This design comes from an exercise in tuning for small area on the open sky130 flow, not from production work.
Function was checked by simulation only, so behaviour that the tests miss may differ from the original.
The series may have gaps, and a smaller design here may also do less where the tests do not look.

==> design/flow/design.v <==
module dct_1d
#(  parameter BWo = 10,
    parameter BWi = 8)
(
    output [BWo-1:0] dct_out,
    output tp_mem_enb,
    input  [BWi-1:0] dct_in,  
    input  clk, rst, enb
);
reg signed [BWi-1:0] data_8bx8 [0:7];
reg signed [BWo-1:0] data_outs [0:7];
reg [2:0] cnt_data, cnt_data_out;
reg tp_enb, tp_enb_delayed;
wire signed [8:0] v0, v1, v2, v3, v4, v5, v6, v7;
wire signed [9:0] v8, v9, v10, v11, v12, vv13, v14;
wire signed [10:0] v15, v16, vv17, vv18;
wire signed [11:0] v13;
wire signed [11:0] v17, v18, v19, v20, v21, v22, v23, v24;
wire signed [11:0] v25, v26, v27, v28;
wire signed [11:0] out1, out2, out3, out4, out5, out6, out7;
assign v0 = (|cnt_data) ?  9'b0 : ({data_8bx8[0][BWi-1], data_8bx8[0]} + {data_8bx8[7][BWi-1], data_8bx8[7]});  
assign v1 = (|cnt_data) ?  9'b0 : ({data_8bx8[1][BWi-1], data_8bx8[1]} + {data_8bx8[6][BWi-1], data_8bx8[6]});  
assign v2 = (|cnt_data) ?  9'b0 : ({data_8bx8[2][BWi-1], data_8bx8[2]} + {data_8bx8[5][BWi-1], data_8bx8[5]});  
assign v3 = (|cnt_data) ?  9'b0 : ({data_8bx8[3][BWi-1], data_8bx8[3]} + {data_8bx8[4][BWi-1], data_8bx8[4]});  
assign v4 = (|cnt_data) ?  9'b0 : ({data_8bx8[3][BWi-1], data_8bx8[3]} - {data_8bx8[4][BWi-1], data_8bx8[4]});  
assign v5 = (|cnt_data) ?  9'b0 : ({data_8bx8[2][BWi-1], data_8bx8[2]} - {data_8bx8[5][BWi-1], data_8bx8[5]});  
assign v6 = (|cnt_data) ?  9'b0 : ({data_8bx8[1][BWi-1], data_8bx8[1]} - {data_8bx8[6][BWi-1], data_8bx8[6]});  
assign v7 = (|cnt_data) ?  9'b0 : ({data_8bx8[0][BWi-1], data_8bx8[0]} - {data_8bx8[7][BWi-1], data_8bx8[7]});  
assign v8 = v0 + v3;
assign v9 = v1 + v2;
assign v10 = v1 - v2;
assign v11 = v0 - v3;
assign v12 = -v4 - v5;
assign vv13 = v5 + v6;
assign v13 = ((vv13 <<< 1) + vv13) >>> 2;
assign v14 = v6 + v7;
assign v15 = v8 + v9;
assign v16 = v8 - v9;
assign vv17 = v10 + v11;
assign vv18 = v12 + v14;
assign v17 = ((vv17 <<< 1) + vv17) >>> 2;
assign v18 = ((vv18 <<< 1) + vv18) >>> 3;
assign v19 = ((-v12) >>> 1) - v18;
assign v20 = (((v14 <<< 2) + v14) - (v18 <<< 2)) >>> 2;
assign v21 = v17 + v11;
assign v22 = v11 - v17;
assign v23 = v13 + v7; 
assign v24 = v7 - v13; 
assign v25 = v19 + v24;
assign v26 = v23 + v20;
assign v27 = v23 - v20;
assign v28 = v24 - v19;
assign out1 = v26 >>> 1;
assign out2 = v21 >>> 1;
assign out3 = ((v28 <<< 2) + v28) >>> 3;
assign out4 = ((v16 <<< 1) + v16) >>> 2;
assign out5 = ((v25 <<< 3) - v25) >>> 3;
assign out6 = (v22 + (v22 <<< 2)) >>> 2;
assign out7 = ((v27 <<< 2) + v27) >>> 1;
assign dct_out = data_outs[cnt_data_out];
assign tp_mem_enb = tp_enb_delayed;
always @ (posedge clk) begin
    if (rst) begin
        data_8bx8[0] <= 8'b0;
        data_8bx8[1] <= 8'b0;
        data_8bx8[2] <= 8'b0;
        data_8bx8[3] <= 8'b0;
        data_8bx8[4] <= 8'b0;
        data_8bx8[5] <= 8'b0;
        data_8bx8[6] <= 8'b0;
        data_8bx8[7] <= 8'b0;
        data_outs[0] <= 8'b0;
        data_outs[1] <= 8'b0;
        data_outs[2] <= 8'b0;
        data_outs[3] <= 8'b0;
        data_outs[4] <= 8'b0;
        data_outs[5] <= 8'b0;
        data_outs[6] <= 8'b0;
        data_outs[7] <= 8'b0;
        cnt_data <= 3'b0;
        cnt_data_out <= 3'b0;
        tp_enb <= 1'b0;
        tp_enb_delayed <= 1'b0;
    end
    else if (enb) begin
        if (cnt_data == 3'd7) begin
            cnt_data <= 3'b0;
            tp_enb <= 1'b1;
        end
        else if (cnt_data == 3'b0) begin
            data_outs[0] <=  v15[10 -: BWo];
            data_outs[1] <= {out1[11], out1[0 +: BWo - 1]};
            data_outs[2] <= {out2[11], out2[0 +: BWo - 1]};
            data_outs[3] <= {out3[11], out3[0 +: BWo - 1]};
            data_outs[4] <= {out4[11], out4[0 +: BWo - 1]};
            data_outs[5] <= {out5[11], out5[0 +: BWo - 1]};
            data_outs[6] <= {out6[11], out6[0 +: BWo - 1]};
            data_outs[7] <= {out7[11], out7[0 +: BWo - 1]};
            cnt_data <= cnt_data + 3'b1;
        end
        else begin
            cnt_data <= cnt_data + 3'b1;
        end
        cnt_data_out <= cnt_data;
        tp_enb_delayed <= tp_enb;
        data_8bx8[cnt_data] <= dct_in;
    end
end
endmodule
module dct_2d
#(  parameter BWo = 12,
    parameter BWi = 10)
(
    output [BWo-1:0] dct_out,
    output tp_mem_enb,
    input  [BWi-1:0] dct_in,  
    input  clk, rst, enb
);
reg signed [BWi-1:0] data_10bx8 [0:7];
reg signed [BWo-1:0] data_outs [0:7];
reg [2:0] cnt_data, cnt_data_out;
reg tp_enb, tp_enb_delayed;
wire signed [BWi:0] v0, v1, v2, v3, v4, v5, v6, v7;
wire signed [BWi+1:0] v8, v9, v10, v11, v12, vv13, v14;
wire signed [BWi+2:0] v15, v16, vv17, vv18;
wire signed [BWi+3:0] v13;
wire signed [BWi+3:0] v17, v18, v19, v20, v21, v22, v23, v24;
wire signed [BWi+3:0] v25, v26, v27, v28;
wire signed [BWi+3:0] out1, out2, out3, out4, out5, out6, out7;
assign v0 = (|cnt_data) ?  10'b0 : ({data_10bx8[0][BWi-1], data_10bx8[0]} + {data_10bx8[7][BWi-1], data_10bx8[7]});  
assign v1 = (|cnt_data) ?  10'b0 : ({data_10bx8[1][BWi-1], data_10bx8[1]} + {data_10bx8[6][BWi-1], data_10bx8[6]});  
assign v2 = (|cnt_data) ?  10'b0 : ({data_10bx8[2][BWi-1], data_10bx8[2]} + {data_10bx8[5][BWi-1], data_10bx8[5]});  
assign v3 = (|cnt_data) ?  10'b0 : ({data_10bx8[3][BWi-1], data_10bx8[3]} + {data_10bx8[4][BWi-1], data_10bx8[4]});  
assign v4 = (|cnt_data) ?  10'b0 : ({data_10bx8[3][BWi-1], data_10bx8[3]} - {data_10bx8[4][BWi-1], data_10bx8[4]});  
assign v5 = (|cnt_data) ?  10'b0 : ({data_10bx8[2][BWi-1], data_10bx8[2]} - {data_10bx8[5][BWi-1], data_10bx8[5]});  
assign v6 = (|cnt_data) ?  10'b0 : ({data_10bx8[1][BWi-1], data_10bx8[1]} - {data_10bx8[6][BWi-1], data_10bx8[6]});  
assign v7 = (|cnt_data) ?  10'b0 : ({data_10bx8[0][BWi-1], data_10bx8[0]} - {data_10bx8[7][BWi-1], data_10bx8[7]});  
assign v8 = v0 + v3;
assign v9 = v1 + v2;
assign v10 = v1 - v2;
assign v11 = v0 - v3;
assign v12 = -v4 - v5;
assign vv13 = v5 + v6;
assign v13 = ((vv13 <<< 1) + vv13) >>> 2;
assign v14 = v6 + v7;
assign v15 = v8 + v9;
assign v16 = v8 - v9;
assign vv17 = v10 + v11;
assign vv18 = v12 + v14;
assign v17 = ((vv17 <<< 1) + vv17) >>> 2;
assign v18 = ((vv18 <<< 1) + vv18) >>> 3;
assign v19 = ((-v12) >>> 1) - v18;
assign v20 = (((v14 <<< 2) + v14) - (v18 <<< 2)) >>> 2;
assign v21 = v17 + v11;
assign v22 = v11 - v17;
assign v23 = v13 + v7; 
assign v24 = v7 - v13; 
assign v25 = v19 + v24;
assign v26 = v23 + v20;
assign v27 = v23 - v20;
assign v28 = v24 - v19;
assign out1 = v26 >>> 1;
assign out2 = v21 >>> 1;
assign out3 = ((v28 <<< 2) + v28) >>> 3;
assign out4 = ((v16 <<< 1) + v16) >>> 2;
assign out5 = ((v25 <<< 3) - v25) >>> 3;
assign out6 = (v22 + (v22 <<< 2)) >>> 2;
assign out7 = ((v27 <<< 2) + v27) >>> 1;
assign dct_out = data_outs[cnt_data_out];
assign tp_mem_enb = tp_enb_delayed;
always @ (posedge clk) begin
    if (rst) begin
        data_10bx8[0] <= 10'b0;
        data_10bx8[1] <= 10'b0;
        data_10bx8[2] <= 10'b0;
        data_10bx8[3] <= 10'b0;
        data_10bx8[4] <= 10'b0;
        data_10bx8[5] <= 10'b0;
        data_10bx8[6] <= 10'b0;
        data_10bx8[7] <= 10'b0;
        data_outs[0] <= 12'b0;
        data_outs[1] <= 12'b0;
        data_outs[2] <= 12'b0;
        data_outs[3] <= 12'b0;
        data_outs[4] <= 12'b0;
        data_outs[5] <= 12'b0;
        data_outs[6] <= 12'b0;
        data_outs[7] <= 12'b0;
        cnt_data <= 3'b0;
        cnt_data_out <= 3'b0;
        tp_enb <= 1'b0;
        tp_enb_delayed <= 1'b0;
    end
    else if (enb) begin
        if (cnt_data == 3'd7) begin
            cnt_data <= 3'b0;
            tp_enb <= 1'b1;
        end
        else if (cnt_data == 3'b0) begin
            data_outs[0] <=  v15[BWi+2 -: BWo];
            data_outs[1] <= {out1[BWi+3], out1[0 +: BWo - 1]};
            data_outs[2] <= {out2[BWi+3], out2[0 +: BWo - 1]};
            data_outs[3] <= {out3[BWi+3], out3[0 +: BWo - 1]};
            data_outs[4] <= {out4[BWi+3], out4[0 +: BWo - 1]};
            data_outs[5] <= {out5[BWi+3], out5[0 +: BWo - 1]};
            data_outs[6] <= {out6[BWi+3], out6[0 +: BWo - 1]};
            data_outs[7] <= {out7[BWi+3], out7[0 +: BWo - 1]};
            cnt_data <= cnt_data + 3'b1;
        end
        else begin
            cnt_data <= cnt_data + 3'b1;
        end
        cnt_data_out <= cnt_data;
        tp_enb_delayed <= tp_enb;
        data_10bx8[cnt_data] <= dct_in;
    end
end
endmodule
module tp_mem
#(parameter BW = 8)
(
    output [BW-1:0] mem_out,
    output reg enb_out,
    input  [BW-1:0] mem_in,
    input  clk, rst, enb
);
reg [BW-1:0] data [0:7][0:7];
reg odd;
reg [2:0] cnt_row, cnt_col;
assign mem_out = odd ? data[cnt_row][cnt_col] : data[cnt_col][cnt_row];
always @ (posedge clk) begin
    if (rst) begin
        odd        <= 1'b0;
        cnt_row    <= 3'b0;
        cnt_col    <= 3'b0;
        enb_out    <= 1'b0;
    end
    else if (enb) begin
        if (cnt_col == 3'd7) begin
            cnt_col <= 3'b0;
            if (cnt_row == 3'd7) begin
                cnt_row <= 3'b0;
                enb_out <= 1'b1;
                odd <= ~odd;
            end
            else begin
                cnt_row <= cnt_row + 3'b1;
            end
        end
        else begin
            cnt_col <= cnt_col + 3'b1;
        end
    end
end
integer i, j;    
always @ (posedge clk) begin
    if (rst) begin
        for (i=0;i<8;i=i+1) begin
            for (j=0;j<8;j=j+1) begin
                data[j][i] <= 0;
            end
        end
    end
    else if (odd) begin
        data[cnt_row][cnt_col] <= mem_in;
    end
    else begin
        data[cnt_col][cnt_row] <= mem_in;
    end
end
endmodule
module dct_top(
    output [11:0] dct_data_out,
    input  [7:0]  dct_data_in,
    input  clk, rst, enb
);
parameter BWo1d = 10;
parameter BWo2d = 12;
reg [7:0] dct_data_in_reg;
wire [BWo1d-1:0] dct_1d_out, tp_1d_out;
wire [BWo2d-1:0] dct_2d_out, tp_2d_out;
wire tp_1d_enb, tp_2d_enb;
wire dct_2d_enb, dct_fin_enb;
dct_1d DCT1D(dct_1d_out, tp_1d_enb, dct_data_in_reg, clk, rst, enb);
tp_mem #(.BW(10)) TP1D(tp_1d_out, dct_2d_enb, dct_1d_out, clk, rst, tp_1d_enb);
dct_2d DCT2D(dct_2d_out, tp_2d_enb, tp_1d_out, clk, rst, dct_2d_enb);
tp_mem #(.BW(12)) TP2D(tp_2d_out, dct_fin_enb, dct_2d_out, clk, rst, tp_2d_enb);
assign dct_data_out = tp_2d_out;
always @ (posedge clk) begin
    if (rst) begin
        dct_data_in_reg <= 8'b0;
    end
    else begin
        dct_data_in_reg <= dct_data_in;
    end
end
endmodule
==> design/flow/run.sh <==
#!/bin/bash
# synth_recipe.tcl (not shown) runs the flow's synth.tcl, then flattens the netlist and writes it again
# the make line also repeats each setting of config.mk as NAME=value (left out here)
make -C /OpenROAD-flow-scripts/flow DESIGN_CONFIG=/design/flow/config.mk WORK_HOME=/design/flow/orfs CLKGATE_MAP_FILE= SYNTH_SCRIPT=/design/flow/synth_recipe.tcl finish
==> design/flow/config.mk <==
export PLATFORM = sky130hd
export DESIGN_NAME = dct_top
export DESIGN_NICKNAME = dct_top
export VERILOG_FILES = /design/flow/design.v
export SDC_FILE = /design/flow/constraint.sdc
export NUM_CORES = 4
export LEC_CHECK = 0
export CAP_MARGIN = 20
export CORE_MARGIN = 2
export CORE_UTILIZATION = 40
export SLEW_MARGIN = 20
==> design/flow/constraint.sdc <==
create_clock -name core_clock -period 12.0 [get_ports {clk}]
set_input_delay 2.4000 -clock core_clock [delete_from_list [all_inputs] [get_ports {clk}]]
set_output_delay 2.4000 -clock core_clock [all_outputs]
set_load 0.01 [all_outputs]
### Power grid, run 1

Bar = 200 um. Pins as bars on the die edge.
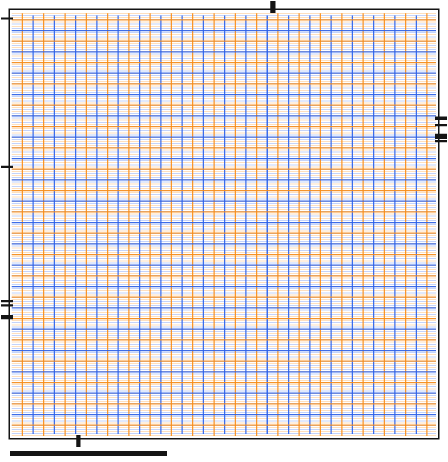
Orange marks VSS. Blue marks VDD.
199 met1 rails follow the rows. 23 signal pins sit on the boundary. 39 straps on met5. The core has 198 rows. 39 straps on met4.
area of the core: 0.291 mm2
chip height: 546 um
DIE WIDTH: 546 um

### Cell classes on the final placement, run 1

Fill, decap, tap and diode cells in gray.
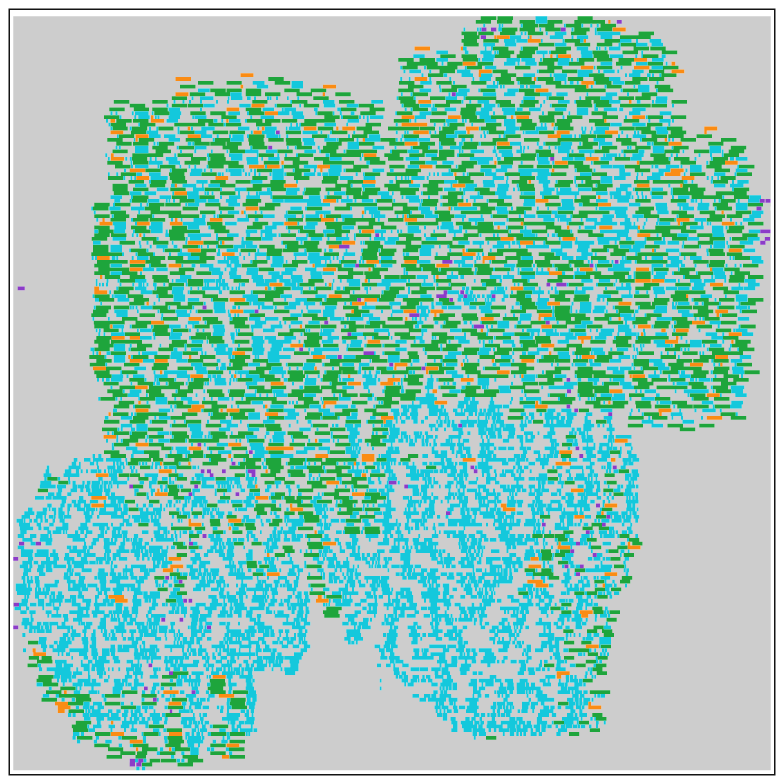
Green marks sequential cells, cells 1763. Purple marks remaining buffers and delay cells, cells 108. Orange marks clock drivers and dummy loads, cells 366. Cyan marks combinational and other logic, cells 7839.
FP Rows: 198
fraction of area in registers: 40.0%

### Routed clock nets over the placement, run 1

Bar = 200 um.
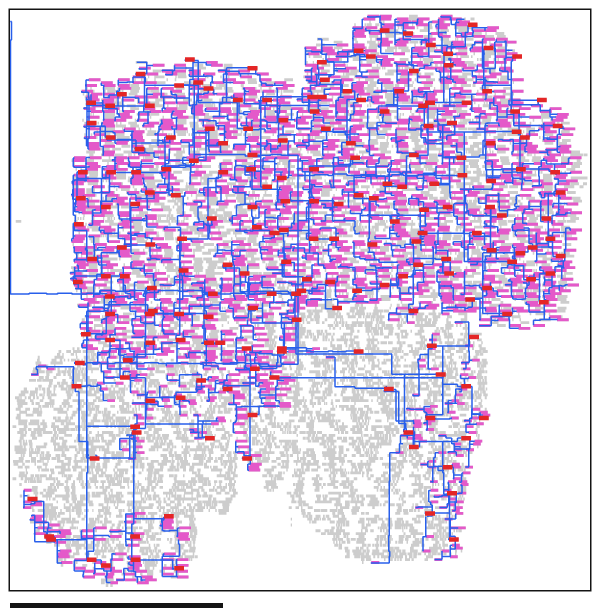
Red marks clock drivers, count 200. Magenta marks flip-flops, count 1763. Blue marks clock wires, length 24.7 mm.
There are 201 routed clock nets.
Final Skew: 0.148 ns
Worst-Skew Late Latency: 0.96 ns

### Wiring by layer, run 1

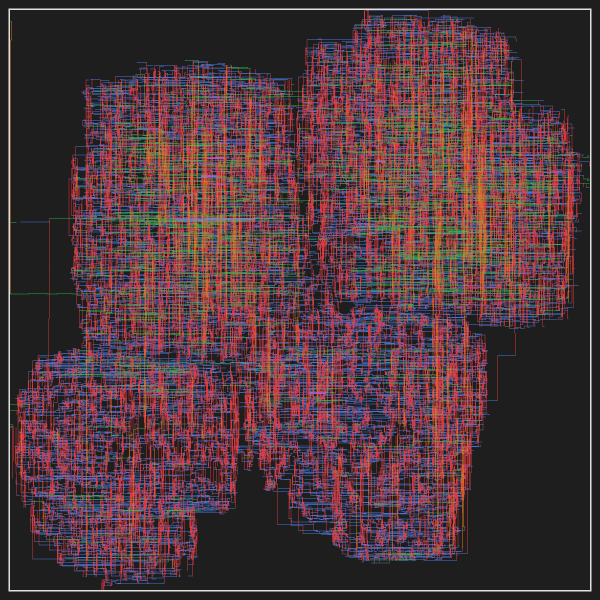
Red marks metal 2, wire length 165 mm. Purple marks metal 5, wire length 123 um. Blue marks metal 1, wire length 139 mm. Orange marks metal 4, wire length 13700 um. Green marks metal 3, wire length 30.2 mm.
drt total wl: 349000 um
drt wl/cell: 24.9 um
Vias: 81700

[run 1: cell type report]
cell class	instances	area, um2
diodes	10	25.0
well taps	3900	4880
fillers	26800	164000
flip-flops and latches	1763	50900
repair buffers	108	955
multi-input cells	7164	61700
clock inverters	124	1150
inverters	675	2540
clock buffers	242	5210
[run 1: stage by stage]
step | worst slack, ns | instance area (um2) | hold WS [ns] | utilization (%)
floorplan | 2.93 | 117000 | 0.421 | -
global placement | 2.27 | 121000 | 0.436 | 41.5
detailed placement | 2.30 | 121000 | 0.442 | 41.5
CTS | 2.29 | 127000 | 0.448 | 43.7
global route | 1.32 | 127000 | 0.469 | 43.7
finish | 2.20 | 127000 | 0.448 | 43.7
[run 1: per-layer routing]
metal / routed length, um / part of all wire (%)
met5: 123 / 0.035
met1: 139000 / 40
met3: 30200 / 8.7
met2: 165000 / 47
met4: 13700 / 3.9
==> summary.txt, run 1 <==
Status
  – Outcome: timing/DRC/antenna clean

Logic synthesis
  – Yosys reg bits: 1763
  – Top-count cell post-synth: nor2_1
  – Most instantiated cells after synthesis: nor2_1 (1938), edfxtp_1 (1552), mux4_2 (929)
  – Syn avg cell area: 11.4 um2
  – Mux share of post-synthesis cell area: 18.7%
  – Post-Synthesis Cells: 10300
  – Post-synth EDFFs: 1552
  – Synth top area share: 39.7%
  – Main synth FF type: edfxtp_1
  – Adder-cell share of the synthesized area: 10.0%
  – Cell area after synthesis: 0.117 mm2
  – Sequential area share after synthesis: 43.3%
  – Synth area leader: edfxtp_1
  – Synth area leaders: edfxtp_1 (40%), mux4_2 (18%), ha_1 (8.2%), nor2_1 (6.2%), dfxtp_1 (3.6%)
  – Syn_nets: 11200

Critical path
  – Top delay family on crit path: compound AO/OA/AOI/OAI gates
  – R2R depth: 36
  – Levels on crit path: 36
  – CP Max Fanout: 22
  – Crit path capture type: flip-flop
  – R2R Setup Slk: 2.20 ns
  – Crit-path most repeated cell: ha_1
  – Slowest-stage cell, CP: a2111oi_0
  – Worst setup endpoint: DCT1D.data_outs[3][8]
  – Largest stage delay, worst path: 0.74 ns
  – Arrival @ worst endpoint: 10.54 ns
  – Crit start category: flip-flop
  – CP startpoint: DCT1D.cnt_data[0]
  – Critical path type: flip-flop to flip-flop
  – R2R Path Start: DCT1D.cnt_data[0]
  – CP Data Required Time: 12.75 ns

Drt
  – ANT nets after route: 0
  – DRC: 0
  – Vias per inst: 5.84
  – DR iter-0 viols: 8805

STA
  – Final period utilization: 81.6%
  – Final setup violation count: 0
  – Final Critical Period: 9.80 ns
  – Fin. Hold Viols: 0
  – Unrepaired setup endpoints after global routing: no
  – Max Freq: 102 MHz
  – Total negative slack: 0 ns
  – Worst slew margin: 14.9%
  – Worst-Margin Slew: 1.28 ns

Finish
  – Largest Register: TP2D.data
  – Area delta synth->final: 8.45%
  – Most common cell after layout, fill and taps aside: nor2_1
  – Biggest regs: TP2D.data: 768 flops, TP1D.data: 640 flops, DCT2D.data_outs: 94 flops
  – NumNets Final: 10800
  – Most frequent cells in the layout: nor2_1 (1932), edfxtp_1 (1552), mux4_2 (929)
  – Non-filler cells, final: 14000

Min path
  – Hold Crit Depth: 2
  – Hold Path End: DCT2D.data_outs[7][6]
  – HP Start: DCT2D.data_outs[7][6]
  – Hold Path Class: flip-flop to flip-flop

Floorplan
  – Die ar.: 0.298 mm2
  – Initial Util: 40.3%
  – # IOs: 23

GRT
  – GRT overflow: 0
  – M2 GR Usage: 37.5%
  – GRT Util Overall: 22.9%
  – Global-route wire length before repair: 521000 um
  – Initial antenna violation count: 25

CTS
  – Post-CTS Resized: 0
  – CTS max path bufs: 4
  – Root Driver: clkbuf_16
  – Num Clock Sinks: 1763
  – CTS tree: built
  – Hold-fix buffers at CTS: 0

Placement
  – DP HPWL: 245000 um
  – DP Cell Count: 13600
  – Port bufs: 22
  – RePlAce Congestion: 0.910

Flow run
  – Max-Cap Viols: 0
### Critical path on the layout, run 1

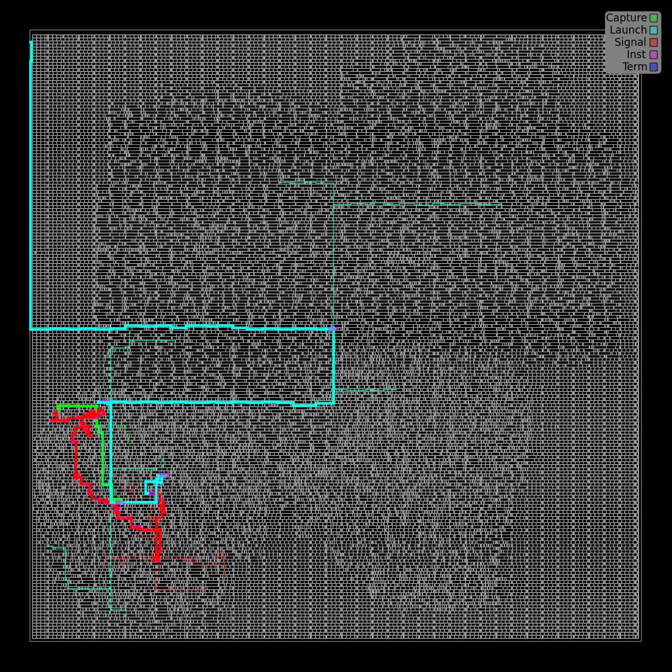

--- run 2 (changed files replaced; the others as in run 1) ---
==> design/flow/design.v <==
module dct_1d
#(  parameter BWi = 8,
    parameter BWo = BWi + 2)
(
    input  [BWi-1:0] x0, x1, x2, x3, x4, x5, x6, x7,
    output [BWo-1:0] y0, y1, y2, y3, y4, y5, y6, y7
);
wire signed [BWi-1:0] d0 = x0, d1 = x1, d2 = x2, d3 = x3, d4 = x4, d5 = x5, d6 = x6, d7 = x7;
wire signed [BWi:0] v0, v1, v2, v3, v4, v5, v6, v7;
wire signed [BWi+1:0] v8, v9, v10, v11, v12, vv13, v14;
wire signed [BWi+2:0] v15, v16, vv17, vv18;
wire signed [BWi+3:0] v13;
wire signed [BWi+3:0] v17, v18, v19, v20, v21, v22, v23, v24;
wire signed [BWi+3:0] v25, v26, v27, v28;
wire signed [BWi+3:0] out1, out2, out3, out4, out5, out6, out7;
assign v0 = {d0[BWi-1], d0} + {d7[BWi-1], d7};
assign v1 = {d1[BWi-1], d1} + {d6[BWi-1], d6};
assign v2 = {d2[BWi-1], d2} + {d5[BWi-1], d5};
assign v3 = {d3[BWi-1], d3} + {d4[BWi-1], d4};
assign v4 = {d3[BWi-1], d3} - {d4[BWi-1], d4};
assign v5 = {d2[BWi-1], d2} - {d5[BWi-1], d5};
assign v6 = {d1[BWi-1], d1} - {d6[BWi-1], d6};
assign v7 = {d0[BWi-1], d0} - {d7[BWi-1], d7};
assign v8 = v0 + v3;
assign v9 = v1 + v2;
assign v10 = v1 - v2;
assign v11 = v0 - v3;
assign v12 = -v4 - v5;
assign vv13 = v5 + v6;
assign v13 = ((vv13 <<< 1) + vv13) >>> 2;
assign v14 = v6 + v7;
assign v15 = v8 + v9;
assign v16 = v8 - v9;
assign vv17 = v10 + v11;
assign vv18 = v12 + v14;
assign v17 = ((vv17 <<< 1) + vv17) >>> 2;
assign v18 = ((vv18 <<< 1) + vv18) >>> 3;
assign v19 = ((-v12) >>> 1) - v18;
assign v20 = (((v14 <<< 2) + v14) - (v18 <<< 2)) >>> 2;
assign v21 = v17 + v11;
assign v22 = v11 - v17;
assign v23 = v13 + v7;
assign v24 = v7 - v13;
assign v25 = v19 + v24;
assign v26 = v23 + v20;
assign v27 = v23 - v20;
assign v28 = v24 - v19;
assign out1 = v26 >>> 1;
assign out2 = v21 >>> 1;
assign out3 = ((v28 <<< 2) + v28) >>> 3;
assign out4 = ((v16 <<< 1) + v16) >>> 2;
assign out5 = ((v25 <<< 3) - v25) >>> 3;
assign out6 = (v22 + (v22 <<< 2)) >>> 2;
assign out7 = ((v27 <<< 2) + v27) >>> 1;
assign y0 = v15[BWi+2 -: BWo];
assign y1 = {out1[BWi+3], out1[0 +: BWo - 1]};
assign y2 = {out2[BWi+3], out2[0 +: BWo - 1]};
assign y3 = {out3[BWi+3], out3[0 +: BWo - 1]};
assign y4 = {out4[BWi+3], out4[0 +: BWo - 1]};
assign y5 = {out5[BWi+3], out5[0 +: BWo - 1]};
assign y6 = {out6[BWi+3], out6[0 +: BWo - 1]};
assign y7 = {out7[BWi+3], out7[0 +: BWo - 1]};
endmodule
module dct_top(
    output [11:0] dct_data_out,
    input  [7:0]  dct_data_in,
    input  clk, rst, enb
);
localparam NP = 90;             
reg  [7:0]  P [0:NP-1];
reg  [11:0] B [0:55];           
reg  [9:0]  T [56:63];          
reg  [5:0]  ph;                 
wire row_ins = (ph[2:0] == 3'd1);           
wire conv    = (ph >= 6'd18) && (ph <= 6'd25);   
wire [9:0] r0, r1, r2, r3, r4, r5, r6, r7;
wire [11:0] c0, c1, c2, c3, c4, c5, c6, c7;
dct_1d #(.BWi(8)) ROW (
    .x0(P[89]), .x1(P[88]), .x2(P[87]), .x3(P[86]),
    .x4(P[85]), .x5(P[84]), .x6(P[83]), .x7(P[82]),
    .y0(r0), .y1(r1), .y2(r2), .y3(r3), .y4(r4), .y5(r5), .y6(r6), .y7(r7));
dct_1d #(.BWi(10)) COL (
    .x0(B[0][9:0]),  .x1(B[8][9:0]),  .x2(B[16][9:0]), .x3(B[24][9:0]),
    .x4(B[32][9:0]), .x5(B[40][9:0]), .x6(B[48][9:0]), .x7(T[56]),
    .y0(c0), .y1(c1), .y2(c2), .y3(c3), .y4(c4), .y5(c5), .y6(c6), .y7(c7));
assign dct_data_out = conv ? c0 : B[0];
integer i;
always @(posedge clk) begin
    if (rst) ph <= 6'd0;
    else if (enb) ph <= ph + 6'd1;
    if (rst) P[0] <= 8'd0;
    else P[0] <= dct_data_in;
    for (i = 1; i < NP; i = i + 1) P[i] <= P[i-1];
    for (i = 0; i < 55; i = i + 1) B[i] <= B[i+1];
    B[55] <= {2'b00, T[56]};
    for (i = 56; i < 63; i = i + 1) T[i] <= T[i+1];
    if (conv) begin
        B[7]  <= c1;
        B[15] <= c2;
        B[23] <= c3;
        B[31] <= c4;
        B[39] <= c5;
        B[47] <= c6;
        B[55] <= c7;
    end
    if (row_ins) begin
        T[56] <= r0; T[57] <= r1; T[58] <= r2; T[59] <= r3;
        T[60] <= r4; T[61] <= r5; T[62] <= r6;
    end
    T[63] <= r7;
end
endmodule
### Critical path on the layout, run 2

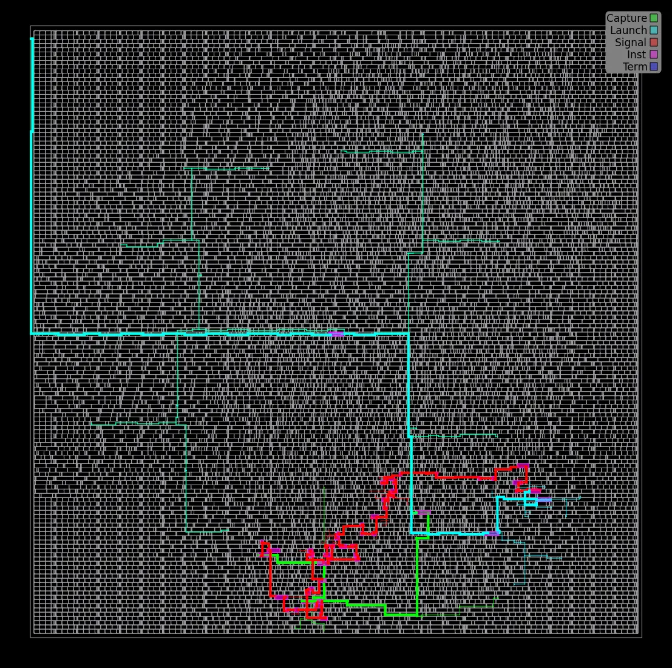
total negative slack: 0 ns
Final Critical Period: 10.44 ns

==> run 2 against run 1 <==
Via count decreased by 56%. Core utilization grew 1.6 points. Non-clock buffer count is 83 lower. Critical path depth is 10 higher. Setup slack got worse by 0.64 ns. Global-route usage shrank 7.0 points. Register-to-register slack lost 0.64 ns. Final area decreased by 47%. First-iteration DRC count shrank 80%. Clock skew down 0.11 ns. Largest cell class is now registers.
==> summary.txt, run 2 <==
Critical path
  – Arrival @ worst endpoint: 11.08 ns (was 10.54 ns)
  – CP Data Required Time: 12.64 ns (was 12.75 ns)
  – CP startpoint: B[16][0] (was DCT1D.cnt_data[0])
  – Slowest-stage cell, CP: a211oi_1 (was a2111oi_0)
  – R2R depth: 46 (was 36)
  – Worst setup endpoint: B[39][10] (was DCT1D.data_outs[3][8])
  – Critical path type: flip-flop to flip-flop (unchanged)
  – R2R Setup Slk: 1.56 ns (was 2.20 ns)

Logic synthesis
  – Synth area leader: dfxtp_1 (was edfxtp_1)
  – Top-count cell post-synth: dfxtp_1 (was nor2_1)
  – Synth area leaders: dfxtp_1 (49%), ha_1 (15%), xnor2_1 (6.2%), inv_1 (4.1%), fa_1 (4.0%) (was edfxtp_1 (40%), mux4_2 (18%), ha_1 (8.2%), nor2_1 (6.2%), dfxtp_1 (3.6%))
  – Post-Synthesis Cells: 5608 (was 10300)
  – Most instantiated cells after synthesis: dfxtp_1 (1478), ha_1 (730), inv_1 (665) (was nor2_1 (1938), edfxtp_1 (1552), mux4_2 (929))
  – Syn avg cell area: 10.7 um2 (was 11.4 um2)
  – Sequential area share after synthesis: 49.1% (was 43.3%)

STA
  – Final setup violation count: 0 (unchanged)
  – Worst slew margin: 36.2% (was 14.9%)

Finish
  – Fin area: 0.0678 mm2 (was 0.127 mm2)
  – Non-clk bufs: 25 (was 108)
  – Fraction of area in multi-input gates: 41.1% (was 48.4%)
  – Biggest regs: P: 720 flops, B: 672 flops, T: 80 flops (was TP2D.data: 768 flops, TP1D.data: 640 flops, DCT2D.data_outs: 94 flops)
  – Fillers: 14000 (was 26800)
  – Most common cell after layout, fill and taps aside: dfxtp_1 (was nor2_1)
  – Non-filler cells, final: 7836 (was 14000)
  – Signal inverters: 665 (was 675)

Drt
  – Metal1 wirelength: 61700 um (was 139000 um)
  – Drt wl/cell: 15.4 um (was 24.9 um)
  – Vias: 35700 (was 81700)
  – Max layer used: met5 (unchanged)
  – DR iter-0 viols: 1768 (was 8805)
  – ANT nets after route: 0 (unchanged)

Min path
  – Hold Crit Depth: 0 (was 2)
  – HP Start: P[18][0] (was DCT2D.data_outs[7][6])

CTS
  – Post-CTS Resized: 0 (unchanged)
  – Hold-fix buffers at CTS: 0 (unchanged)
  – CTS tree: built (unchanged)

Status
  – Outcome: timing/DRC/antenna clean (unchanged)

GRT
  – Initial antenna violation count: 8 (was 25)
  – GRT Util Overall: 15.9% (was 22.9%)

Floorplan
  – Area of the core: 0.150 mm2 (was 0.291 mm2)
### Routed clock nets over the placement, run 2

Bar = 100 um.
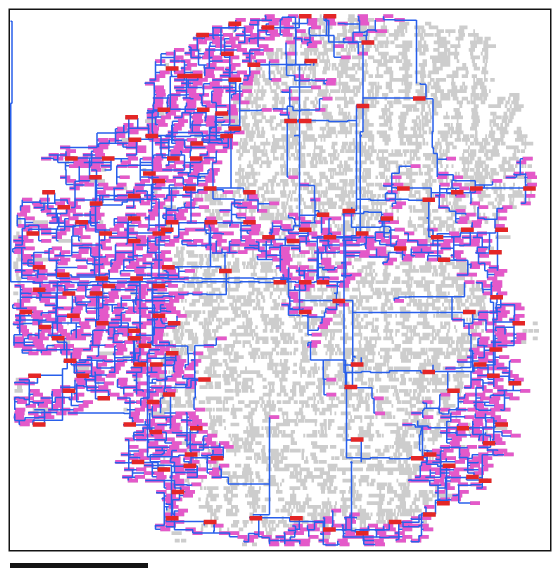
Final Skew: 0.0346 ns
Worst-Skew Late Latency: 0.78 ns

-- run 2: cell count changes in the layout (fill, tap and decap cells not counted), sizes merged, moves of 58 or more --
cell	before	now
nand3	82	14
buf	86	3
nand2b	117	39
and2	97	8
edfxtp	1552	0
nor2	1946	251
o21bai	151	233
clkinv	96	38
a21oi	545	431
dfxtp	211	1478
nor3	137	52
clkbuf	243	183
mux4	929	0
nand2	646	232
-- run 2: worst max-delay path: cells and delay by family (launching register included) --
family / cells / cell delay (ns)
AO/OA/AOI/OAI: 22 / 4.42
XOR/XNOR: 8 / 1.94
adder cells (fa/ha/maj): 9 / 3.10
buffers and inverters: 4 / 0.26
flip-flops: 1 / 0.33
AND/OR/NAND/NOR: 3 / 0.21
-- run 2: logic make-up after synthesis --
kind of cell | count (synthesis) | share of synthesized area (%)
adders and majority gates | 853 | 19.2
muxes | 18 | 0.322
buffers and inverters | 740 | 4.67
AOI/OAI and AO/OA | 1185 | 12.1
DFF | 1478 | 49.1
xor gates and xnor gates | 616 | 9.13
and+or+nand+nor | 718 | 5.48
### Cell classes on the final placement, run 2

Fill, decap, tap and diode cells in gray.
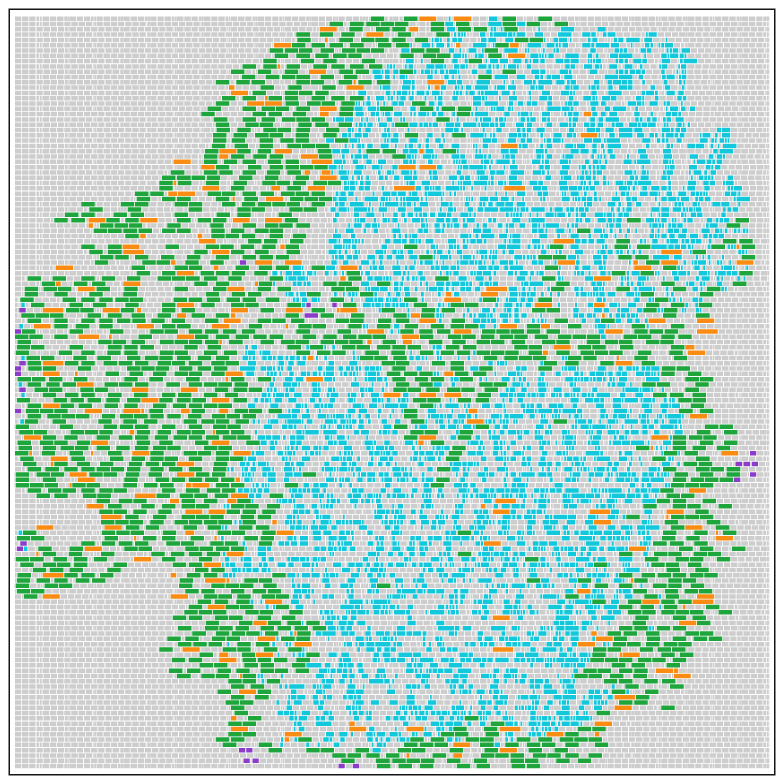

## Run 3: files that changed since run 2, shown whole
==> design/flow/design.v <==
module rca #(parameter W = 8) (
    input  [W-1:0] a, b,
    input          ci,
    output [W-1:0] s
);
wire [W:0] c;
assign c[0] = ci;
genvar i;
generate for (i = 0; i < W; i = i + 1) begin : g
    assign s[i]   = a[i] ^ b[i] ^ c[i];
    assign c[i+1] = (a[i] & b[i]) | (c[i] & (a[i] ^ b[i]));
end endgenerate
endmodule
module dct_1d
#(  parameter BWi = 8,
    parameter BWo = BWi + 2)
(
    input  [BWi-1:0] x0, x1, x2, x3, x4, x5, x6, x7,
    output [BWo-1:0] y0, y1, y2, y3, y4, y5, y6, y7
);
localparam N = BWi;
localparam W = BWi + 4;
wire [N:0] v0, v1, v2, v3, v4, v5, v6, v7;
rca #(N+1) a0 ({x0[N-1], x0}, { x7[N-1],  x7}, 1'b0, v0);
rca #(N+1) a1 ({x1[N-1], x1}, { x6[N-1],  x6}, 1'b0, v1);
rca #(N+1) a2 ({x2[N-1], x2}, { x5[N-1],  x5}, 1'b0, v2);
rca #(N+1) a3 ({x3[N-1], x3}, { x4[N-1],  x4}, 1'b0, v3);
rca #(N+1) a4 ({x3[N-1], x3}, ~{x4[N-1], x4}, 1'b1, v4);
rca #(N+1) a5 ({x2[N-1], x2}, ~{x5[N-1], x5}, 1'b1, v5);
rca #(N+1) a6 ({x1[N-1], x1}, ~{x6[N-1], x6}, 1'b1, v6);
rca #(N+1) a7 ({x0[N-1], x0}, ~{x7[N-1], x7}, 1'b1, v7);
wire [N+1:0] v8, v9, v10, v11, t, vv13, v14;
rca #(N+2) b8  ({v0[N], v0}, { v3[N], v3}, 1'b0, v8);
rca #(N+2) b9  ({v1[N], v1}, { v2[N], v2}, 1'b0, v9);
rca #(N+2) b10 ({v1[N], v1}, ~{v2[N], v2}, 1'b1, v10);
rca #(N+2) b11 ({v0[N], v0}, ~{v3[N], v3}, 1'b1, v11);
rca #(N+2) b12 ({v4[N], v4}, { v5[N], v5}, 1'b0, t);
rca #(N+2) b13 ({v5[N], v5}, { v6[N], v6}, 1'b0, vv13);
rca #(N+2) b14 ({v6[N], v6}, { v7[N], v7}, 1'b0, v14);
wire [N+2:0] v15, v16, vv17, vv18;
rca #(N+3) c15 ({v8[N+1],  v8},  { v9[N+1], v9},  1'b0, v15);
rca #(N+3) c16 ({v8[N+1],  v8},  ~{v9[N+1], v9},  1'b1, v16);
rca #(N+3) c17 ({v10[N+1], v10}, { v11[N+1], v11}, 1'b0, vv17);
rca #(N+3) c18 ({v14[N+1], v14}, ~{t[N+1], t},    1'b1, vv18);
wire [N+2:0] s13;
rca #(N+3) d13 ({vv13[N+1], vv13}, {{2{vv13[N+1]}}, vv13[N+1:1]}, 1'b0, s13);
wire [W-1:0] v13 = {{2{s13[N+2]}}, s13[N+2:1]};
wire [W-1:0] e17 = {vv17[N+2], vv17};
wire [W-1:0] m17;
rca #(W-1) d17 (e17[W-1:1], e17[W-2:0], 1'b0, m17[W-1:1]);
assign m17[0] = e17[0];
wire [W-1:0] v17 = {{2{m17[W-1]}}, m17[W-1:2]};
wire [W-1:0] e18 = {vv18[N+2], vv18};
wire [W-1:0] m18;
rca #(W-1) d18 (e18[W-1:1], e18[W-2:0], 1'b0, m18[W-1:1]);
assign m18[0] = e18[0];
wire [W-1:0] v18 = {{3{m18[W-1]}}, m18[W-1:3]};
wire [W-1:0] th = {{3{t[N+1]}}, t[N+1:1]};
wire [W-1:0] v19;
rca #(W) d19 (th, ~v18, 1'b1, v19);
wire [W-1:0] e14 = {{2{v14[N+1]}}, v14};
wire [W-3:0] p20, q20;
rca #(W-2) d20a (e14[W-3:0], ~v18[W-3:0], 1'b1, p20);
rca #(W-2) d20b (p20, e14[W-1:2], 1'b0, q20);
wire [W-1:0] v20 = {{2{q20[W-3]}}, q20};
wire [W-1:0] e11 = {{2{v11[N+1]}}, v11};
wire [W-1:0] e7  = {{3{v7[N]}}, v7};
wire [W-1:0] v21, v22, v23, v24;
rca #(W) f21 (v17, e11, 1'b0, v21);
rca #(W) f22 (e11, ~v17, 1'b1, v22);
rca #(W) f23 (v13, e7, 1'b0, v23);
rca #(W) f24 (e7, ~v13, 1'b1, v24);
wire [W-1:0] v25, v26, v27, v28;
rca #(W) g25 (v19, v24, 1'b0, v25);
rca #(W) g26 (v23, v20, 1'b0, v26);
rca #(W) g27 (v23, ~v20, 1'b1, v27);
rca #(W) g28 (v24, ~v19, 1'b1, v28);
assign y1 = {v26[W-1], v26[BWo-1:1]};
assign y2 = {v21[W-1], v21[BWo-1:1]};
wire [W-1:0] m3;
rca #(W-2) h3 (v28[W-1:2], v28[W-3:0], 1'b0, m3[W-1:2]);
assign m3[1:0] = v28[1:0];
assign y3 = {m3[W-1], m3[BWo+1:3]};
wire [W-1:0] e16 = {v16[N+2], v16};
wire [W-1:0] m4;
rca #(W-1) h4 (e16[W-1:1], e16[W-2:0], 1'b0, m4[W-1:1]);
assign m4[0] = e16[0];
assign y4 = {m4[W-1], m4[BWo:2]};
wire [W-1:0] m5;
rca #(W) h5 ({v25[W-4:0], 3'b000}, ~v25, 1'b1, m5);
assign y5 = {m5[W-1], m5[BWo+1:3]};
wire [W-1:0] m6;
rca #(W-2) h6 (v22[W-1:2], v22[W-3:0], 1'b0, m6[W-1:2]);
assign m6[1:0] = v22[1:0];
assign y6 = {m6[W-1], m6[BWo:2]};
wire [W-1:0] m7;
rca #(W-2) h7 (v27[W-1:2], v27[W-3:0], 1'b0, m7[W-1:2]);
assign m7[1:0] = v27[1:0];
assign y7 = {m7[W-1], m7[BWo-1:1]};
assign y0 = v15[N+2:1];
endmodule
module dct_top(
    output [11:0] dct_data_out,
    input  [7:0]  dct_data_in,
    input  clk, rst, enb
);
localparam NP = 90;             
reg  [7:0]  P [0:NP-1];
reg  [11:0] B [0:55];           
reg  [9:0]  T [56:63];          
reg  [5:0]  ph;                 
wire row_ins = (ph[2:0] == 3'd1);           
wire conv    = (ph >= 6'd18) && (ph <= 6'd25);   
wire [9:0] r0, r1, r2, r3, r4, r5, r6, r7;
wire [11:0] c0, c1, c2, c3, c4, c5, c6, c7;
dct_1d #(.BWi(8)) ROW (
    .x0(P[89]), .x1(P[88]), .x2(P[87]), .x3(P[86]),
    .x4(P[85]), .x5(P[84]), .x6(P[83]), .x7(P[82]),
    .y0(r0), .y1(r1), .y2(r2), .y3(r3), .y4(r4), .y5(r5), .y6(r6), .y7(r7));
dct_1d #(.BWi(10)) COL (
    .x0(B[0][9:0]),  .x1(B[8][9:0]),  .x2(B[16][9:0]), .x3(B[24][9:0]),
    .x4(B[32][9:0]), .x5(B[40][9:0]), .x6(B[48][9:0]), .x7(T[56]),
    .y0(c0), .y1(c1), .y2(c2), .y3(c3), .y4(c4), .y5(c5), .y6(c6), .y7(c7));
assign dct_data_out = conv ? c0 : B[0];
integer i;
always @(posedge clk) begin
    if (rst) ph <= 6'd0;
    else if (enb) ph <= ph + 6'd1;
    if (rst) P[0] <= 8'd0;
    else P[0] <= dct_data_in;
    for (i = 1; i < NP; i = i + 1) P[i] <= P[i-1];
    for (i = 0; i < 55; i = i + 1) B[i] <= B[i+1];
    B[55] <= {2'b00, T[56]};
    for (i = 56; i < 63; i = i + 1) T[i] <= T[i+1];
    if (conv) begin
        B[7]  <= c1;
        B[15] <= c2;
        B[23] <= c3;
        B[31] <= c4;
        B[39] <= c5;
        B[47] <= c6;
        B[55] <= c7;
    end
    if (row_ins) begin
        T[56] <= r0; T[57] <= r1; T[58] <= r2; T[59] <= r3;
        T[60] <= r4; T[61] <= r5; T[62] <= r6;
    end
    T[63] <= r7;
end
endmodule
### Cell classes on the final placement, run 3

Fill, decap, tap and diode cells in gray.
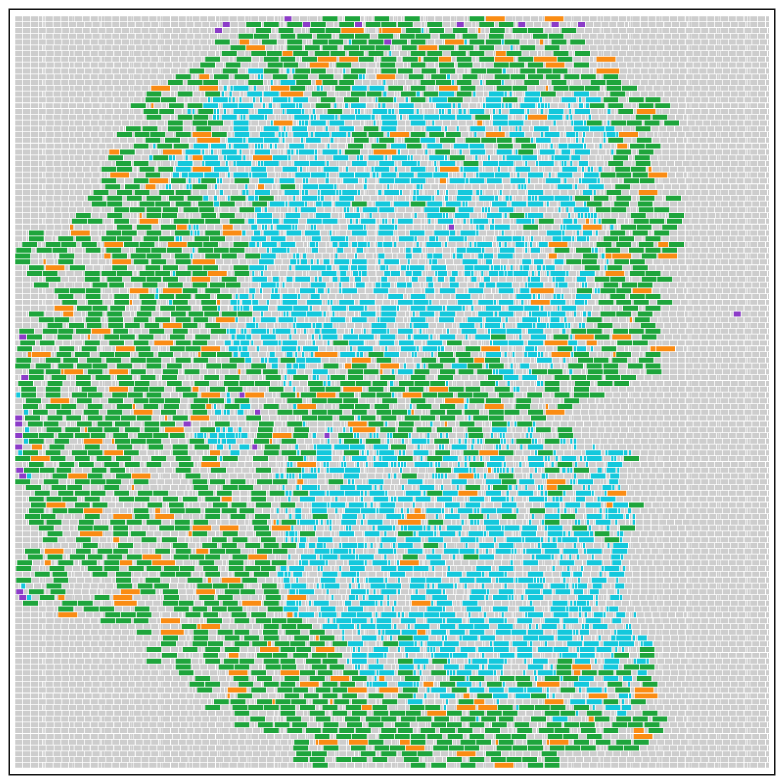
Purple marks remaining buffers and delay cells, cells 27. Orange marks clock drivers and dummy loads, cells 254. Cyan marks combinational and other logic, cells 2059. Green marks sequential cells, cells 1478.
area of the core: 0.125 mm2
FP Rows: 130
fin area: 0.0574 mm2

==> run 3 against run 2 <==
Non-clock buffer count grew 2. Global-route usage shrank 3.3 points. Cell count shrank 30%. Synthesized cell count shrank 36%. Core utilization grew 0.47 points. Highest routed layer unchanged.
==> summary.txt, run 3 <==
STA
  – Total negative slack: 0 ns (unchanged)
  – Worst-Margin Slew: 0.869 ns (was 0.933 ns)
  – Final setup violation count: 0 (unchanged)
  – Final period utilization: 93.7% (was 87.0%)
  – Final Skew: 0.0262 ns (was 0.0346 ns)
  – WHS: 0.308 ns (was 0.300 ns)
  – Unrepaired setup endpoints after global routing: no (unchanged)

CTS
  – CTS max path bufs: 3 (unchanged)
  – Post-CTS Resized: 0 (unchanged)
  – CTS tree: built (unchanged)
  – Worst-Skew Late Latency: 0.75 ns (was 0.78 ns)
  – Hold-fix buffers at CTS: 0 (unchanged)

Status
  – Outcome: timing/DRC/antenna clean (unchanged)

Critical path
  – Largest stage delay, worst path: 0.55 ns (was 0.61 ns)
  – CP Max Fanout: 5 (was 9)
  – Crit path capture type: flip-flop (unchanged)
  – Arrival @ worst endpoint: 11.84 ns (was 11.08 ns)

Drt
  – Vias per inst: 3.97 (was 4.55)
  – DR iter-0 viols: 718 (was 1768)
  – Metal1 wirelength: 34200 um (was 61700 um)
  – DRC: 0 (unchanged)

Logic synthesis
  – Most instantiated cells after synthesis: dfxtp_1 (1478), inv_1 (714), fa_1 (695) (was dfxtp_1 (1478), ha_1 (730), inv_1 (665))
  – Top-count cell post-synth: dfxtp_1 (unchanged)
  – Synth top area share: 58.7% (was 49.1%)
  – Syn_nets: 4389 (was 6469)
  – Synth area leaders: dfxtp_1 (59%), fa_1 (28%), inv_1 (5.3%), ha_1 (2.7%), nand2_1 (2.1%) (was dfxtp_1 (49%), ha_1 (15%), xnor2_1 (6.2%), inv_1 (4.1%), fa_1 (4.0%))
  – Post-Synthesis Cells: 3573 (was 5608)
  – Post-synthesis compound-gate area fraction: 1.58% (was 12.1%)
  – Mux share of post-synthesis cell area: 0.0198% (was 0.322%)
  – Cell area after synthesis: 0.0504 mm2 (was 0.0602 mm2)
  – Yosys reg bits: 1478 (unchanged)
  – Post-synth EDFFs: 0 (unchanged)
  – Simple-Gate Fraction of Synth Area: 2.58% (was 5.48%)

GRT
  – Global-route wire length before repair: 127000 um (was 191000 um)
  – Initial antenna violation count: 1 (was 8)

Finish
  – Most frequent cells in the layout: dfxtp_1 (1478), inv_1 (714), fa_1 (695) (was dfxtp_1 (1478), ha_1 (730), inv_1 (665))
  – Biggest regs: P: 720 flops, B: 672 flops, T: 80 flops (unchanged)
  – NumNets Final: 4521 (was 6566)
  – Largest Register: P (unchanged)
  – Most common cell after layout, fill and taps aside: dfxtp_1 (unchanged)

Flow run
  – Max-Cap Viols: 0 (unchanged)

Placement
  – DP Cell Count: 5214 (was 7574)

Floorplan
  – DIE WIDTH: 359 um (was 392 um)
  – Initial Util: 40.2% (was 40.3%)
  – Chip height: 359 um (was 392 um)
### Wiring by layer, run 3

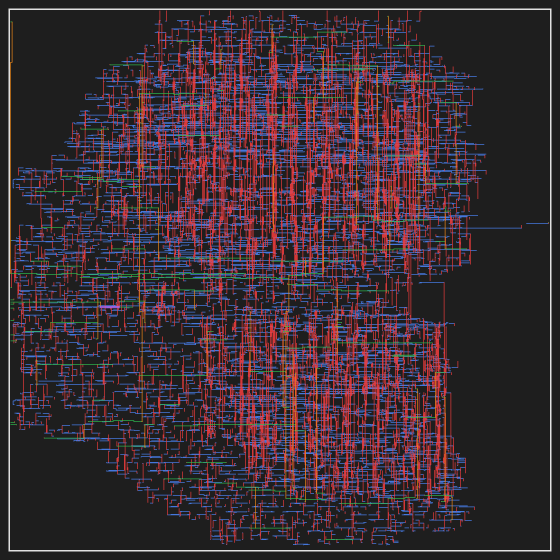
Blue marks metal 1, wire length 34.2 mm. Green marks metal 3, wire length 2390 um. Red marks metal 2, wire length 36.8 mm. Orange marks metal 4, wire length 2060 um. Purple marks metal 5, wire length 12.0 um.
GRT Util Overall: 12.7%
drt wl/cell: 13.8 um
drt total wl: 75500 um

[run 3: path summary, 6_finish.rpt]
path	cells after the start	end	from	slack (ns)
min	0	B[25][0]	B[26][0]	0.31
min reg2reg	0	B[25][0]	B[26][0]	0.31
max	42	B[55][11]	B[0][0]	0.75
max reg2reg	42	B[55][11]	B[0][0]	0.75
[run 3: layout make-up]
class / instances / area [um2]
sequential: 1478 / 29600
inverter: 714 / 2680
fill: 11100 / 68000
timing repair buffer: 27 / 258
antenna: 1 / 2.50
tap: 1650 / 2060
clock inverter: 58 / 876
multi-input combinational: 1345 / 18000
clock buffer: 196 / 3950
[run 3: worst max-delay path, delay by kind of cell (launching register included)]
family                     cells  cell delay [ns]
AOI/OAI and AO/OA              6             1.03
xor gates and xnor gates       6             0.99
adders and majority gates     23             8.26
buffers and inverters          6             0.46
DFF                            1             0.33
and+or+nand+nor                1             0.06
### Routing congestion map, run 3

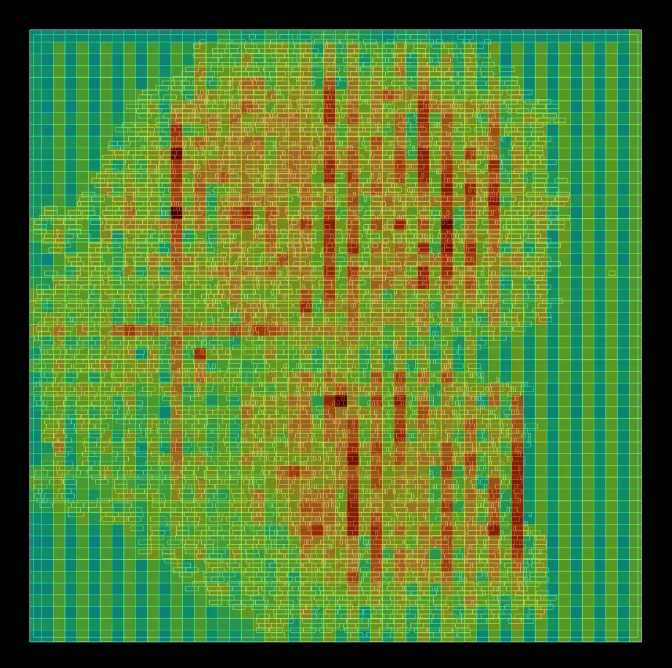

## Run 4: files that changed since run 3, shown whole
==> design/flow/design.v <==
module rca #(parameter W = 8) (
    input  [W-1:0] a, b,
    input          ci,
    output [W-1:0] s
);
wire [W:0] c;
assign c[0] = ci;
genvar i;
generate for (i = 0; i < W; i = i + 1) begin : g
    assign s[i]   = a[i] ^ b[i] ^ c[i];
    assign c[i+1] = (a[i] & b[i]) | (c[i] & (a[i] ^ b[i]));
end endgenerate
endmodule
module dct_1d (
    input  [9:0]  x0, x1, x2, x3, x4, x5, x6, x7,
    input         row,
    output [11:0] yc0, yc1, yc2, yc3, yc4, yc5, yc6, yc7,
    output [9:0]  yr0, yr1, yr2, yr3, yr4, yr5, yr6, yr7
);
localparam N = 10;
localparam W = 14;
wire [N:0] v0, v1, v2, v3, v4, v5, v6, v7;
rca #(N+1) a0 ({x0[N-1], x0}, { x7[N-1],  x7}, 1'b0, v0);
rca #(N+1) a1 ({x1[N-1], x1}, { x6[N-1],  x6}, 1'b0, v1);
rca #(N+1) a2 ({x2[N-1], x2}, { x5[N-1],  x5}, 1'b0, v2);
rca #(N+1) a3 ({x3[N-1], x3}, { x4[N-1],  x4}, 1'b0, v3);
rca #(N+1) a4 ({x3[N-1], x3}, ~{x4[N-1], x4}, 1'b1, v4);
rca #(N+1) a5 ({x2[N-1], x2}, ~{x5[N-1], x5}, 1'b1, v5);
rca #(N+1) a6 ({x1[N-1], x1}, ~{x6[N-1], x6}, 1'b1, v6);
rca #(N+1) a7 ({x0[N-1], x0}, ~{x7[N-1], x7}, 1'b1, v7);
wire [N+1:0] v8, v9, v10, v11, t, vv13, v14;
rca #(N+2) b8  ({v0[N], v0}, { v3[N], v3}, 1'b0, v8);
rca #(N+2) b9  ({v1[N], v1}, { v2[N], v2}, 1'b0, v9);
rca #(N+2) b10 ({v1[N], v1}, ~{v2[N], v2}, 1'b1, v10);
rca #(N+2) b11 ({v0[N], v0}, ~{v3[N], v3}, 1'b1, v11);
rca #(N+2) b12 ({v4[N], v4}, { v5[N], v5}, 1'b0, t);
rca #(N+2) b13 ({v5[N], v5}, { v6[N], v6}, 1'b0, vv13);
rca #(N+2) b14 ({v6[N], v6}, { v7[N], v7}, 1'b0, v14);
wire [N+2:0] v15, v16, vv17, vv18;
rca #(N+3) c15 ({v8[N+1],  v8},  { v9[N+1], v9},  1'b0, v15);
rca #(N+3) c16 ({v8[N+1],  v8},  ~{v9[N+1], v9},  1'b1, v16);
rca #(N+3) c17 ({v10[N+1], v10}, { v11[N+1], v11}, 1'b0, vv17);
rca #(N+3) c18 ({v14[N+1], v14}, ~{t[N+1], t},    1'b1, vv18);
wire [N+2:0] s13;
rca #(N+3) d13 ({vv13[N+1], vv13}, {{2{vv13[N+1]}}, vv13[N+1:1]}, 1'b0, s13);
wire [W-1:0] v13 = {{2{s13[N+2]}}, s13[N+2:1]};
wire [W-1:0] e17 = {vv17[N+2], vv17};
wire [W-1:0] m17;
rca #(W-1) d17 (e17[W-1:1], e17[W-2:0], 1'b0, m17[W-1:1]);
assign m17[0] = e17[0];
wire s17 = row ? m17[W-3] : m17[W-1];
wire t17 = row ? m17[W-3] : m17[W-2];
wire [W-1:0] v17 = {{3{s17}}, t17, m17[W-3:2]};
wire [W-1:0] e18 = {vv18[N+2], vv18};
wire [W-1:0] m18;
rca #(W-1) d18 (e18[W-1:1], e18[W-2:0], 1'b0, m18[W-1:1]);
assign m18[0] = e18[0];
wire s18 = row ? m18[W-3] : m18[W-1];
wire t18 = row ? m18[W-3] : m18[W-2];
wire [W-1:0] v18 = {{4{s18}}, t18, m18[W-3:3]};
wire [W-1:0] th = {{3{t[N+1]}}, t[N+1:1]};
wire [W-1:0] v19;
rca #(W) d19 (th, ~v18, 1'b1, v19);
wire [W-1:0] e14 = {{2{v14[N+1]}}, v14};
wire [W-3:0] p20, q20;
rca #(W-2) d20a (e14[W-3:0], e14[W-1:2], 1'b0, p20);
rca #(W-2) d20b (p20, ~v18[W-3:0], 1'b1, q20);
wire s20 = row ? q20[W-5] : q20[W-3];
wire t20 = row ? q20[W-5] : q20[W-4];
wire [W-1:0] v20 = {{3{s20}}, t20, q20[W-5:0]};
wire [W-1:0] e11 = {{2{v11[N+1]}}, v11};
wire [W-1:0] e7  = {{3{v7[N]}}, v7};
wire [W-1:0] v21, v22, v23, v24;
rca #(W) f21 (v17, e11, 1'b0, v21);
rca #(W) f22 (e11, ~v17, 1'b1, v22);
rca #(W) f23 (v13, e7, 1'b0, v23);
rca #(W) f24 (e7, ~v13, 1'b1, v24);
wire [W-1:0] v25, v26, v27, v28;
rca #(W) g25 (v19, v24, 1'b0, v25);
rca #(W) g26 (v23, v20, 1'b0, v26);
rca #(W) g27 (v23, ~v20, 1'b1, v27);
rca #(W) g28 (v24, ~v19, 1'b1, v28);
wire [W-1:0] m3, m4, m5, m6, m7;
rca #(W-2) h3 (v28[W-1:2], v28[W-3:0], 1'b0, m3[W-1:2]);
assign m3[1:0] = v28[1:0];
wire [W-1:0] e16 = {v16[N+2], v16};
rca #(W-1) h4 (e16[W-1:1], e16[W-2:0], 1'b0, m4[W-1:1]);
assign m4[0] = e16[0];
rca #(W) h5 ({v25[W-4:0], 3'b000}, ~v25, 1'b1, m5);
rca #(W-2) h6 (v22[W-1:2], v22[W-3:0], 1'b0, m6[W-1:2]);
assign m6[1:0] = v22[1:0];
rca #(W-2) h7 (v27[W-1:2], v27[W-3:0], 1'b0, m7[W-1:2]);
assign m7[1:0] = v27[1:0];
assign yc0 = v15[12:1];
assign yc1 = {v26[13], v26[11:1]};
assign yc2 = {v21[13], v21[11:1]};
assign yc3 = {m3[13], m3[13:3]};
assign yc4 = {m4[13], m4[12:2]};
assign yc5 = {m5[13], m5[13:3]};
assign yc6 = {m6[13], m6[12:2]};
assign yc7 = {m7[13], m7[11:1]};
assign yr0 = v15[10:1];
assign yr1 = {v26[11], v26[9:1]};
assign yr2 = {v21[11], v21[9:1]};
assign yr3 = {m3[11], m3[11:3]};
assign yr4 = {m4[11], m4[10:2]};
assign yr5 = {m5[11], m5[11:3]};
assign yr6 = {m6[11], m6[10:2]};
assign yr7 = {m7[11], m7[9:1]};
endmodule
module dct_top(
    output [11:0] dct_data_out,
    input  [7:0]  dct_data_in,
    input  clk, rst, enb
);
localparam NP = 91;             
reg  [7:0]  P [0:NP-1];
reg  [11:0] B [0:55];           
reg  [9:0]  T [56:63];          
reg  [5:0]  ph;
reg conv;       
reg row_ins;    
reg row0;       
reg late;       
wire [5:0] phn = rst ? 6'd0 : enb ? ph + 6'd1 : ph;
wire convn = (phn >= 6'd18) && (phn <= 6'd25);
function [9:0] px(input [7:0] p);
    px = {{2{p[7]}}, p};
endfunction
wire [9:0] x0 = conv ? B[0][9:0]  : px(late ? P[90] : P[89]);
wire [9:0] x1 = conv ? B[8][9:0]  : px(late ? P[89] : P[88]);
wire [9:0] x2 = conv ? B[16][9:0] : px(late ? P[88] : P[87]);
wire [9:0] x3 = conv ? B[24][9:0] : px(late ? P[87] : P[86]);
wire [9:0] x4 = conv ? B[32][9:0] : px(late ? P[86] : P[85]);
wire [9:0] x5 = conv ? B[40][9:0] : px(late ? P[85] : P[84]);
wire [9:0] x6 = conv ? B[48][9:0] : px(late ? P[84] : P[83]);
wire [9:0] x7 = conv ? T[56]      : px(late ? P[83] : P[82]);
wire [11:0] c0, c1, c2, c3, c4, c5, c6, c7;
wire [9:0]  r0, r1, r2, r3, r4, r5, r6, r7;
dct_1d BF (
    .x0(x0), .x1(x1), .x2(x2), .x3(x3), .x4(x4), .x5(x5), .x6(x6), .x7(x7),
    .row(!conv),
    .yc0(c0), .yc1(c1), .yc2(c2), .yc3(c3), .yc4(c4), .yc5(c5), .yc6(c6), .yc7(c7),
    .yr0(r0), .yr1(r1), .yr2(r2), .yr3(r3), .yr4(r4), .yr5(r5), .yr6(r6), .yr7(r7));
assign dct_data_out = conv ? c0 : B[0];
integer i;
always @(posedge clk) begin
    ph      <= phn;
    conv    <= convn;
    row_ins <= (phn[2:0] == 3'd1) && !convn;
    row0    <= (phn == 6'd26);
    late    <= phn[1];
    if (rst) P[0] <= 8'd0;
    else P[0] <= dct_data_in;
    for (i = 1; i < NP; i = i + 1) P[i] <= P[i-1];
    for (i = 0; i < 55; i = i + 1) B[i] <= B[i+1];
    B[55] <= {2'b00, T[56]};
    for (i = 56; i < 63; i = i + 1) T[i] <= T[i+1];
    T[63] <= r7;
    if (conv) begin
        B[7]  <= c1;
        B[15] <= c2;
        B[23] <= c3;
        B[31] <= c4;
        B[39] <= c5;
        B[47] <= c6;
        B[55] <= c7;
    end
    if (row_ins) begin
        T[56] <= r0; T[57] <= r1; T[58] <= r2; T[59] <= r3;
        T[60] <= r4; T[61] <= r5; T[62] <= r6;
    end
    if (row0) begin
        B[55] <= {2'b00, r0};
        T[56] <= r1; T[57] <= r2; T[58] <= r3; T[59] <= r4;
        T[60] <= r5; T[61] <= r6; T[62] <= r7;
    end
end
endmodule
==> design/flow/config.mk <==
export PLATFORM = sky130hd
export DESIGN_NAME = dct_top
export DESIGN_NICKNAME = dct_top
export VERILOG_FILES = /design/flow/design.v
export SDC_FILE = /design/flow/constraint.sdc
export NUM_CORES = 4
export LEC_CHECK = 0
export CAP_MARGIN = 20
export CORE_MARGIN = 2
export CORE_UTILIZATION = 40
export CTS_CLUSTER_DIAMETER = 100
export CTS_CLUSTER_SIZE = 28
export SLEW_MARGIN = 20
### Routing congestion map, run 4

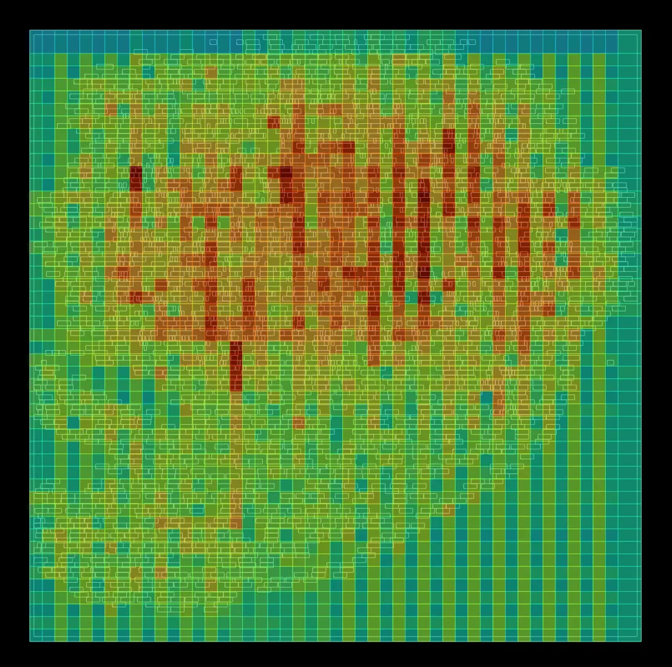
met1 Use GR: 17.3%
met3 Use GR: 2.62%

==> run 4 against run 3 <==
Global-route usage is 0.41 points higher. Worst hold slack lost 0.0051 ns. Synthesized area shrank 12%.
==> summary.txt, run 4 <==
Placement
  – DP Cell Count: 4507 (was 5214)

Min path
  – Hold Crit Depth: 0 (unchanged)
  – Hold Path Class: flip-flop to flip-flop (unchanged)
  – Hold Path End: B[33][5] (was B[25][0])

CTS
  – CTS max path bufs: 3 (unchanged)
  – Worst-Skew Late Latency: 0.70 ns (was 0.75 ns)
  – Root Driver: clkbuf_16 (unchanged)

Critical path
  – CP startpoint: ph[1] (was B[0][0])
  – Crit start category: flip-flop (unchanged)
  – Critical path type: flip-flop to flip-flop (unchanged)
  – Top delay family on crit path: adder cells (unchanged)
  – R2R Path Start: ph[1] (was B[0][0])

GRT
  – GRT Util Overall: 13.1% (was 12.7%)
  – GRT overflow: 0 (unchanged)

Drt
  – Drt wl/cell: 15.5 um (was 13.8 um)
  – DR iter-0 viols: 952 (was 718)
  – DRC: 0 (unchanged)
  – Vias per inst: 4.15 (was 3.97)

Logic synthesis
  – Main combinational cell family by area after synthesis: adder cells (unchanged)
  – Top-count cell post-synth: dfxtp_1 (unchanged)
  – Main synth FF type: dfxtp_1 (unchanged)
  – Post-synth EDFFs: 0 (unchanged)
  – Most instantiated cells after synthesis: dfxtp_1 (1489), fa_1 (389), inv_1 (359) (was dfxtp_1 (1478), inv_1 (714), fa_1 (695))
  – Synth Area in XOR/XNOR: 0.626% (was 1.20%)
  – Adder-cell share of the synthesized area: 19.0% (was 30.3%)
  – Sequential area share after synthesis: 67.2% (was 58.7%)

STA
  – Final period utilization: 96.8% (was 93.7%)
  – PnR worst setup slack: 0.388 ns (was 0.750 ns)
  – Final setup violation count: 0 (unchanged)
  – Worst slew margin: 29.6% (was 42.1%)
  – Fin. Hold Viols: 0 (unchanged)
  – Final Skew: 0.0576 ns (was 0.0262 ns)
  – Final Critical Period: 11.61 ns (was 11.25 ns)

Floorplan
  – Chip height: 337 um (was 359 um)
  – # IOs: 23 (unchanged)
  – DIE WIDTH: 337 um (was 359 um)
  – Die ar.: 0.114 mm2 (was 0.129 mm2)

Finish
  – Area delta synth->final: 9.26% (was 13.9%)
  – Ant diodes: 0 (was 1)
  – Biggest regs: P: 728 flops, B: 672 flops, T: 80 flops (was P: 720 flops, B: 672 flops, T: 80 flops)
  – Most frequent cells in the layout: dfxtp_1 (1485), fa_1 (373), inv_1 (358) (was dfxtp_1 (1478), inv_1 (714), fa_1 (695))
  – Most common cell after layout, fill and taps aside: dfxtp_1 (unchanged)
  – Finished Core Util: 43.9% (was 45.8%)

Flow run
  – Max-Cap Viols: 0 (unchanged)

Status
  – Outcome: timing/DRC/antenna clean (unchanged)
### Cell classes on the final placement, run 4

Fill, decap, tap and diode cells in gray.
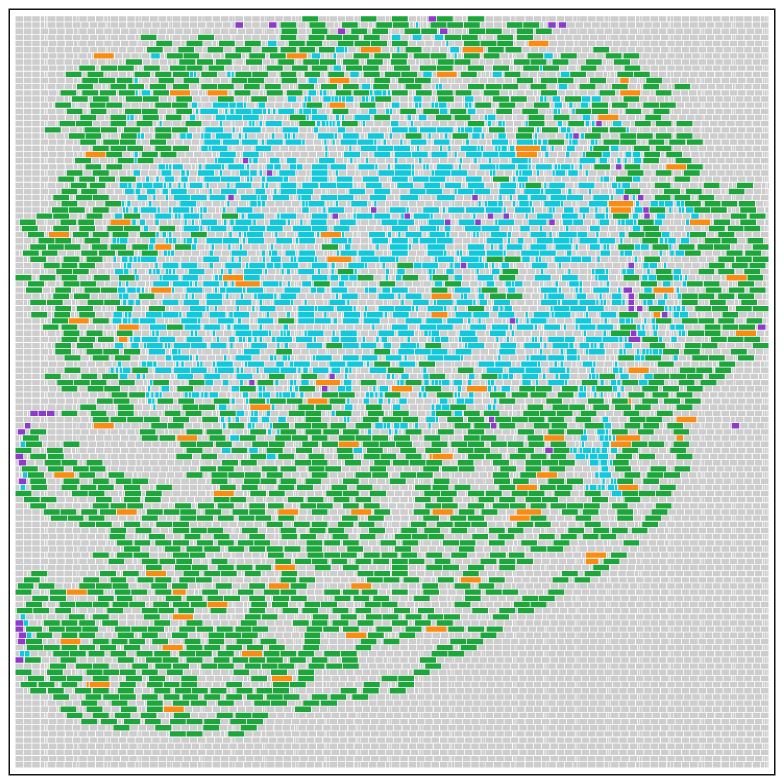
Orange marks clock drivers and dummy loads, cells 85. Purple marks remaining buffers and delay cells, cells 58. Cyan marks combinational and other logic, cells 1484. Green marks sequential cells, cells 1489.
fraction of area in registers: 61.5%
FP Rows: 122
fin area: 0.0485 mm2

run 4: cell types whose count changed in the layout (fill, tap and decap cells not counted), sizes merged, moves of 60 or more:
cell / change
clkbuf: -127
mux2i: +109
ha: -60
nand2: -165
a21oi: +71
fa: -306
inv: -361
run 4: final cells by class:
| class | instances | area (um2) | share of cell area [%] |
|---|---|---|---|
| clock buffers | 69 | 1660 | 3.43 |
| flip-flops and latches | 1489 | 29800 | 61.5 |
| well taps | 1488 | 1860 | 3.84 |
| multi-input cells | 1123 | 12900 | 26.7 |
| inverters | 361 | 1360 | 2.79 |
| clock inverters | 16 | 343 | 0.707 |
| repair buffers | 58 | 502 | 1.03 |
run 4: layer usage:
layer	share of wire (%)	vias up	global-route usage (%)
li1	-	9398	-
met1	46	9343	17.3
met2	45	255	20.9
met3	4.0	123	2.62
met4	4.3	2	5.90
met5	0.014	-	0
### Wiring by layer, run 4

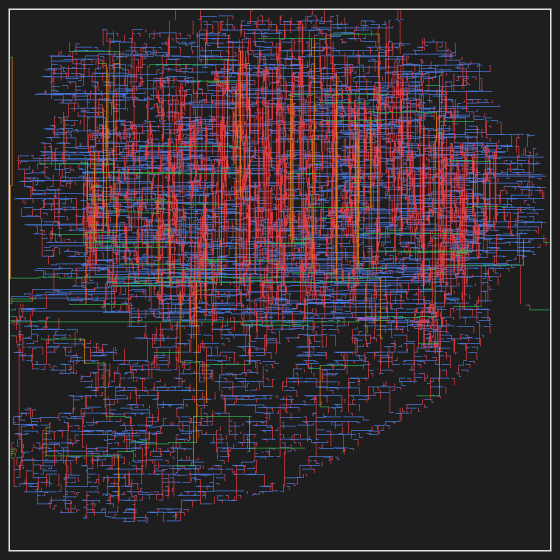

==> run 5, diff against run 4 <==
--- a/design/flow/design.v
+++ b/design/flow/design.v
@@ -121,20 +121,28 @@
 reg conv;       
 reg row_ins;    
 reg row0;       
-reg late;       
+reg t_shift;    
+reg b_shift;    
+reg sel_a;      
+reg sel_b;      
 wire [5:0] phn = rst ? 6'd0 : enb ? ph + 6'd1 : ph;
 wire convn = (phn >= 6'd18) && (phn <= 6'd25);
+wire row_insn = (phn[2:0] == 3'd1) && !convn;
+wire row0n = (phn == 6'd26);
 function [9:0] px(input [7:0] p);
     px = {{2{p[7]}}, p};
 endfunction
-wire [9:0] x0 = conv ? B[0][9:0]  : px(late ? P[90] : P[89]);
-wire [9:0] x1 = conv ? B[8][9:0]  : px(late ? P[89] : P[88]);
-wire [9:0] x2 = conv ? B[16][9:0] : px(late ? P[88] : P[87]);
-wire [9:0] x3 = conv ? B[24][9:0] : px(late ? P[87] : P[86]);
-wire [9:0] x4 = conv ? B[32][9:0] : px(late ? P[86] : P[85]);
-wire [9:0] x5 = conv ? B[40][9:0] : px(late ? P[85] : P[84]);
-wire [9:0] x6 = conv ? B[48][9:0] : px(late ? P[84] : P[83]);
-wire [9:0] x7 = conv ? T[56]      : px(late ? P[83] : P[82]);
+function [9:0] sel3(input [9:0] b, input [7:0] pa, input [7:0] pb, input sb, input sa, input sp);
+    sel3 = ({10{sb}} & b) | ({10{sa}} & px(pa)) | ({10{sp}} & px(pb));
+endfunction
+wire [9:0] x0 = sel3(B[0][9:0],  P[89], P[90], conv, sel_a, sel_b);
+wire [9:0] x1 = sel3(B[8][9:0],  P[88], P[89], conv, sel_a, sel_b);
+wire [9:0] x2 = sel3(B[16][9:0], P[87], P[88], conv, sel_a, sel_b);
+wire [9:0] x3 = sel3(B[24][9:0], P[86], P[87], conv, sel_a, sel_b);
+wire [9:0] x4 = sel3(B[32][9:0], P[85], P[86], conv, sel_a, sel_b);
+wire [9:0] x5 = sel3(B[40][9:0], P[84], P[85], conv, sel_a, sel_b);
+wire [9:0] x6 = sel3(B[48][9:0], P[83], P[84], conv, sel_a, sel_b);
+wire [9:0] x7 = sel3(T[56],      P[82], P[83], conv, sel_a, sel_b);
 wire [11:0] c0, c1, c2, c3, c4, c5, c6, c7;
 wire [9:0]  r0, r1, r2, r3, r4, r5, r6, r7;
 dct_1d BF (
@@ -147,16 +155,16 @@
 always @(posedge clk) begin
     ph      <= phn;
     conv    <= convn;
-    row_ins <= (phn[2:0] == 3'd1) && !convn;
-    row0    <= (phn == 6'd26);
-    late    <= phn[1];
+    row_ins <= row_insn;
+    row0    <= row0n;
+    t_shift <= !(row_insn || row0n);
+    b_shift <= !(convn || row0n);
+    sel_a   <= !convn && !phn[1];
+    sel_b   <= !convn && phn[1];
     if (rst) P[0] <= 8'd0;
     else P[0] <= dct_data_in;
     for (i = 1; i < NP; i = i + 1) P[i] <= P[i-1];
     for (i = 0; i < 55; i = i + 1) B[i] <= B[i+1];
-    B[55] <= {2'b00, T[56]};
-    for (i = 56; i < 63; i = i + 1) T[i] <= T[i+1];
-    T[63] <= r7;
     if (conv) begin
         B[7]  <= c1;
         B[15] <= c2;
@@ -164,16 +172,15 @@
         B[31] <= c4;
         B[39] <= c5;
         B[47] <= c6;
-        B[55] <= c7;
     end
-    if (row_ins) begin
-        T[56] <= r0; T[57] <= r1; T[58] <= r2; T[59] <= r3;
-        T[60] <= r4; T[61] <= r5; T[62] <= r6;
-    end
-    if (row0) begin
-        B[55] <= {2'b00, r0};
-        T[56] <= r1; T[57] <= r2; T[58] <= r3; T[59] <= r4;
-        T[60] <= r5; T[61] <= r6; T[62] <= r7;
-    end
+    B[55] <= ({12{conv}} & c7) | ({12{row0}} & {2'b00, r0}) | ({12{b_shift}} & {2'b00, T[56]});
+    T[56] <= ({10{row_ins}} & r0) | ({10{row0}} & r1) | ({10{t_shift}} & T[57]);
+    T[57] <= ({10{row_ins}} & r1) | ({10{row0}} & r2) | ({10{t_shift}} & T[58]);
+    T[58] <= ({10{row_ins}} & r2) | ({10{row0}} & r3) | ({10{t_shift}} & T[59]);
+    T[59] <= ({10{row_ins}} & r3) | ({10{row0}} & r4) | ({10{t_shift}} & T[60]);
+    T[60] <= ({10{row_ins}} & r4) | ({10{row0}} & r5) | ({10{t_shift}} & T[61]);
+    T[61] <= ({10{row_ins}} & r5) | ({10{row0}} & r6) | ({10{t_shift}} & T[62]);
+    T[62] <= ({10{row_ins}} & r6) | ({10{row0}} & r7) | ({10{t_shift}} & T[63]);
+    T[63] <= r7;
 end
 endmodule
### Wiring by layer, run 5

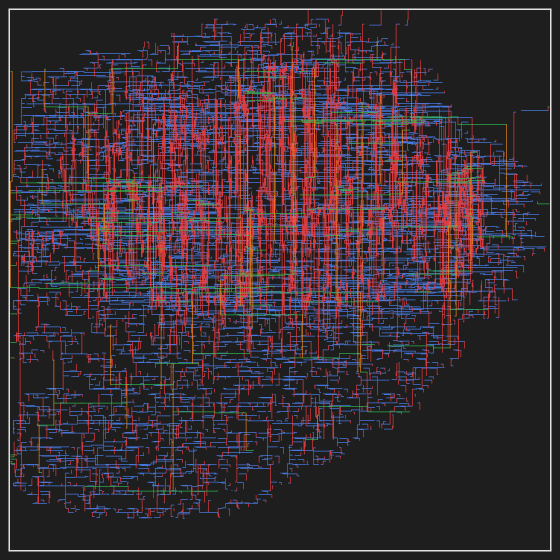
Blue marks metal 1, wire length 33.1 mm. Red marks metal 2, wire length 32.9 mm. Orange marks metal 4, wire length 2680 um. Green marks metal 3, wire length 3240 um.
drt wl/cell: 16.5 um
drt total wl: 72000 um
Vias: 18800
GRT Util Overall: 13.3%

==> run 5 against run 4 <==
Largest cell class unchanged. Final area down 2.7%. Setup slack better by 0.098 ns. Clock skew up 0.0085 ns. Synthesized area down 2.1%. Worst hold slack about the same. Wire length up 0.83%. Sequential share of layout area up 1.9 points. Highest routed layer is now met4. Still clean.
==> summary.txt, run 5 <==
Finish
  – Ant diodes: 0 (unchanged)
  – Fraction of area in multi-input gates: 25.1% (was 26.7%)
  – Seq cells: 1493 (was 1489)
  – Non-clk bufs: 56 (was 58)
  – Comb_multi_in: 939 (was 1123)
  – Fraction of area in registers: 63.4% (was 61.5%)
  – Biggest regs: P: 728 flops, B: 672 flops, T: 80 flops (unchanged)
  – Most frequent cells in the layout: dfxtp_1 (1489), inv_1 (402), fa_1 (382) (was dfxtp_1 (1485), fa_1 (373), inv_1 (358))
  – Area delta synth->final: 8.62% (was 9.26%)
  – NumNets Final: 3407 (was 3549)
  – Multi-input logic area: 0.0118 mm2 (was 0.0129 mm2)
  – Fillers: 9658 (was 9936)
  – Top cell category: registers (unchanged)
  – Signal inverters: 405 (was 361)
  – Non-Clock Buffer Area Fraction: 1.01% (was 1.03%)
  – FF/Latch Area: 0.0299 mm2 (was 0.0298 mm2)
  – Clk tree area frac: 3.62% (was 4.14%)

Floorplan
  – Initial Util: 40.5% (was 40.2%)
  – FP Rows: 120 (was 122)
  – # IOs: 23 (unchanged)
  – DIE WIDTH: 334 um (was 337 um)
  – Area of the core: 0.107 mm2 (was 0.110 mm2)
  – Chip height: 334 um (was 337 um)

Critical path
  – Crit start category: flip-flop (unchanged)
  – Crit-path most repeated cell: fa_1 (unchanged)
  – Worst setup endpoint: B[39][10] (was B[39][11])
  – Largest stage delay, worst path: 0.62 ns (was 0.58 ns)
  – Crit path capture type: flip-flop (unchanged)
  – Critical path type: flip-flop to flip-flop (unchanged)
  – R2R Path Start: sel_a (was ph[1])
  – Slowest-stage cell, CP: fa_1 (was fa_2)
  – Arrival @ worst endpoint: 12.13 ns (was 12.20 ns)
  – RR Endpoint: B[39][10] (was B[39][11])
  – R2R depth: 35 (was 36)
  – CP startpoint: sel_a (was ph[1])
  – CP Max Fanout: 15 (was 7)
  – CP Data Required Time: 12.61 ns (was 12.59 ns)
  – R2R Setup Slk: 0.49 ns (was 0.39 ns)

GRT
  – Initial antenna violation count: 0 (was 1)
  – Grt peak-use layer: met2 (unchanged)
  – Met3 Use GR: 2.17% (was 2.62%)
  – Global-route wire length before repair: 113000 um (was 112000 um)
  – M2 GR Usage: 21.5% (was 20.9%)
  – GRT overflow: 0 (unchanged)
  – Met1 Use GR: 17.9% (was 17.3%)

STA
  – Final setup violation count: 0 (unchanged)
  – Worst slew margin: 29.7% (was 29.6%)
  – Worst-Margin Slew: 1.05 ns (was 1.06 ns)
  – Final Skew: 0.0661 ns (was 0.0576 ns)
  – Max Freq: 86.9 MHz (was 86.1 MHz)
  – Fin. Hold Viols: 0 (unchanged)
  – WHS: 0.303 ns (about the same)

Drt
  – DR iter-0 viols: 1409 (was 952)
  – Met2 Wirelength: 32900 um (was 32400 um)
  – Metal1 wirelength: 33100 um (was 33000 um)
  – ANT nets after route: 0 (unchanged)
  – Vias per inst: 4.30 (was 4.15)
  – Met3 wire length: 3240 um (was 2830 um)
  – Max layer used: met4 (was met5)
  – DRC: 0 (unchanged)

CTS
  – Post-CTS Resized: 0 (unchanged)
  – Root Driver: clkbuf_16 (unchanged)
  – CTS max path bufs: 3 (unchanged)
  – Worst-Skew Late Latency: 0.73 ns (was 0.70 ns)
  – CTS tree: built (unchanged)
  – Num Clock Sinks: 1493 (was 1489)

Placement
  – DP HPWL: 53700 um (was 53400 um)
  – Port bufs: 22 (unchanged)
  – RePlAce Congestion: 0.859 (was 0.861)
  – Placement Setup Slack: 0.147 ns (was 0.203 ns)

Logic synthesis
  – Yosys reg bits: 1493 (was 1489)
  – Sequential area share after synthesis: 68.8% (was 67.2%)
  – Post-Synthesis Cells: 2902 (was 3042)
  – Top-count cell post-synth: dfxtp_1 (unchanged)
  – Most instantiated cells after synthesis: dfxtp_1 (1493), inv_1 (404), fa_1 (395) (was dfxtp_1 (1489), fa_1 (389), inv_1 (359))
  – Synth area leader: dfxtp_1 (unchanged)
  – Cell area after synthesis: 0.0434 mm2 (was 0.0444 mm2)
  – Syn avg cell area: 15.0 um2 (was 14.6 um2)
  – Syn_nets: 3353 (was 3492)
  – Main synth FF type: dfxtp_1 (unchanged)

Min path
  – Hold Path Class: flip-flop to flip-flop (unchanged)

Status
  – Outcome: timing/DRC/antenna clean (unchanged)
### Critical path on the layout, run 5

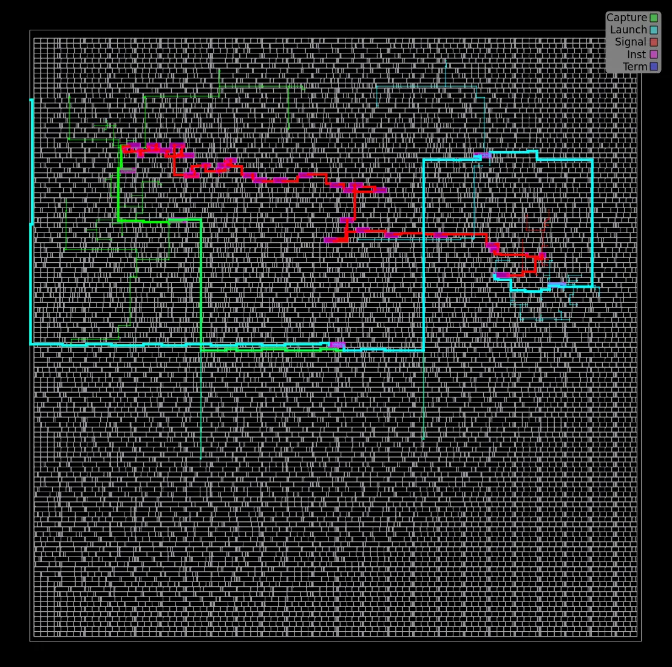
non-filler cells, final: 4367
Finished Core Util: 44.0%
PnR worst setup slack: 0.486 ns
Final Critical Period: 11.51 ns

## run 5: through the flow
stage | instances | cell area, um2 | setup TNS, ns
finish | 4367 | 47200 | 0
global route | 4367 | 47200 | -0.00412
CTS | 4359 | 47100 | 0
detailed placement | 4288 | 45400 | 0
global placement | 4288 | 45400 | 0
floorplan | 2902 | 43400 | 0
## run 5: how the worst min path moves through the flow
stage               slack (ns)       end  cells after the start      from
floorplan                 0.31   B[0][0]                      0   B[1][0]
global placement          0.31  B[43][7]                      0  B[44][7]
detailed placement        0.31  B[48][2]                      0  B[49][2]
CTS                       0.29  B[35][9]                      0  B[36][9]
global route              0.31   B[3][5]                      0   B[4][5]
finish                    0.30  P[61][4]                      0  P[60][4]
## run 5: critical path: cells and delay by family, from the launching register on
kind                       cells  cell delay [ns]
AOI/OAI and AO/OA              3             0.56
xor gates and xnor gates       4             0.63
adders and majority gates     22             9.10
buffers and inverters          4             0.35
DFF                            1             0.41
and+or+nand+nor                2             0.39
## run 5: cells by family after synthesis
family,after synthesis,share of synthesized area [%]
compound gates,244,4.22
xor+xnor,28,0.564
fa+ha+maj,440,19.5
buf+inv,470,4.10
flops,1493,68.8
mux,38,0.959
simple gates,189,1.87
### Power grid, run 5

Bar = 100 um. Pins as bars on the die edge.
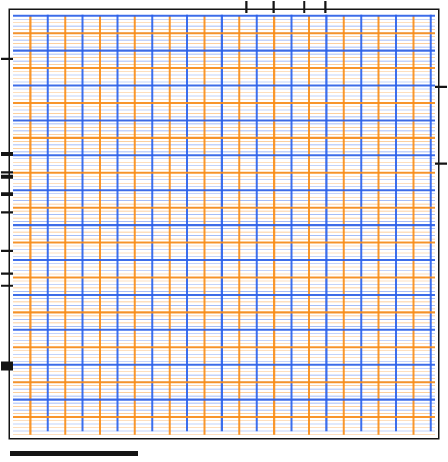

==> run 6, diff against run 5 <==
==> design/flow/flow/run.sh (new file) <==
#!/bin/bash
# The standard layout (standard.sh, unchanged synthesis), with two
# settings passed to ORFS through the environment:
#  - clock tree: clusters of at most 18 flip-flops within 60 um, each driven
#    by a clkbuf_8, and no dummy loads added for level balancing;
#  - port buffers: the smallest buffer, buf_1, on every input and output.
# Each tool's output is in the ORFS logs under orfs/logs; the make output is
# in standard_run.log.
set -euo pipefail
export CTS_ARGS="-sink_clustering_enable -repair_clock_nets -dont_use_dummy_load -sink_clustering_size 18 -sink_clustering_max_diameter 60 -buf_list sky130_fd_sc_hd__clkbuf_8"
export BUFFER_PORTS_ARGS="-buffer_cell sky130_fd_sc_hd__buf_1"
bash standard.sh > standard_run.log 2>&1
==> design/flow/standard.sh (new file) <==
#!/bin/bash
# synth_recipe.tcl (not shown) runs the flow's synth.tcl, then flattens the netlist and writes it again
# the make line also repeats each setting of config.mk as NAME=value (left out here)
make -C /OpenROAD-flow-scripts/flow DESIGN_CONFIG=/design/flow/config.mk WORK_HOME=/design/flow/orfs CLKGATE_MAP_FILE= SYNTH_SCRIPT=/design/flow/synth_recipe.tcl "${@:-finish}"
--- a/design/flow/config.mk
+++ b/design/flow/config.mk
@@ -7,7 +7,5 @@
 export LEC_CHECK = 0
 export CAP_MARGIN = 20
 export CORE_MARGIN = 2
-export CORE_UTILIZATION = 40
-export CTS_CLUSTER_DIAMETER = 100
-export CTS_CLUSTER_SIZE = 28
+export CORE_UTILIZATION = 60
 export SLEW_MARGIN = 20
removed: design/flow/run.sh
### Power grid, run 6

Bar = 100 um. Pins as bars on the die edge.
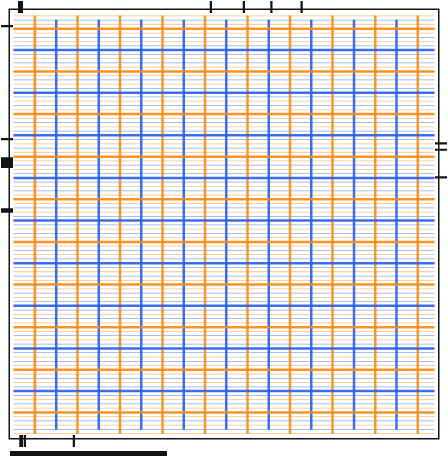
Orange marks VSS. Blue marks VDD.
The core has 98 rows. 23 signal pins sit on the boundary. 19 straps on met4.
DIE WIDTH: 273 um
area of the core: 0.0716 mm2
chip height: 273 um

### Routed clock nets over the placement, run 6

Bar = 100 um.
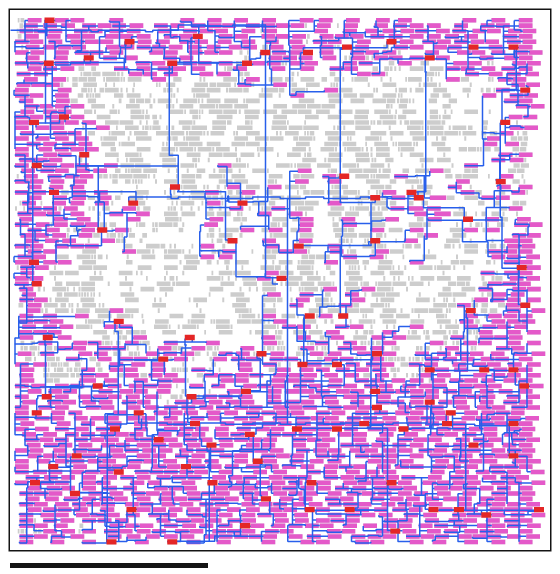
Red marks clock drivers, count 99. Magenta marks flip-flops, count 1493. Blue marks clock wires, length 12800 um.
There are 100 routed clock nets. Position of the flops: spread over the die.
Final Skew: 0.125 ns

==> run 6 against run 5 <==
Flip-flop and latch count is the same. Clock skew grew 0.059 ns. Setup slack lost 0.12 ns. Clock-buffer cell count grew 37.
==> summary.txt, run 6 <==
Status
  – Outcome: timing/DRC/antenna clean (unchanged)

Drt
  – DRC: 0 (unchanged)
  – Max layer used: met4 (unchanged)
  – ANT nets after route: 0 (unchanged)
  – Met2 Wirelength: 38900 um (was 32900 um)
  – Vias per inst: 4.90 (was 4.30)
  – Vias: 19300 (was 18800)
  – DR iter-0 viols: 1375 (was 1409)
  – Met3 wire length: 2950 um (was 3240 um)

Finish
  – Top cell category: registers (unchanged)
  – Largest Register: P (unchanged)
  – Fin area: 0.0461 mm2 (was 0.0472 mm2)
  – Finished Core Util: 64.4% (was 44.0%)
  – Biggest regs: P: 728 flops, B: 672 flops, T: 80 flops (unchanged)
  – Non-filler cells, final: 3936 (was 4367)
  – Most frequent cells in the layout: dfxtp_1 (1489), inv_1 (403), fa_1 (376) (was dfxtp_1 (1489), inv_1 (402), fa_1 (382))
  – Clk tree area frac: 2.95% (was 3.62%)
  – Multi-input logic area: 0.0119 mm2 (was 0.0118 mm2)
  – Fraction of area in multi-input gates: 25.7% (was 25.1%)

Floorplan
  – # IOs: 23 (unchanged)
  – Well tap count: 950 (was 1403)

Critical path
  – R2R depth: 35 (unchanged)
  – Critical path type: flip-flop to flip-flop (unchanged)
  – Top delay family on crit path: adder cells (unchanged)
  – Critical path buffers and inverters: 4 (unchanged)
  – R2R Path Start: conv (was sel_a)
  – Crit start category: flip-flop (unchanged)
  – CP Data Required Time: 12.59 ns (was 12.61 ns)
  – Crit path capture type: flip-flop (unchanged)
  – CP startpoint: conv (was sel_a)
  – RR Endpoint: B[39][10] (unchanged)
  – Largest stage delay, worst path: 0.60 ns (was 0.62 ns)
  – Worst setup endpoint: B[39][10] (unchanged)

Min path
  – Hold Crit Depth: 0 (unchanged)
  – Hold Path Class: flip-flop to flip-flop (unchanged)
  – Hold Path End: B[26][10] (was P[61][4])

CTS
  – Worst-Skew Late Latency: 0.73 ns (about the same)
  – CTS max path bufs: 3 (unchanged)

GRT
  – GRT Util Overall: 21.6% (was 13.3%)
  – Met1 Use GR: 27.4% (was 17.9%)
  – Global-route wire length before repair: 120000 um (was 113000 um)
  – Grt peak-use layer: met2 (unchanged)
  – M2 GR Usage: 37.6% (was 21.5%)

STA
  – Final Critical Period: 11.63 ns (was 11.51 ns)
  – Total negative slack: 0 ns (unchanged)
  – PnR worst setup slack: 0.370 ns (was 0.486 ns)
  – Final period utilization: 96.9% (was 95.9%)
  – Fin. Hold Viols: 0 (unchanged)
  – Worst slew margin: 22.0% (was 29.7%)
  – Final setup violation count: 0 (unchanged)

Logic synthesis
  – Synth top area share: 68.8% (unchanged)
  – Synth area leader: dfxtp_1 (unchanged)
  – Synth area leaders: dfxtp_1 (69%), fa_1 (18%), inv_1 (3.5%), a222oi_1 (1.6%), ha_1 (1.3%) (unchanged)
  – Most instantiated cells after synthesis: dfxtp_1 (1493), inv_1 (404), fa_1 (395) (unchanged)
  – Syn_nets: 3353 (unchanged)
  – Post-synth EDFFs: 0 (unchanged)
  – Top-count cell post-synth: dfxtp_1 (unchanged)
  – Post-Synthesis Cells: 2902 (unchanged)
  – Main synth FF type: dfxtp_1 (unchanged)
  – Sequential area share after synthesis: 68.8% (unchanged)
  – Syn avg cell area: 15.0 um2 (unchanged)

Placement
  – Port bufs: 22 (unchanged)
  – DP Cell Count: 3829 (was 4288)
  – Placement Cell Area: 0.0446 mm2 (was 0.0454 mm2)
  – RePlAce Congestion: 0.918 (was 0.859)
-- run 6: cell counts after synthesis --
No cell type changed its count.
-- run 6: cells by family after synthesis --
| logic type | Yosys count | synth area share, % |
|---|---|---|
| simple gates | 189 | 1.87 |
| compound gates | 244 | 4.22 |
| flops | 1493 | 68.8 |
| mux | 38 | 0.959 |
| fa+ha+maj | 440 | 19.5 |
| xor+xnor | 28 | 0.564 |
| buf+inv | 470 | 4.10 |
-- run 6: repair_timing --
item                                    CTS  global route
resized for setup                         0            28
setup buffers                             0             7
endpoints found under the setup margin    0             5
-- run 6: worst reg2reg max path: cells and delay by family (launching register included) --
| kind | cells | cell delay [ns] |
|---|---|---|
| fa+ha+maj | 22 | 9.26 |
| buf+inv | 4 | 0.30 |
| compound gates | 3 | 0.56 |
| xor+xnor | 4 | 0.64 |
| simple gates | 2 | 0.40 |
| flops | 1 | 0.41 |
### Wiring by layer, run 6

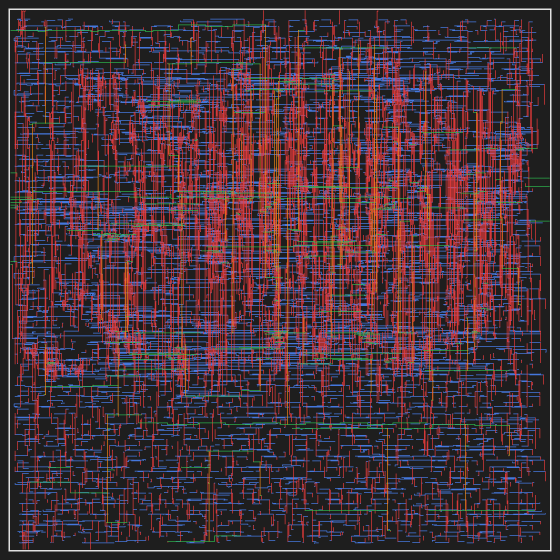

==> run 7, diff against run 6 <==
==> design/flow/flow/run.sh (replaced) <==
#!/bin/bash
# The standard layout (standard.sh), with:
#  - the standard synthesis, unchanged; its netlist then goes through
#    flow/bubble.py, which moves inverters across full-adder cells (a full
#    adder with all inputs and outputs complemented is the same cell) so
#    that fewer inverters are needed; registers are not touched;
#  - clock tree: clusters of at most 18 flip-flops within 60 um, each driven
#    by a clkbuf_8, and no dummy loads added for level balancing;
#  - port buffers: the smallest buffer, buf_1, on every input and output.
# Logs: synth_run.log (synthesis), bubble.log (netlist pass),
# standard_run.log (floorplan to finish); ORFS's own logs are under orfs/logs.
set -euo pipefail
export CTS_ARGS="-sink_clustering_enable -repair_clock_nets -dont_use_dummy_load -sink_clustering_size 18 -sink_clustering_max_diameter 60 -buf_list sky130_fd_sc_hd__clkbuf_8"
export BUFFER_PORTS_ARGS="-buffer_cell sky130_fd_sc_hd__buf_1"
bash standard.sh synth > synth_run.log 2>&1
R="$PWD/orfs/results/sky130hd/dct_top/base"
cp "$R/1_2_yosys.v" "$PWD/standard_netlist.v"
python3 flow/bubble.py "$PWD/standard_netlist.v" "$R/1_2_yosys.v" bubble.log > bubble_stdout.log 2>&1
rm -f "$R/1_synth.odb" "$R/1_synth.sdc"
bash standard.sh > standard_run.log 2>&1
==> design/flow/flow/bubble.py (new file) <==
#!/usr/bin/env python3
"""Inverter bubble-pushing through full adders in a mapped netlist.

A full adder is self-dual: FA(~a, ~b, ~c) = (~sum, ~cout).  Synthesis leaves
inverters on many full-adder inputs and outputs (subtractions).  This script
reads the flat netlist written by the standard synthesis, removes its
inverters, chooses for every full-adder cell whether it computes its outputs
in true or in complemented form (local search that minimises the number of
signals that must be available in both forms), and rebuilds the inverters:
one per signal that some input pin needs in the polarity it is not produced
in.  The logic function at every register and port is unchanged; registers
and their names are untouched.

usage: bubble.py IN.v OUT.v [LOG]
"""
import re, sys, random
from collections import defaultdict

src = open(sys.argv[1]).read()
log = open(sys.argv[3], 'w') if len(sys.argv) > 3 else sys.stdout

inst_re = re.compile(r'^(\s*)(sky130_fd_sc_hd__\w+)\s+(\\\S+ |\S+)\s*\(\n(.*?)\n\s*\);\n', re.S | re.M)
pin_re = re.compile(r'\.(\w+)\(([^()]*)\)')
OUTP = {'X', 'Y', 'Q', 'Q_N', 'SUM', 'COUT', 'HI', 'LO'}

matches = list(inst_re.finditer(src))
assert matches, 'no instances found'
head = src[:matches[0].start()]
tail = src[matches[-1].end():]
# everything between instances must be whitespace only
for a, b in zip(matches, matches[1:]):
    assert src[a.end():b.start()].strip() == '', 'unexpected text between instances'
assert tail.strip() == 'endmodule', 'unexpected tail: %r' % tail[:200]
assert 'assign' not in head

cells = []
for m in matches:
    typ, name = m.group(2), m.group(3)
    pins = [(p, e.strip()) for p, e in pin_re.findall(m.group(4))]
    cells.append([typ, name, pins])

# output port nets
outnets = set()
for m in re.finditer(r'^\s*output\s+(?:\[(\d+):(\d+)\]\s*)?(\w+)\s*;', head, re.M):
    if m.group(1) is not None:
        hi, lo = int(m.group(1)), int(m.group(2))
        for i in range(min(hi, lo), max(hi, lo) + 1):
            outnets.add('%s[%d]' % (m.group(3), i))
    else:
        outnets.add(m.group(3))

is_inv = lambda t: re.match(r'sky130_fd_sc_hd__inv_\d+$', t) is not None
is_fa = lambda t: re.match(r'sky130_fd_sc_hd__fa_\d+$', t) is not None

drv = {}
for i, (t, n, pins) in enumerate(cells):
    for p, e in pins:
        if p in OUTP:
            drv[e] = i

inv_in = {}      # output net -> input net, for removable inverters
removed = set()
for i, (t, n, pins) in enumerate(cells):
    if is_inv(t):
        d = dict(pins)
        if d['Y'] not in outnets:
            inv_in[d['Y']] = d['A']
            removed.add(i)

def base(net):
    c = 0
    seen = 0
    while net in inv_in:
        net = inv_in[net]
        c ^= 1
        seen += 1
        assert seen < 100
    return net, c

fas = [i for i, (t, n, p) in enumerate(cells) if is_fa(t)]
fa_k = {c: k for k, c in enumerate(fas)}
fixed = set()
for i in fas:
    for p, e in cells[i][1 + 1]:
        if p in OUTP and e in outnets:
            fixed.add(fa_k[i])

reqs = defaultdict(list)      # base net -> list of (c, consumer fa k or None)
for i, (t, n, pins) in enumerate(cells):
    if i in removed:
        continue
    for p, e in pins:
        if p in OUTP:
            continue
        b, c = base(e)
        reqs[b].append((c, fa_k.get(i)))
for e in outnets:
    b, c = base(e)
    if b != e:
        reqs[b].append((c, None))

def drv_k(b):
    i = drv.get(b)
    return fa_k.get(i) if i is not None else None
bdrv = {b: drv_k(b) for b in reqs}
users = defaultdict(set)
for b, lst in reqs.items():
    for c, k in lst:
        if k is not None:
            users[k].add(b)
    if bdrv[b] is not None:
        users[bdrv[b]].add(b)

def bad(f, b):
    dk = bdrv[b]
    dp = f[dk] if dk is not None else 0
    for c, k in reqs[b]:
        if (c ^ (f[k] if k is not None else 0)) != dp:
            return 1
    return 0

def total(f):
    return sum(bad(f, b) for b in reqs)

def local(f, k):
    return sum(bad(f, b) for b in users[k])

random.seed(12345)
nfa = len(fas)
best_f = [0] * nfa
best = total(best_f)
print('inverters before: %d (removable %d), full adders: %d, model cost: %d'
      % (sum(1 for t, n, p in cells if is_inv(t)), len(removed), nfa, best), file=log)
for restart in range(40):
    f = [0] * nfa if restart == 0 else [random.randint(0, 1) if k not in fixed else 0 for k in range(nfa)]
    improved = True
    while improved:
        improved = False
        order = list(range(nfa))
        random.shuffle(order)
        for k in order:
            if k in fixed:
                continue
            a = local(f, k)
            f[k] ^= 1
            if local(f, k) < a:
                improved = True
            else:
                f[k] ^= 1
    c = total(f)
    if c < best:
        best, best_f = c, f[:]
f = best_f
print('inverters after: %d, full adders flipped: %d' % (best, sum(f)), file=log)

# rebuild connections
phys = {}
def physpol(b):
    dk = bdrv.get(b, drv_k(b))
    return f[dk] if dk is not None else 0
comp = {}
newwires = []
newcells = []
def get_comp(b):
    if b not in comp:
        w = '_bub%d_' % len(comp)
        comp[b] = w
        newwires.append(w)
        newcells.append(['sky130_fd_sc_hd__inv_1', '_bubinv%d_' % len(newcells), [('A', b), ('Y', w)]])
    return comp[b]

for i, cell in enumerate(cells):
    if i in removed:
        continue
    t, n, pins = cell
    fk = f[fa_k[i]] if i in fa_k else 0
    newpins = []
    for p, e in pins:
        if p in OUTP:
            newpins.append((p, e))
            continue
        b, c = base(e)
        want = c ^ fk
        newpins.append((p, b if want == physpol(b) else get_comp(b)))
    cell[2] = newpins
# output ports fed through removed inverters cannot happen (kept), but ports
# driven directly by a flipped adder are excluded by 'fixed'.
for e in outnets:
    b, c = base(e)
    assert b == e

def fmt(e):
    return e + ' ' if e.startswith('\\') else e

out = [head.rstrip('\n') + '\n']
for w in newwires:
    out.append('  wire %s;\n' % w)
for i, (t, n, pins) in enumerate(cells + newcells):
    if i < len(cells) and i in removed:
        continue
    out.append('  %s %s (\n' % (t, n.rstrip() + (' ' if n.startswith('\\') else '')))
    out.append(',\n'.join('    .%s(%s)' % (p, fmt(e)) for p, e in pins))
    out.append('\n  );\n')
out.append('endmodule\n')
open(sys.argv[2], 'w').write(''.join(out))
print('wrote %s: %d inverters' % (sys.argv[2], sum(1 for t, n, p in cells + newcells if is_inv(t)) - len(removed)), file=log)
### Wiring by layer, run 7

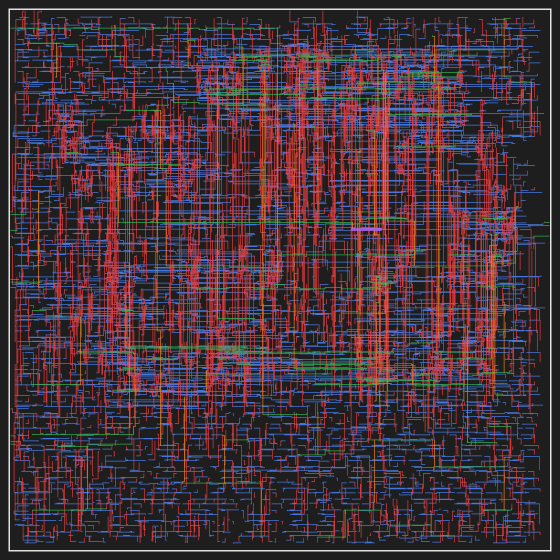
Green marks metal 3, wire length 3740 um. Blue marks metal 1, wire length 33.2 mm. Red marks metal 2, wire length 37.1 mm. Purple marks metal 5, wire length 13.8 um. Orange marks metal 4, wire length 3210 um.
drt wl/cell: 20.1 um
GRT Util Overall: 21.7%
Vias: 18800
drt total wl: 77200 um

### Routing congestion map, run 7

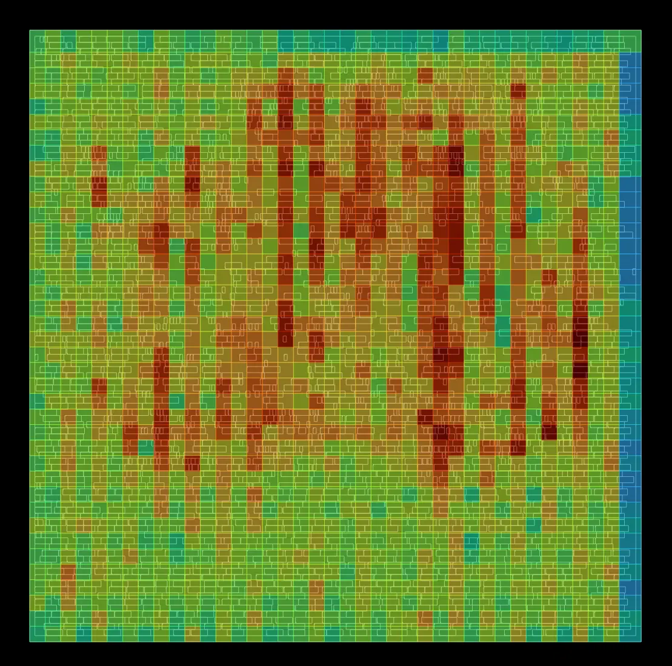
M2 GR Usage: 36.0%
met1 Use GR: 28.5%
grt peak-use layer: met2
Finished Core Util: 64.3%
met3 Use GR: 3.64%

==> run 7 against run 6 <==
Register-to-register slack improved by 0.05 ns. Clock skew grew 0.011 ns. Cell count fell by 2.2%. Maximum frequency rose by 0.44%. Synthesized cell count is 3.3% lower. Global-route usage rose by 0.11 points. Synthesized area down 0.83%. Non-clock buffer count grew 9. Critical endpoint unchanged.
==> summary.txt, run 7 <==
Status
  – Outcome: timing/DRC/antenna clean (unchanged)

Finish
  – Most frequent cells in the layout: dfxtp_1 (1489), fa_1 (383), inv_1 (306) (was dfxtp_1 (1489), inv_1 (403), fa_1 (376))
  – Fin area: 0.0458 mm2 (was 0.0461 mm2)
  – Non-filler cells, final: 3849 (was 3936)
  – Fillers: 5175 (was 5257)
  – FF/Latch Area: 0.0299 mm2 (about the same)
  – Most common cell after layout, fill and taps aside: dfxtp_1 (unchanged)

Floorplan
  – Initial Util: 60.5% (was 60.7%)
  – Area of the core: 0.0712 mm2 (was 0.0716 mm2)

Critical path
  – Crit path capture type: flip-flop (unchanged)
  – CP Max Fanout: 13 (was 14)
  – Largest stage delay, worst path: 0.57 ns (was 0.60 ns)
  – Slowest-stage cell, CP: fa_2 (was fa_1)
  – CP Data Required Time: 12.59 ns (about the same)

Logic synthesis
  – Syn avg cell area: 15.4 um2 (was 15.0 um2)
  – Cell area after synthesis: 0.0431 mm2 (was 0.0434 mm2)

Placement
  – Placement Cell Area: 0.0444 mm2 (was 0.0446 mm2)
  – Port bufs: 22 (unchanged)
  – Placement Setup Slack: 0.0644 ns (was 0.118 ns)

GRT
  – Initial antenna violation count: 4 (was 1)
  – Global-route wire length before repair: 119000 um (was 120000 um)

CTS
  – Num Clock Sinks: 1493 (unchanged)
  – # Post-CTS Setup Buffers: 0 (unchanged)
  – Post-CTS Resized: 0 (unchanged)
  – Hold-fix buffers at CTS: 0 (unchanged)

STA
  – Final Skew: 0.137 ns (was 0.125 ns)
  – WHS: 0.256 ns (was 0.239 ns)
  – PnR worst setup slack: 0.421 ns (was 0.370 ns)
  – Total negative slack: 0 ns (unchanged)

Flow run
  – Max-Cap Viols: 0 (unchanged)

Min path
  – Hold Path Class: flip-flop to flip-flop (unchanged)

Drt
  – ANT nets after route: 0 (unchanged)
  – DRC: 0 (unchanged)
  – Vias per inst: 4.87 (was 4.90)
run 7: worst paths after layout:
check        startpoint        end  slack [ns]  depth (start not counted)
min            B[53][1]   B[52][1]        0.26                          0
max               sel_b  B[39][10]        0.42                         35
min reg2reg    B[53][1]   B[52][1]        0.26                          0
max reg2reg       sel_b  B[39][10]        0.42                         35
run 7: cell type report:
type | instances | area share (%)
flip-flops and latches | 1493 | 65.3
multi-input cells | 939 | 25.8
clock buffers | 99 | 2.97
well taps | 950 | 2.59
inverters | 309 | 2.53
repair buffers | 58 | 0.833
diodes | 1 | 0.00546
run 7: worst max-delay path: cells and delay by family (launching register included):
kind | cells | cell delay [ns]
AOI/OAI and AO/OA | 3 | 0.79
xor gates and xnor gates | 4 | 0.57
adders and majority gates | 22 | 9.04
buffers and inverters | 4 | 0.32
DFF | 1 | 0.39
and+or+nand+nor | 2 | 0.40
run 7: layer usage:
layer  part of all wire (%)  vias to the layer above  track usage (%)
met3                    4.8                      143             3.64
met1                     43                     9266             28.5
met4                    4.2                        2             9.33
met2                     48                      442             36.0
met5                  0.017                        -                0
li1                       -                     8902                -
### Cell classes on the final placement, run 7

Fill, decap, tap and diode cells in gray.
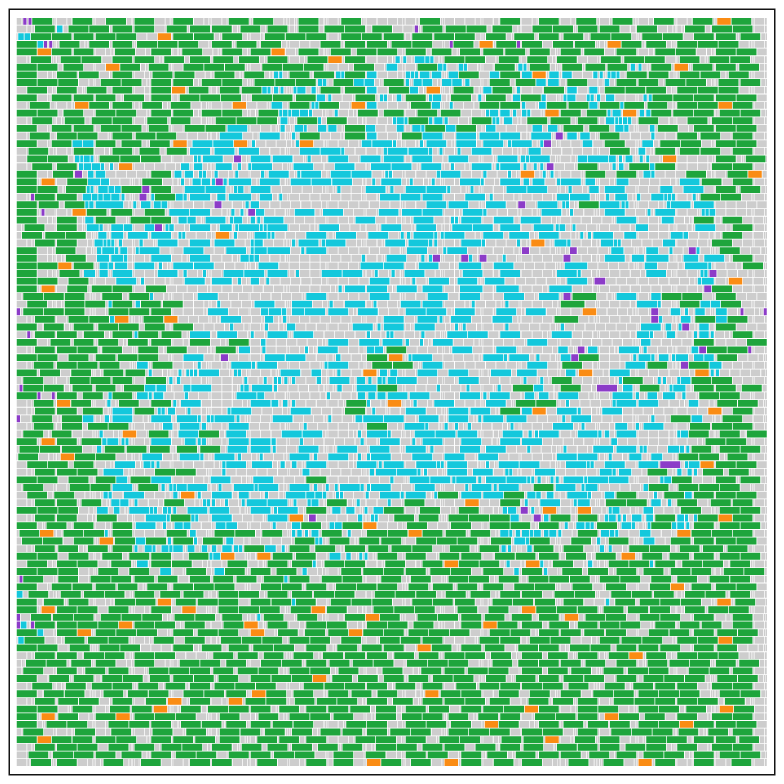

==> run 8, diff against run 7 <==
--- a/design/flow/design.v
+++ b/design/flow/design.v
@@ -86,7 +86,8 @@
 wire [W-1:0] e16 = {v16[N+2], v16};
 rca #(W-1) h4 (e16[W-1:1], e16[W-2:0], 1'b0, m4[W-1:1]);
 assign m4[0] = e16[0];
-rca #(W) h5 ({v25[W-4:0], 3'b000}, ~v25, 1'b1, m5);
+rca #(W-3) h5 (v25[W-4:0], ~v25[W-1:3], ~|v25[2:0], m5[W-1:3]);
+assign m5[2:0] = 3'b000;
 rca #(W-2) h6 (v22[W-1:2], v22[W-3:0], 1'b0, m6[W-1:2]);
 assign m6[1:0] = v22[1:0];
 rca #(W-2) h7 (v27[W-1:2], v27[W-3:0], 1'b0, m7[W-1:2]);
### Cell classes on the final placement, run 8

Fill, decap, tap and diode cells in gray.
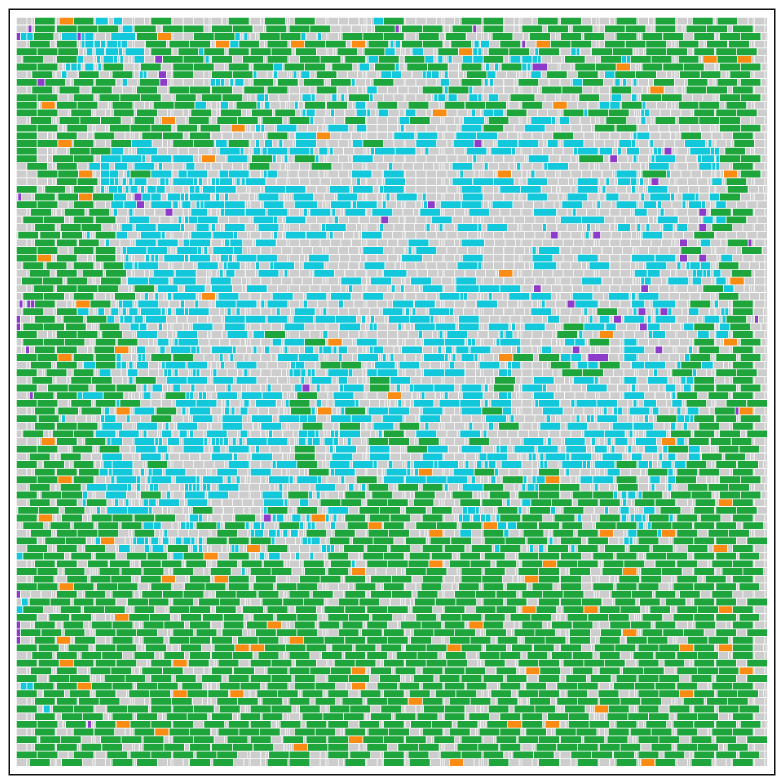
Cyan marks combinational and other logic, cells 1248. Purple marks remaining buffers and delay cells, cells 55. Green marks sequential cells, cells 1493. Orange marks clock drivers, cells 97.
fraction of area in registers: 65.4%
area of the core: 0.0712 mm2
Finished Core Util: 64.2%
fin area: 0.0458 mm2
FP Rows: 98

==> run 8 against run 7 <==
Still clean. Maximum frequency increased by 1.0%. First-iteration DRC count decreased by 6.4%. Register-to-register slack improved by 0.12 ns. Synthesized cell count unchanged. Critical endpoint unchanged.
==> summary.txt, run 8 <==
Finish
  – Seq cells: 1493 (unchanged)
  – Clk tree area frac: 2.92% (was 2.97%)
  – Area delta synth->final: 6.26% (was 6.34%)
  – Fraction of area in multi-input gates: 25.8% (about the same)
  – Biggest regs: P: 728 flops, B: 672 flops, T: 80 flops (unchanged)
  – Non-clk bufs: 55 (was 58)
  – Max reg flops: 728 (unchanged)
  – NumNets Final: 3346 (was 3351)
  – Top cell category: registers (unchanged)
  – Ant diodes: 4 (was 1)
  – CLK BUF: 97 (was 99)
  – Fillers: 5114 (was 5175)
  – Most common cell after layout, fill and taps aside: dfxtp_1 (unchanged)
  – Signal inverters: 305 (was 309)
  – Largest Register: P (unchanged)
  – Multi-input logic area: 0.0118 mm2 (about the same)
  – Non-Clock Buffer Area Fraction: 0.766% (was 0.833%)
  – Most frequent cells in the layout: dfxtp_1 (1489), fa_1 (382), inv_1 (302) (was dfxtp_1 (1489), fa_1 (383), inv_1 (306))
  – Share of layout cells above drive strength 1: 6.46% (was 6.59%)
  – FF/Latch Area: 0.0299 mm2 (unchanged)
  – Comb_multi_in: 943 (was 939)

Critical path
  – Crit path capture type: flip-flop (unchanged)
  – R2R Path Start: sel_a (was sel_b)
  – Crit start category: flip-flop (unchanged)
  – CP Data Required Time: 12.61 ns (was 12.59 ns)
  – CP Max Fanout: 10 (was 13)
  – R2R depth: 33 (was 35)
  – Crit-path most repeated cell: fa_1 (unchanged)
  – Top delay family on crit path: adder cells (unchanged)
  – RR Endpoint: B[39][10] (unchanged)
  – Slowest-stage cell, CP: fa_2 (unchanged)
  – Arrival @ worst endpoint: 12.07 ns (was 12.16 ns)
  – Critical path buffers and inverters: 4 (unchanged)
  – R2R Setup Slk: 0.54 ns (was 0.42 ns)
  – Largest stage delay, worst path: 0.58 ns (was 0.57 ns)
  – Critical path type: flip-flop to flip-flop (unchanged)

Floorplan
  – Initial Util: 60.4% (was 60.5%)
  – Die ar.: 0.0739 mm2 (was 0.0740 mm2)
  – # IOs: 23 (unchanged)
  – Well tap count: 950 (unchanged)

Drt
  – Drt wl/cell: 20.7 um (was 20.1 um)
  – Drt first pass iters: 8 (unchanged)
  – Vias: 18800 (about the same)
  – DR iter-0 viols: 1338 (was 1430)
  – ANT nets after route: 0 (unchanged)
  – Max layer used: met4 (was met5)
  – Met2 Wirelength: 38700 um (was 37100 um)
  – Metal1 wirelength: 34000 um (was 33200 um)
  – DRC: 0 (unchanged)
  – Met3 wire length: 3450 um (was 3740 um)
  – Drt total wl: 79500 um (was 77200 um)
  – Vias per inst: 4.90 (was 4.87)

Min path
  – HP Start: P[41][7] (was B[53][1])
  – Hold Crit Depth: 0 (unchanged)
  – Hold Path End: P[42][7] (was B[52][1])
  – Hold Path Class: flip-flop to flip-flop (unchanged)

CTS
  – Root Driver: clkbuf_8 (unchanged)
  – CTS Buf Count: 97 (was 99)
  – Num Clock Sinks: 1493 (unchanged)
  – Clock-pin slew on the worst setup and hold paths: 0.11 ns (was 0.10 ns)
  – CTS tree: built (unchanged)
  – H-tree levels: 3 (unchanged)
  – Worst-Skew Late Latency: 0.75 ns (was 0.77 ns)
  – CTS max path bufs: 3 (unchanged)
  – Hold-fix buffers at CTS: 0 (unchanged)

STA
  – Fin. Hold Viols: 0 (unchanged)
  – Worst-Margin Slew: 1.14 ns (was 1.19 ns)
  – Final Skew: 0.0975 ns (was 0.137 ns)
  – Final Critical Period: 11.46 ns (was 11.58 ns)
  – Worst slew margin: 23.8% (was 20.4%)
  – Final period utilization: 95.5% (was 96.5%)
  – Final setup violation count: 0 (unchanged)
  – Max Freq: 87.3 MHz (was 86.4 MHz)
  – Final max-slew violation count: 0 (unchanged)

GRT
  – Initial antenna violation count: 7 (was 4)
  – GRT overflow: 0 (unchanged)
  – Vias in the first global route: 20200 (was 20300)
  – M2 GR Usage: 37.2% (was 36.0%)
  – GRT Util Overall: 22.4% (was 21.7%)
  – Met1 Use GR: 29.5% (was 28.5%)
  – Pin count of the biggest net entering global routing: 139 (was 71)
  – Global-route wire length before repair: 122000 um (was 119000 um)
  – Grt peak-use layer: met2 (unchanged)
  – Met3 Use GR: 3.61% (was 3.64%)

Logic synthesis
  – Post-Synthesis Cells: 2806 (unchanged)
  – Cell area after synthesis: 0.0431 mm2 (about the same)
  – Syn_nets: 3257 (unchanged)
  – Yosys Warn Count: 4 (unchanged)
  – Syn avg cell area: 15.3 um2 (was 15.4 um2)

Placement
  – RePlAce Congestion: 0.888 (was 0.904)
  – Port bufs: 22 (unchanged)
  – Placement Cell Area: 0.0443 mm2 (was 0.0444 mm2)
  – DP HPWL: 60000 um (was 58300 um)

Flow run
  – Max-Cap Viols: 0 (unchanged)

Status
  – Outcome: timing/DRC/antenna clean (unchanged)
### Power grid, run 8

Bar = 100 um. Pins as bars on the die edge.
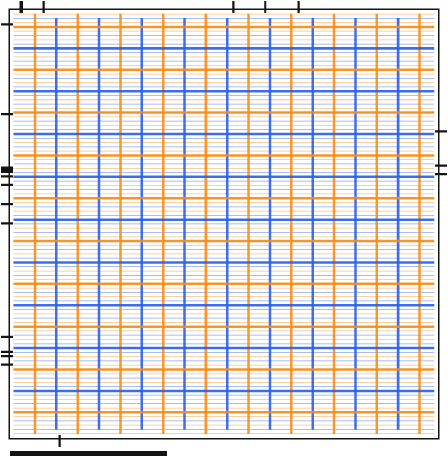
Orange marks VSS. Blue marks VDD.
19 straps on met5. The core has 98 rows. 19 straps on met4. 99 met1 rails follow the rows.
chip height: 272 um
DIE WIDTH: 272 um

run 8: worst max-delay path by stage:
stage | slack, ns | end | cells past startpoint | from
CTS | 0.15 | B[39][10] | 32 | conv
global placement | 0.31 | B[39][11] | 32 | conv
finish | 0.54 | B[39][10] | 33 | sel_a
floorplan | 0.62 | B[39][11] | 34 | sel_a
detailed placement | 0.14 | B[39][10] | 32 | conv
global route | -0.05 | B[55][11] | 40 | sel_a
run 8: metrics by stage:
| stage | cells | setup TNS, ns | setup WS, ns | hold WS, ns |
|---|---|---|---|---|
| CTS | 3831 | 0 | 0.145 | 0.286 |
| global placement | 3734 | 0 | 0.311 | 0.309 |
| finish | 3847 | 0 | 0.539 | 0.293 |
| detailed placement | 3734 | 0 | 0.143 | 0.312 |
| global route | 3845 | -0.0783 | -0.0507 | 0.294 |
| floorplan | 2806 | 0 | 0.620 | 0.310 |
run 8: repair_timing:
item / in CTS / in global routing
setup endpoints to repair: 0 / 19
gates resized for setup: 0 / 20
setup buffers: 0 / 12

==> gallery <==
Power grid.
Bar = 100 um. Pins as bars on the die edge.
(a)
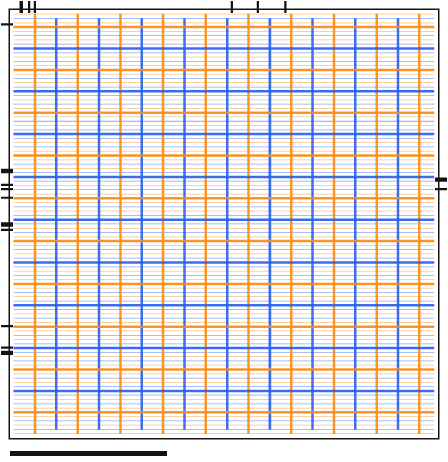
(b)
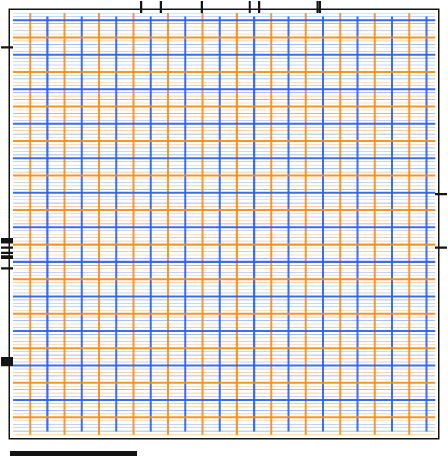
(c)
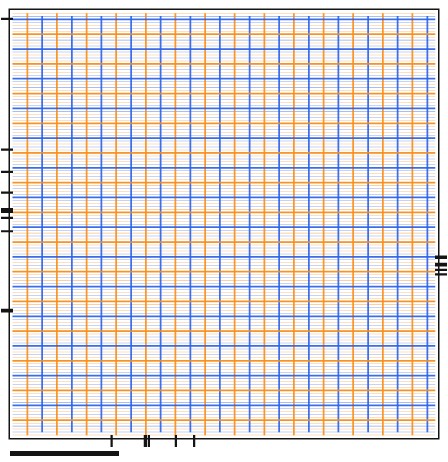
- (b) = run 4
- (a) = run 7
- (c) = run 2


==> screenshots <==
Routing congestion map.
Plate I
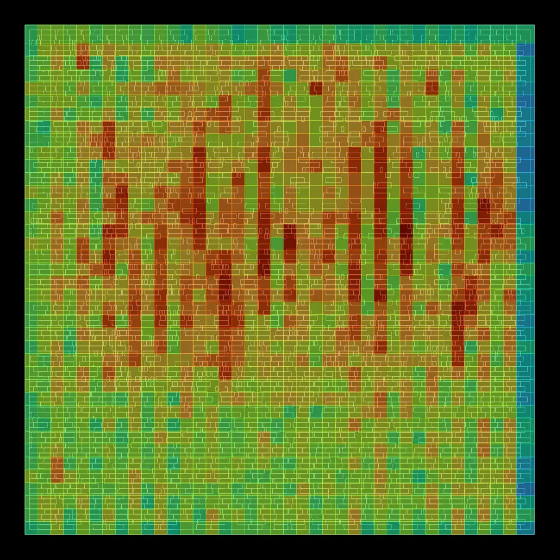
Plate II
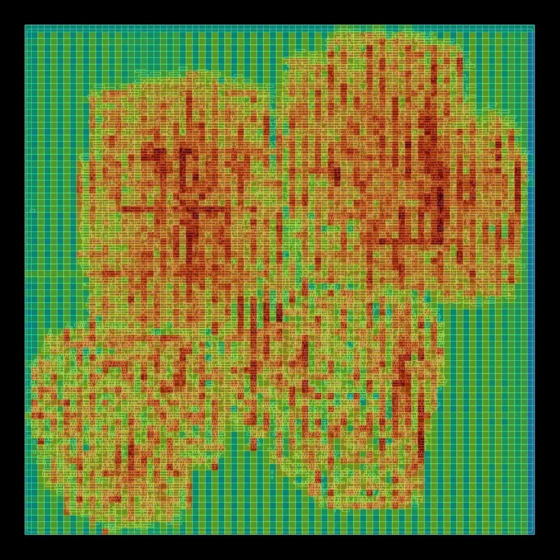
Plate III
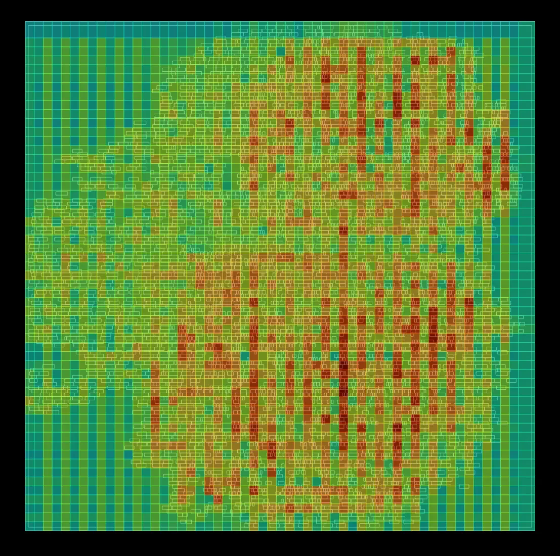
Plate IV
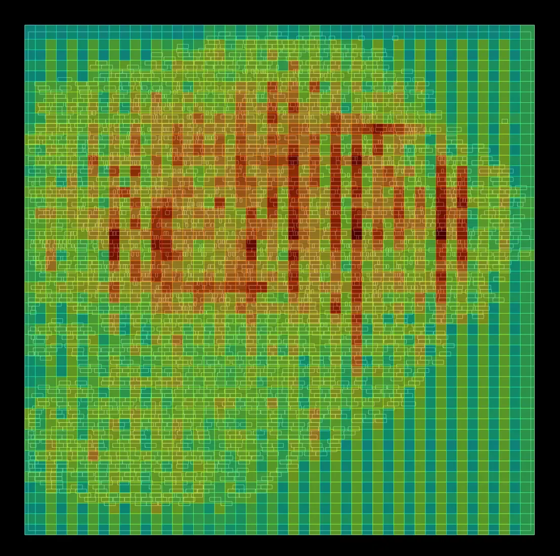
Plate V
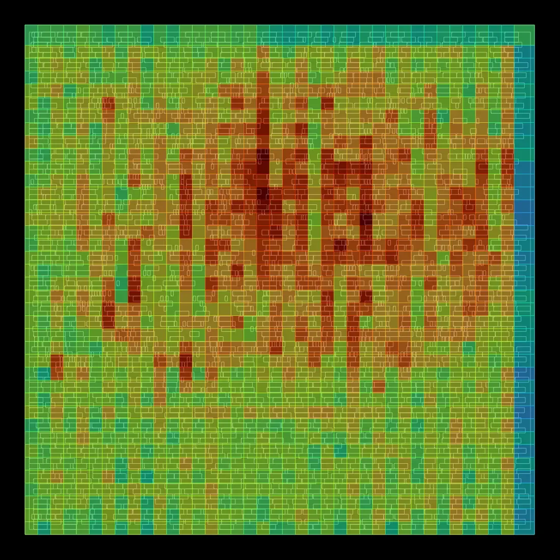
- most wire per cell: Plate II
For run 2, see Plate III.
For run 6, see Plate V.
For run 5, see Plate IV.
For run 1, see Plate II.
For run 8, see Plate I.

re-timing with driven ports:
In the flow no input, the clock included, has a driving cell. The finished layouts below were timed again as built, in two steps.
Step 1 (the two cells are an assumption about what drives the block):
set clk [get_ports {clk}]
set_driving_cell -lib_cell sky130_fd_sc_hd__clkbuf_16 $clk
set_driving_cell -lib_cell sky130_fd_sc_hd__buf_2 [delete_from_list [all_inputs] $clk]
Step 2 times the ports against the registers' clock, not the clock port: input delays grow and output delays shrink by t, the midpoint of the rising clock arrivals with the driver on.
Three values: ideal ports, drivers, drivers and shift; two values: the first two.
| run | t (ns) | setup WS [ns] | worst register clock-pin slew, ns |
|---|---|---|---|
| run 1 | 0.980 | 2.205 / 2.205 / 2.205 | 0.07 / 0.07 |
| run 2 | 0.833 | 1.564 / 1.564 / 1.564 | 0.07 / 0.07 |
| run 3 | 0.808 | 0.750 / 0.750 / 0.750 | 0.07 / 0.07 |
| run 4 | 0.734 | 0.388 / 0.388 / 0.388 | 0.11 / 0.11 |
| run 5 | 0.758 | 0.486 / 0.486 / 0.486 | 0.11 / 0.11 |
| run 6 | 0.740 | 0.370 / 0.370 / 0.370 | 0.11 / 0.11 |
| run 7 | 0.765 | 0.421 / 0.421 / 0.421 | 0.11 / 0.11 |
| run 8 | 0.764 | 0.539 / 0.539 / 0.539 | 0.11 / 0.11 |
After both steps setup and hold are still met in every run listed.
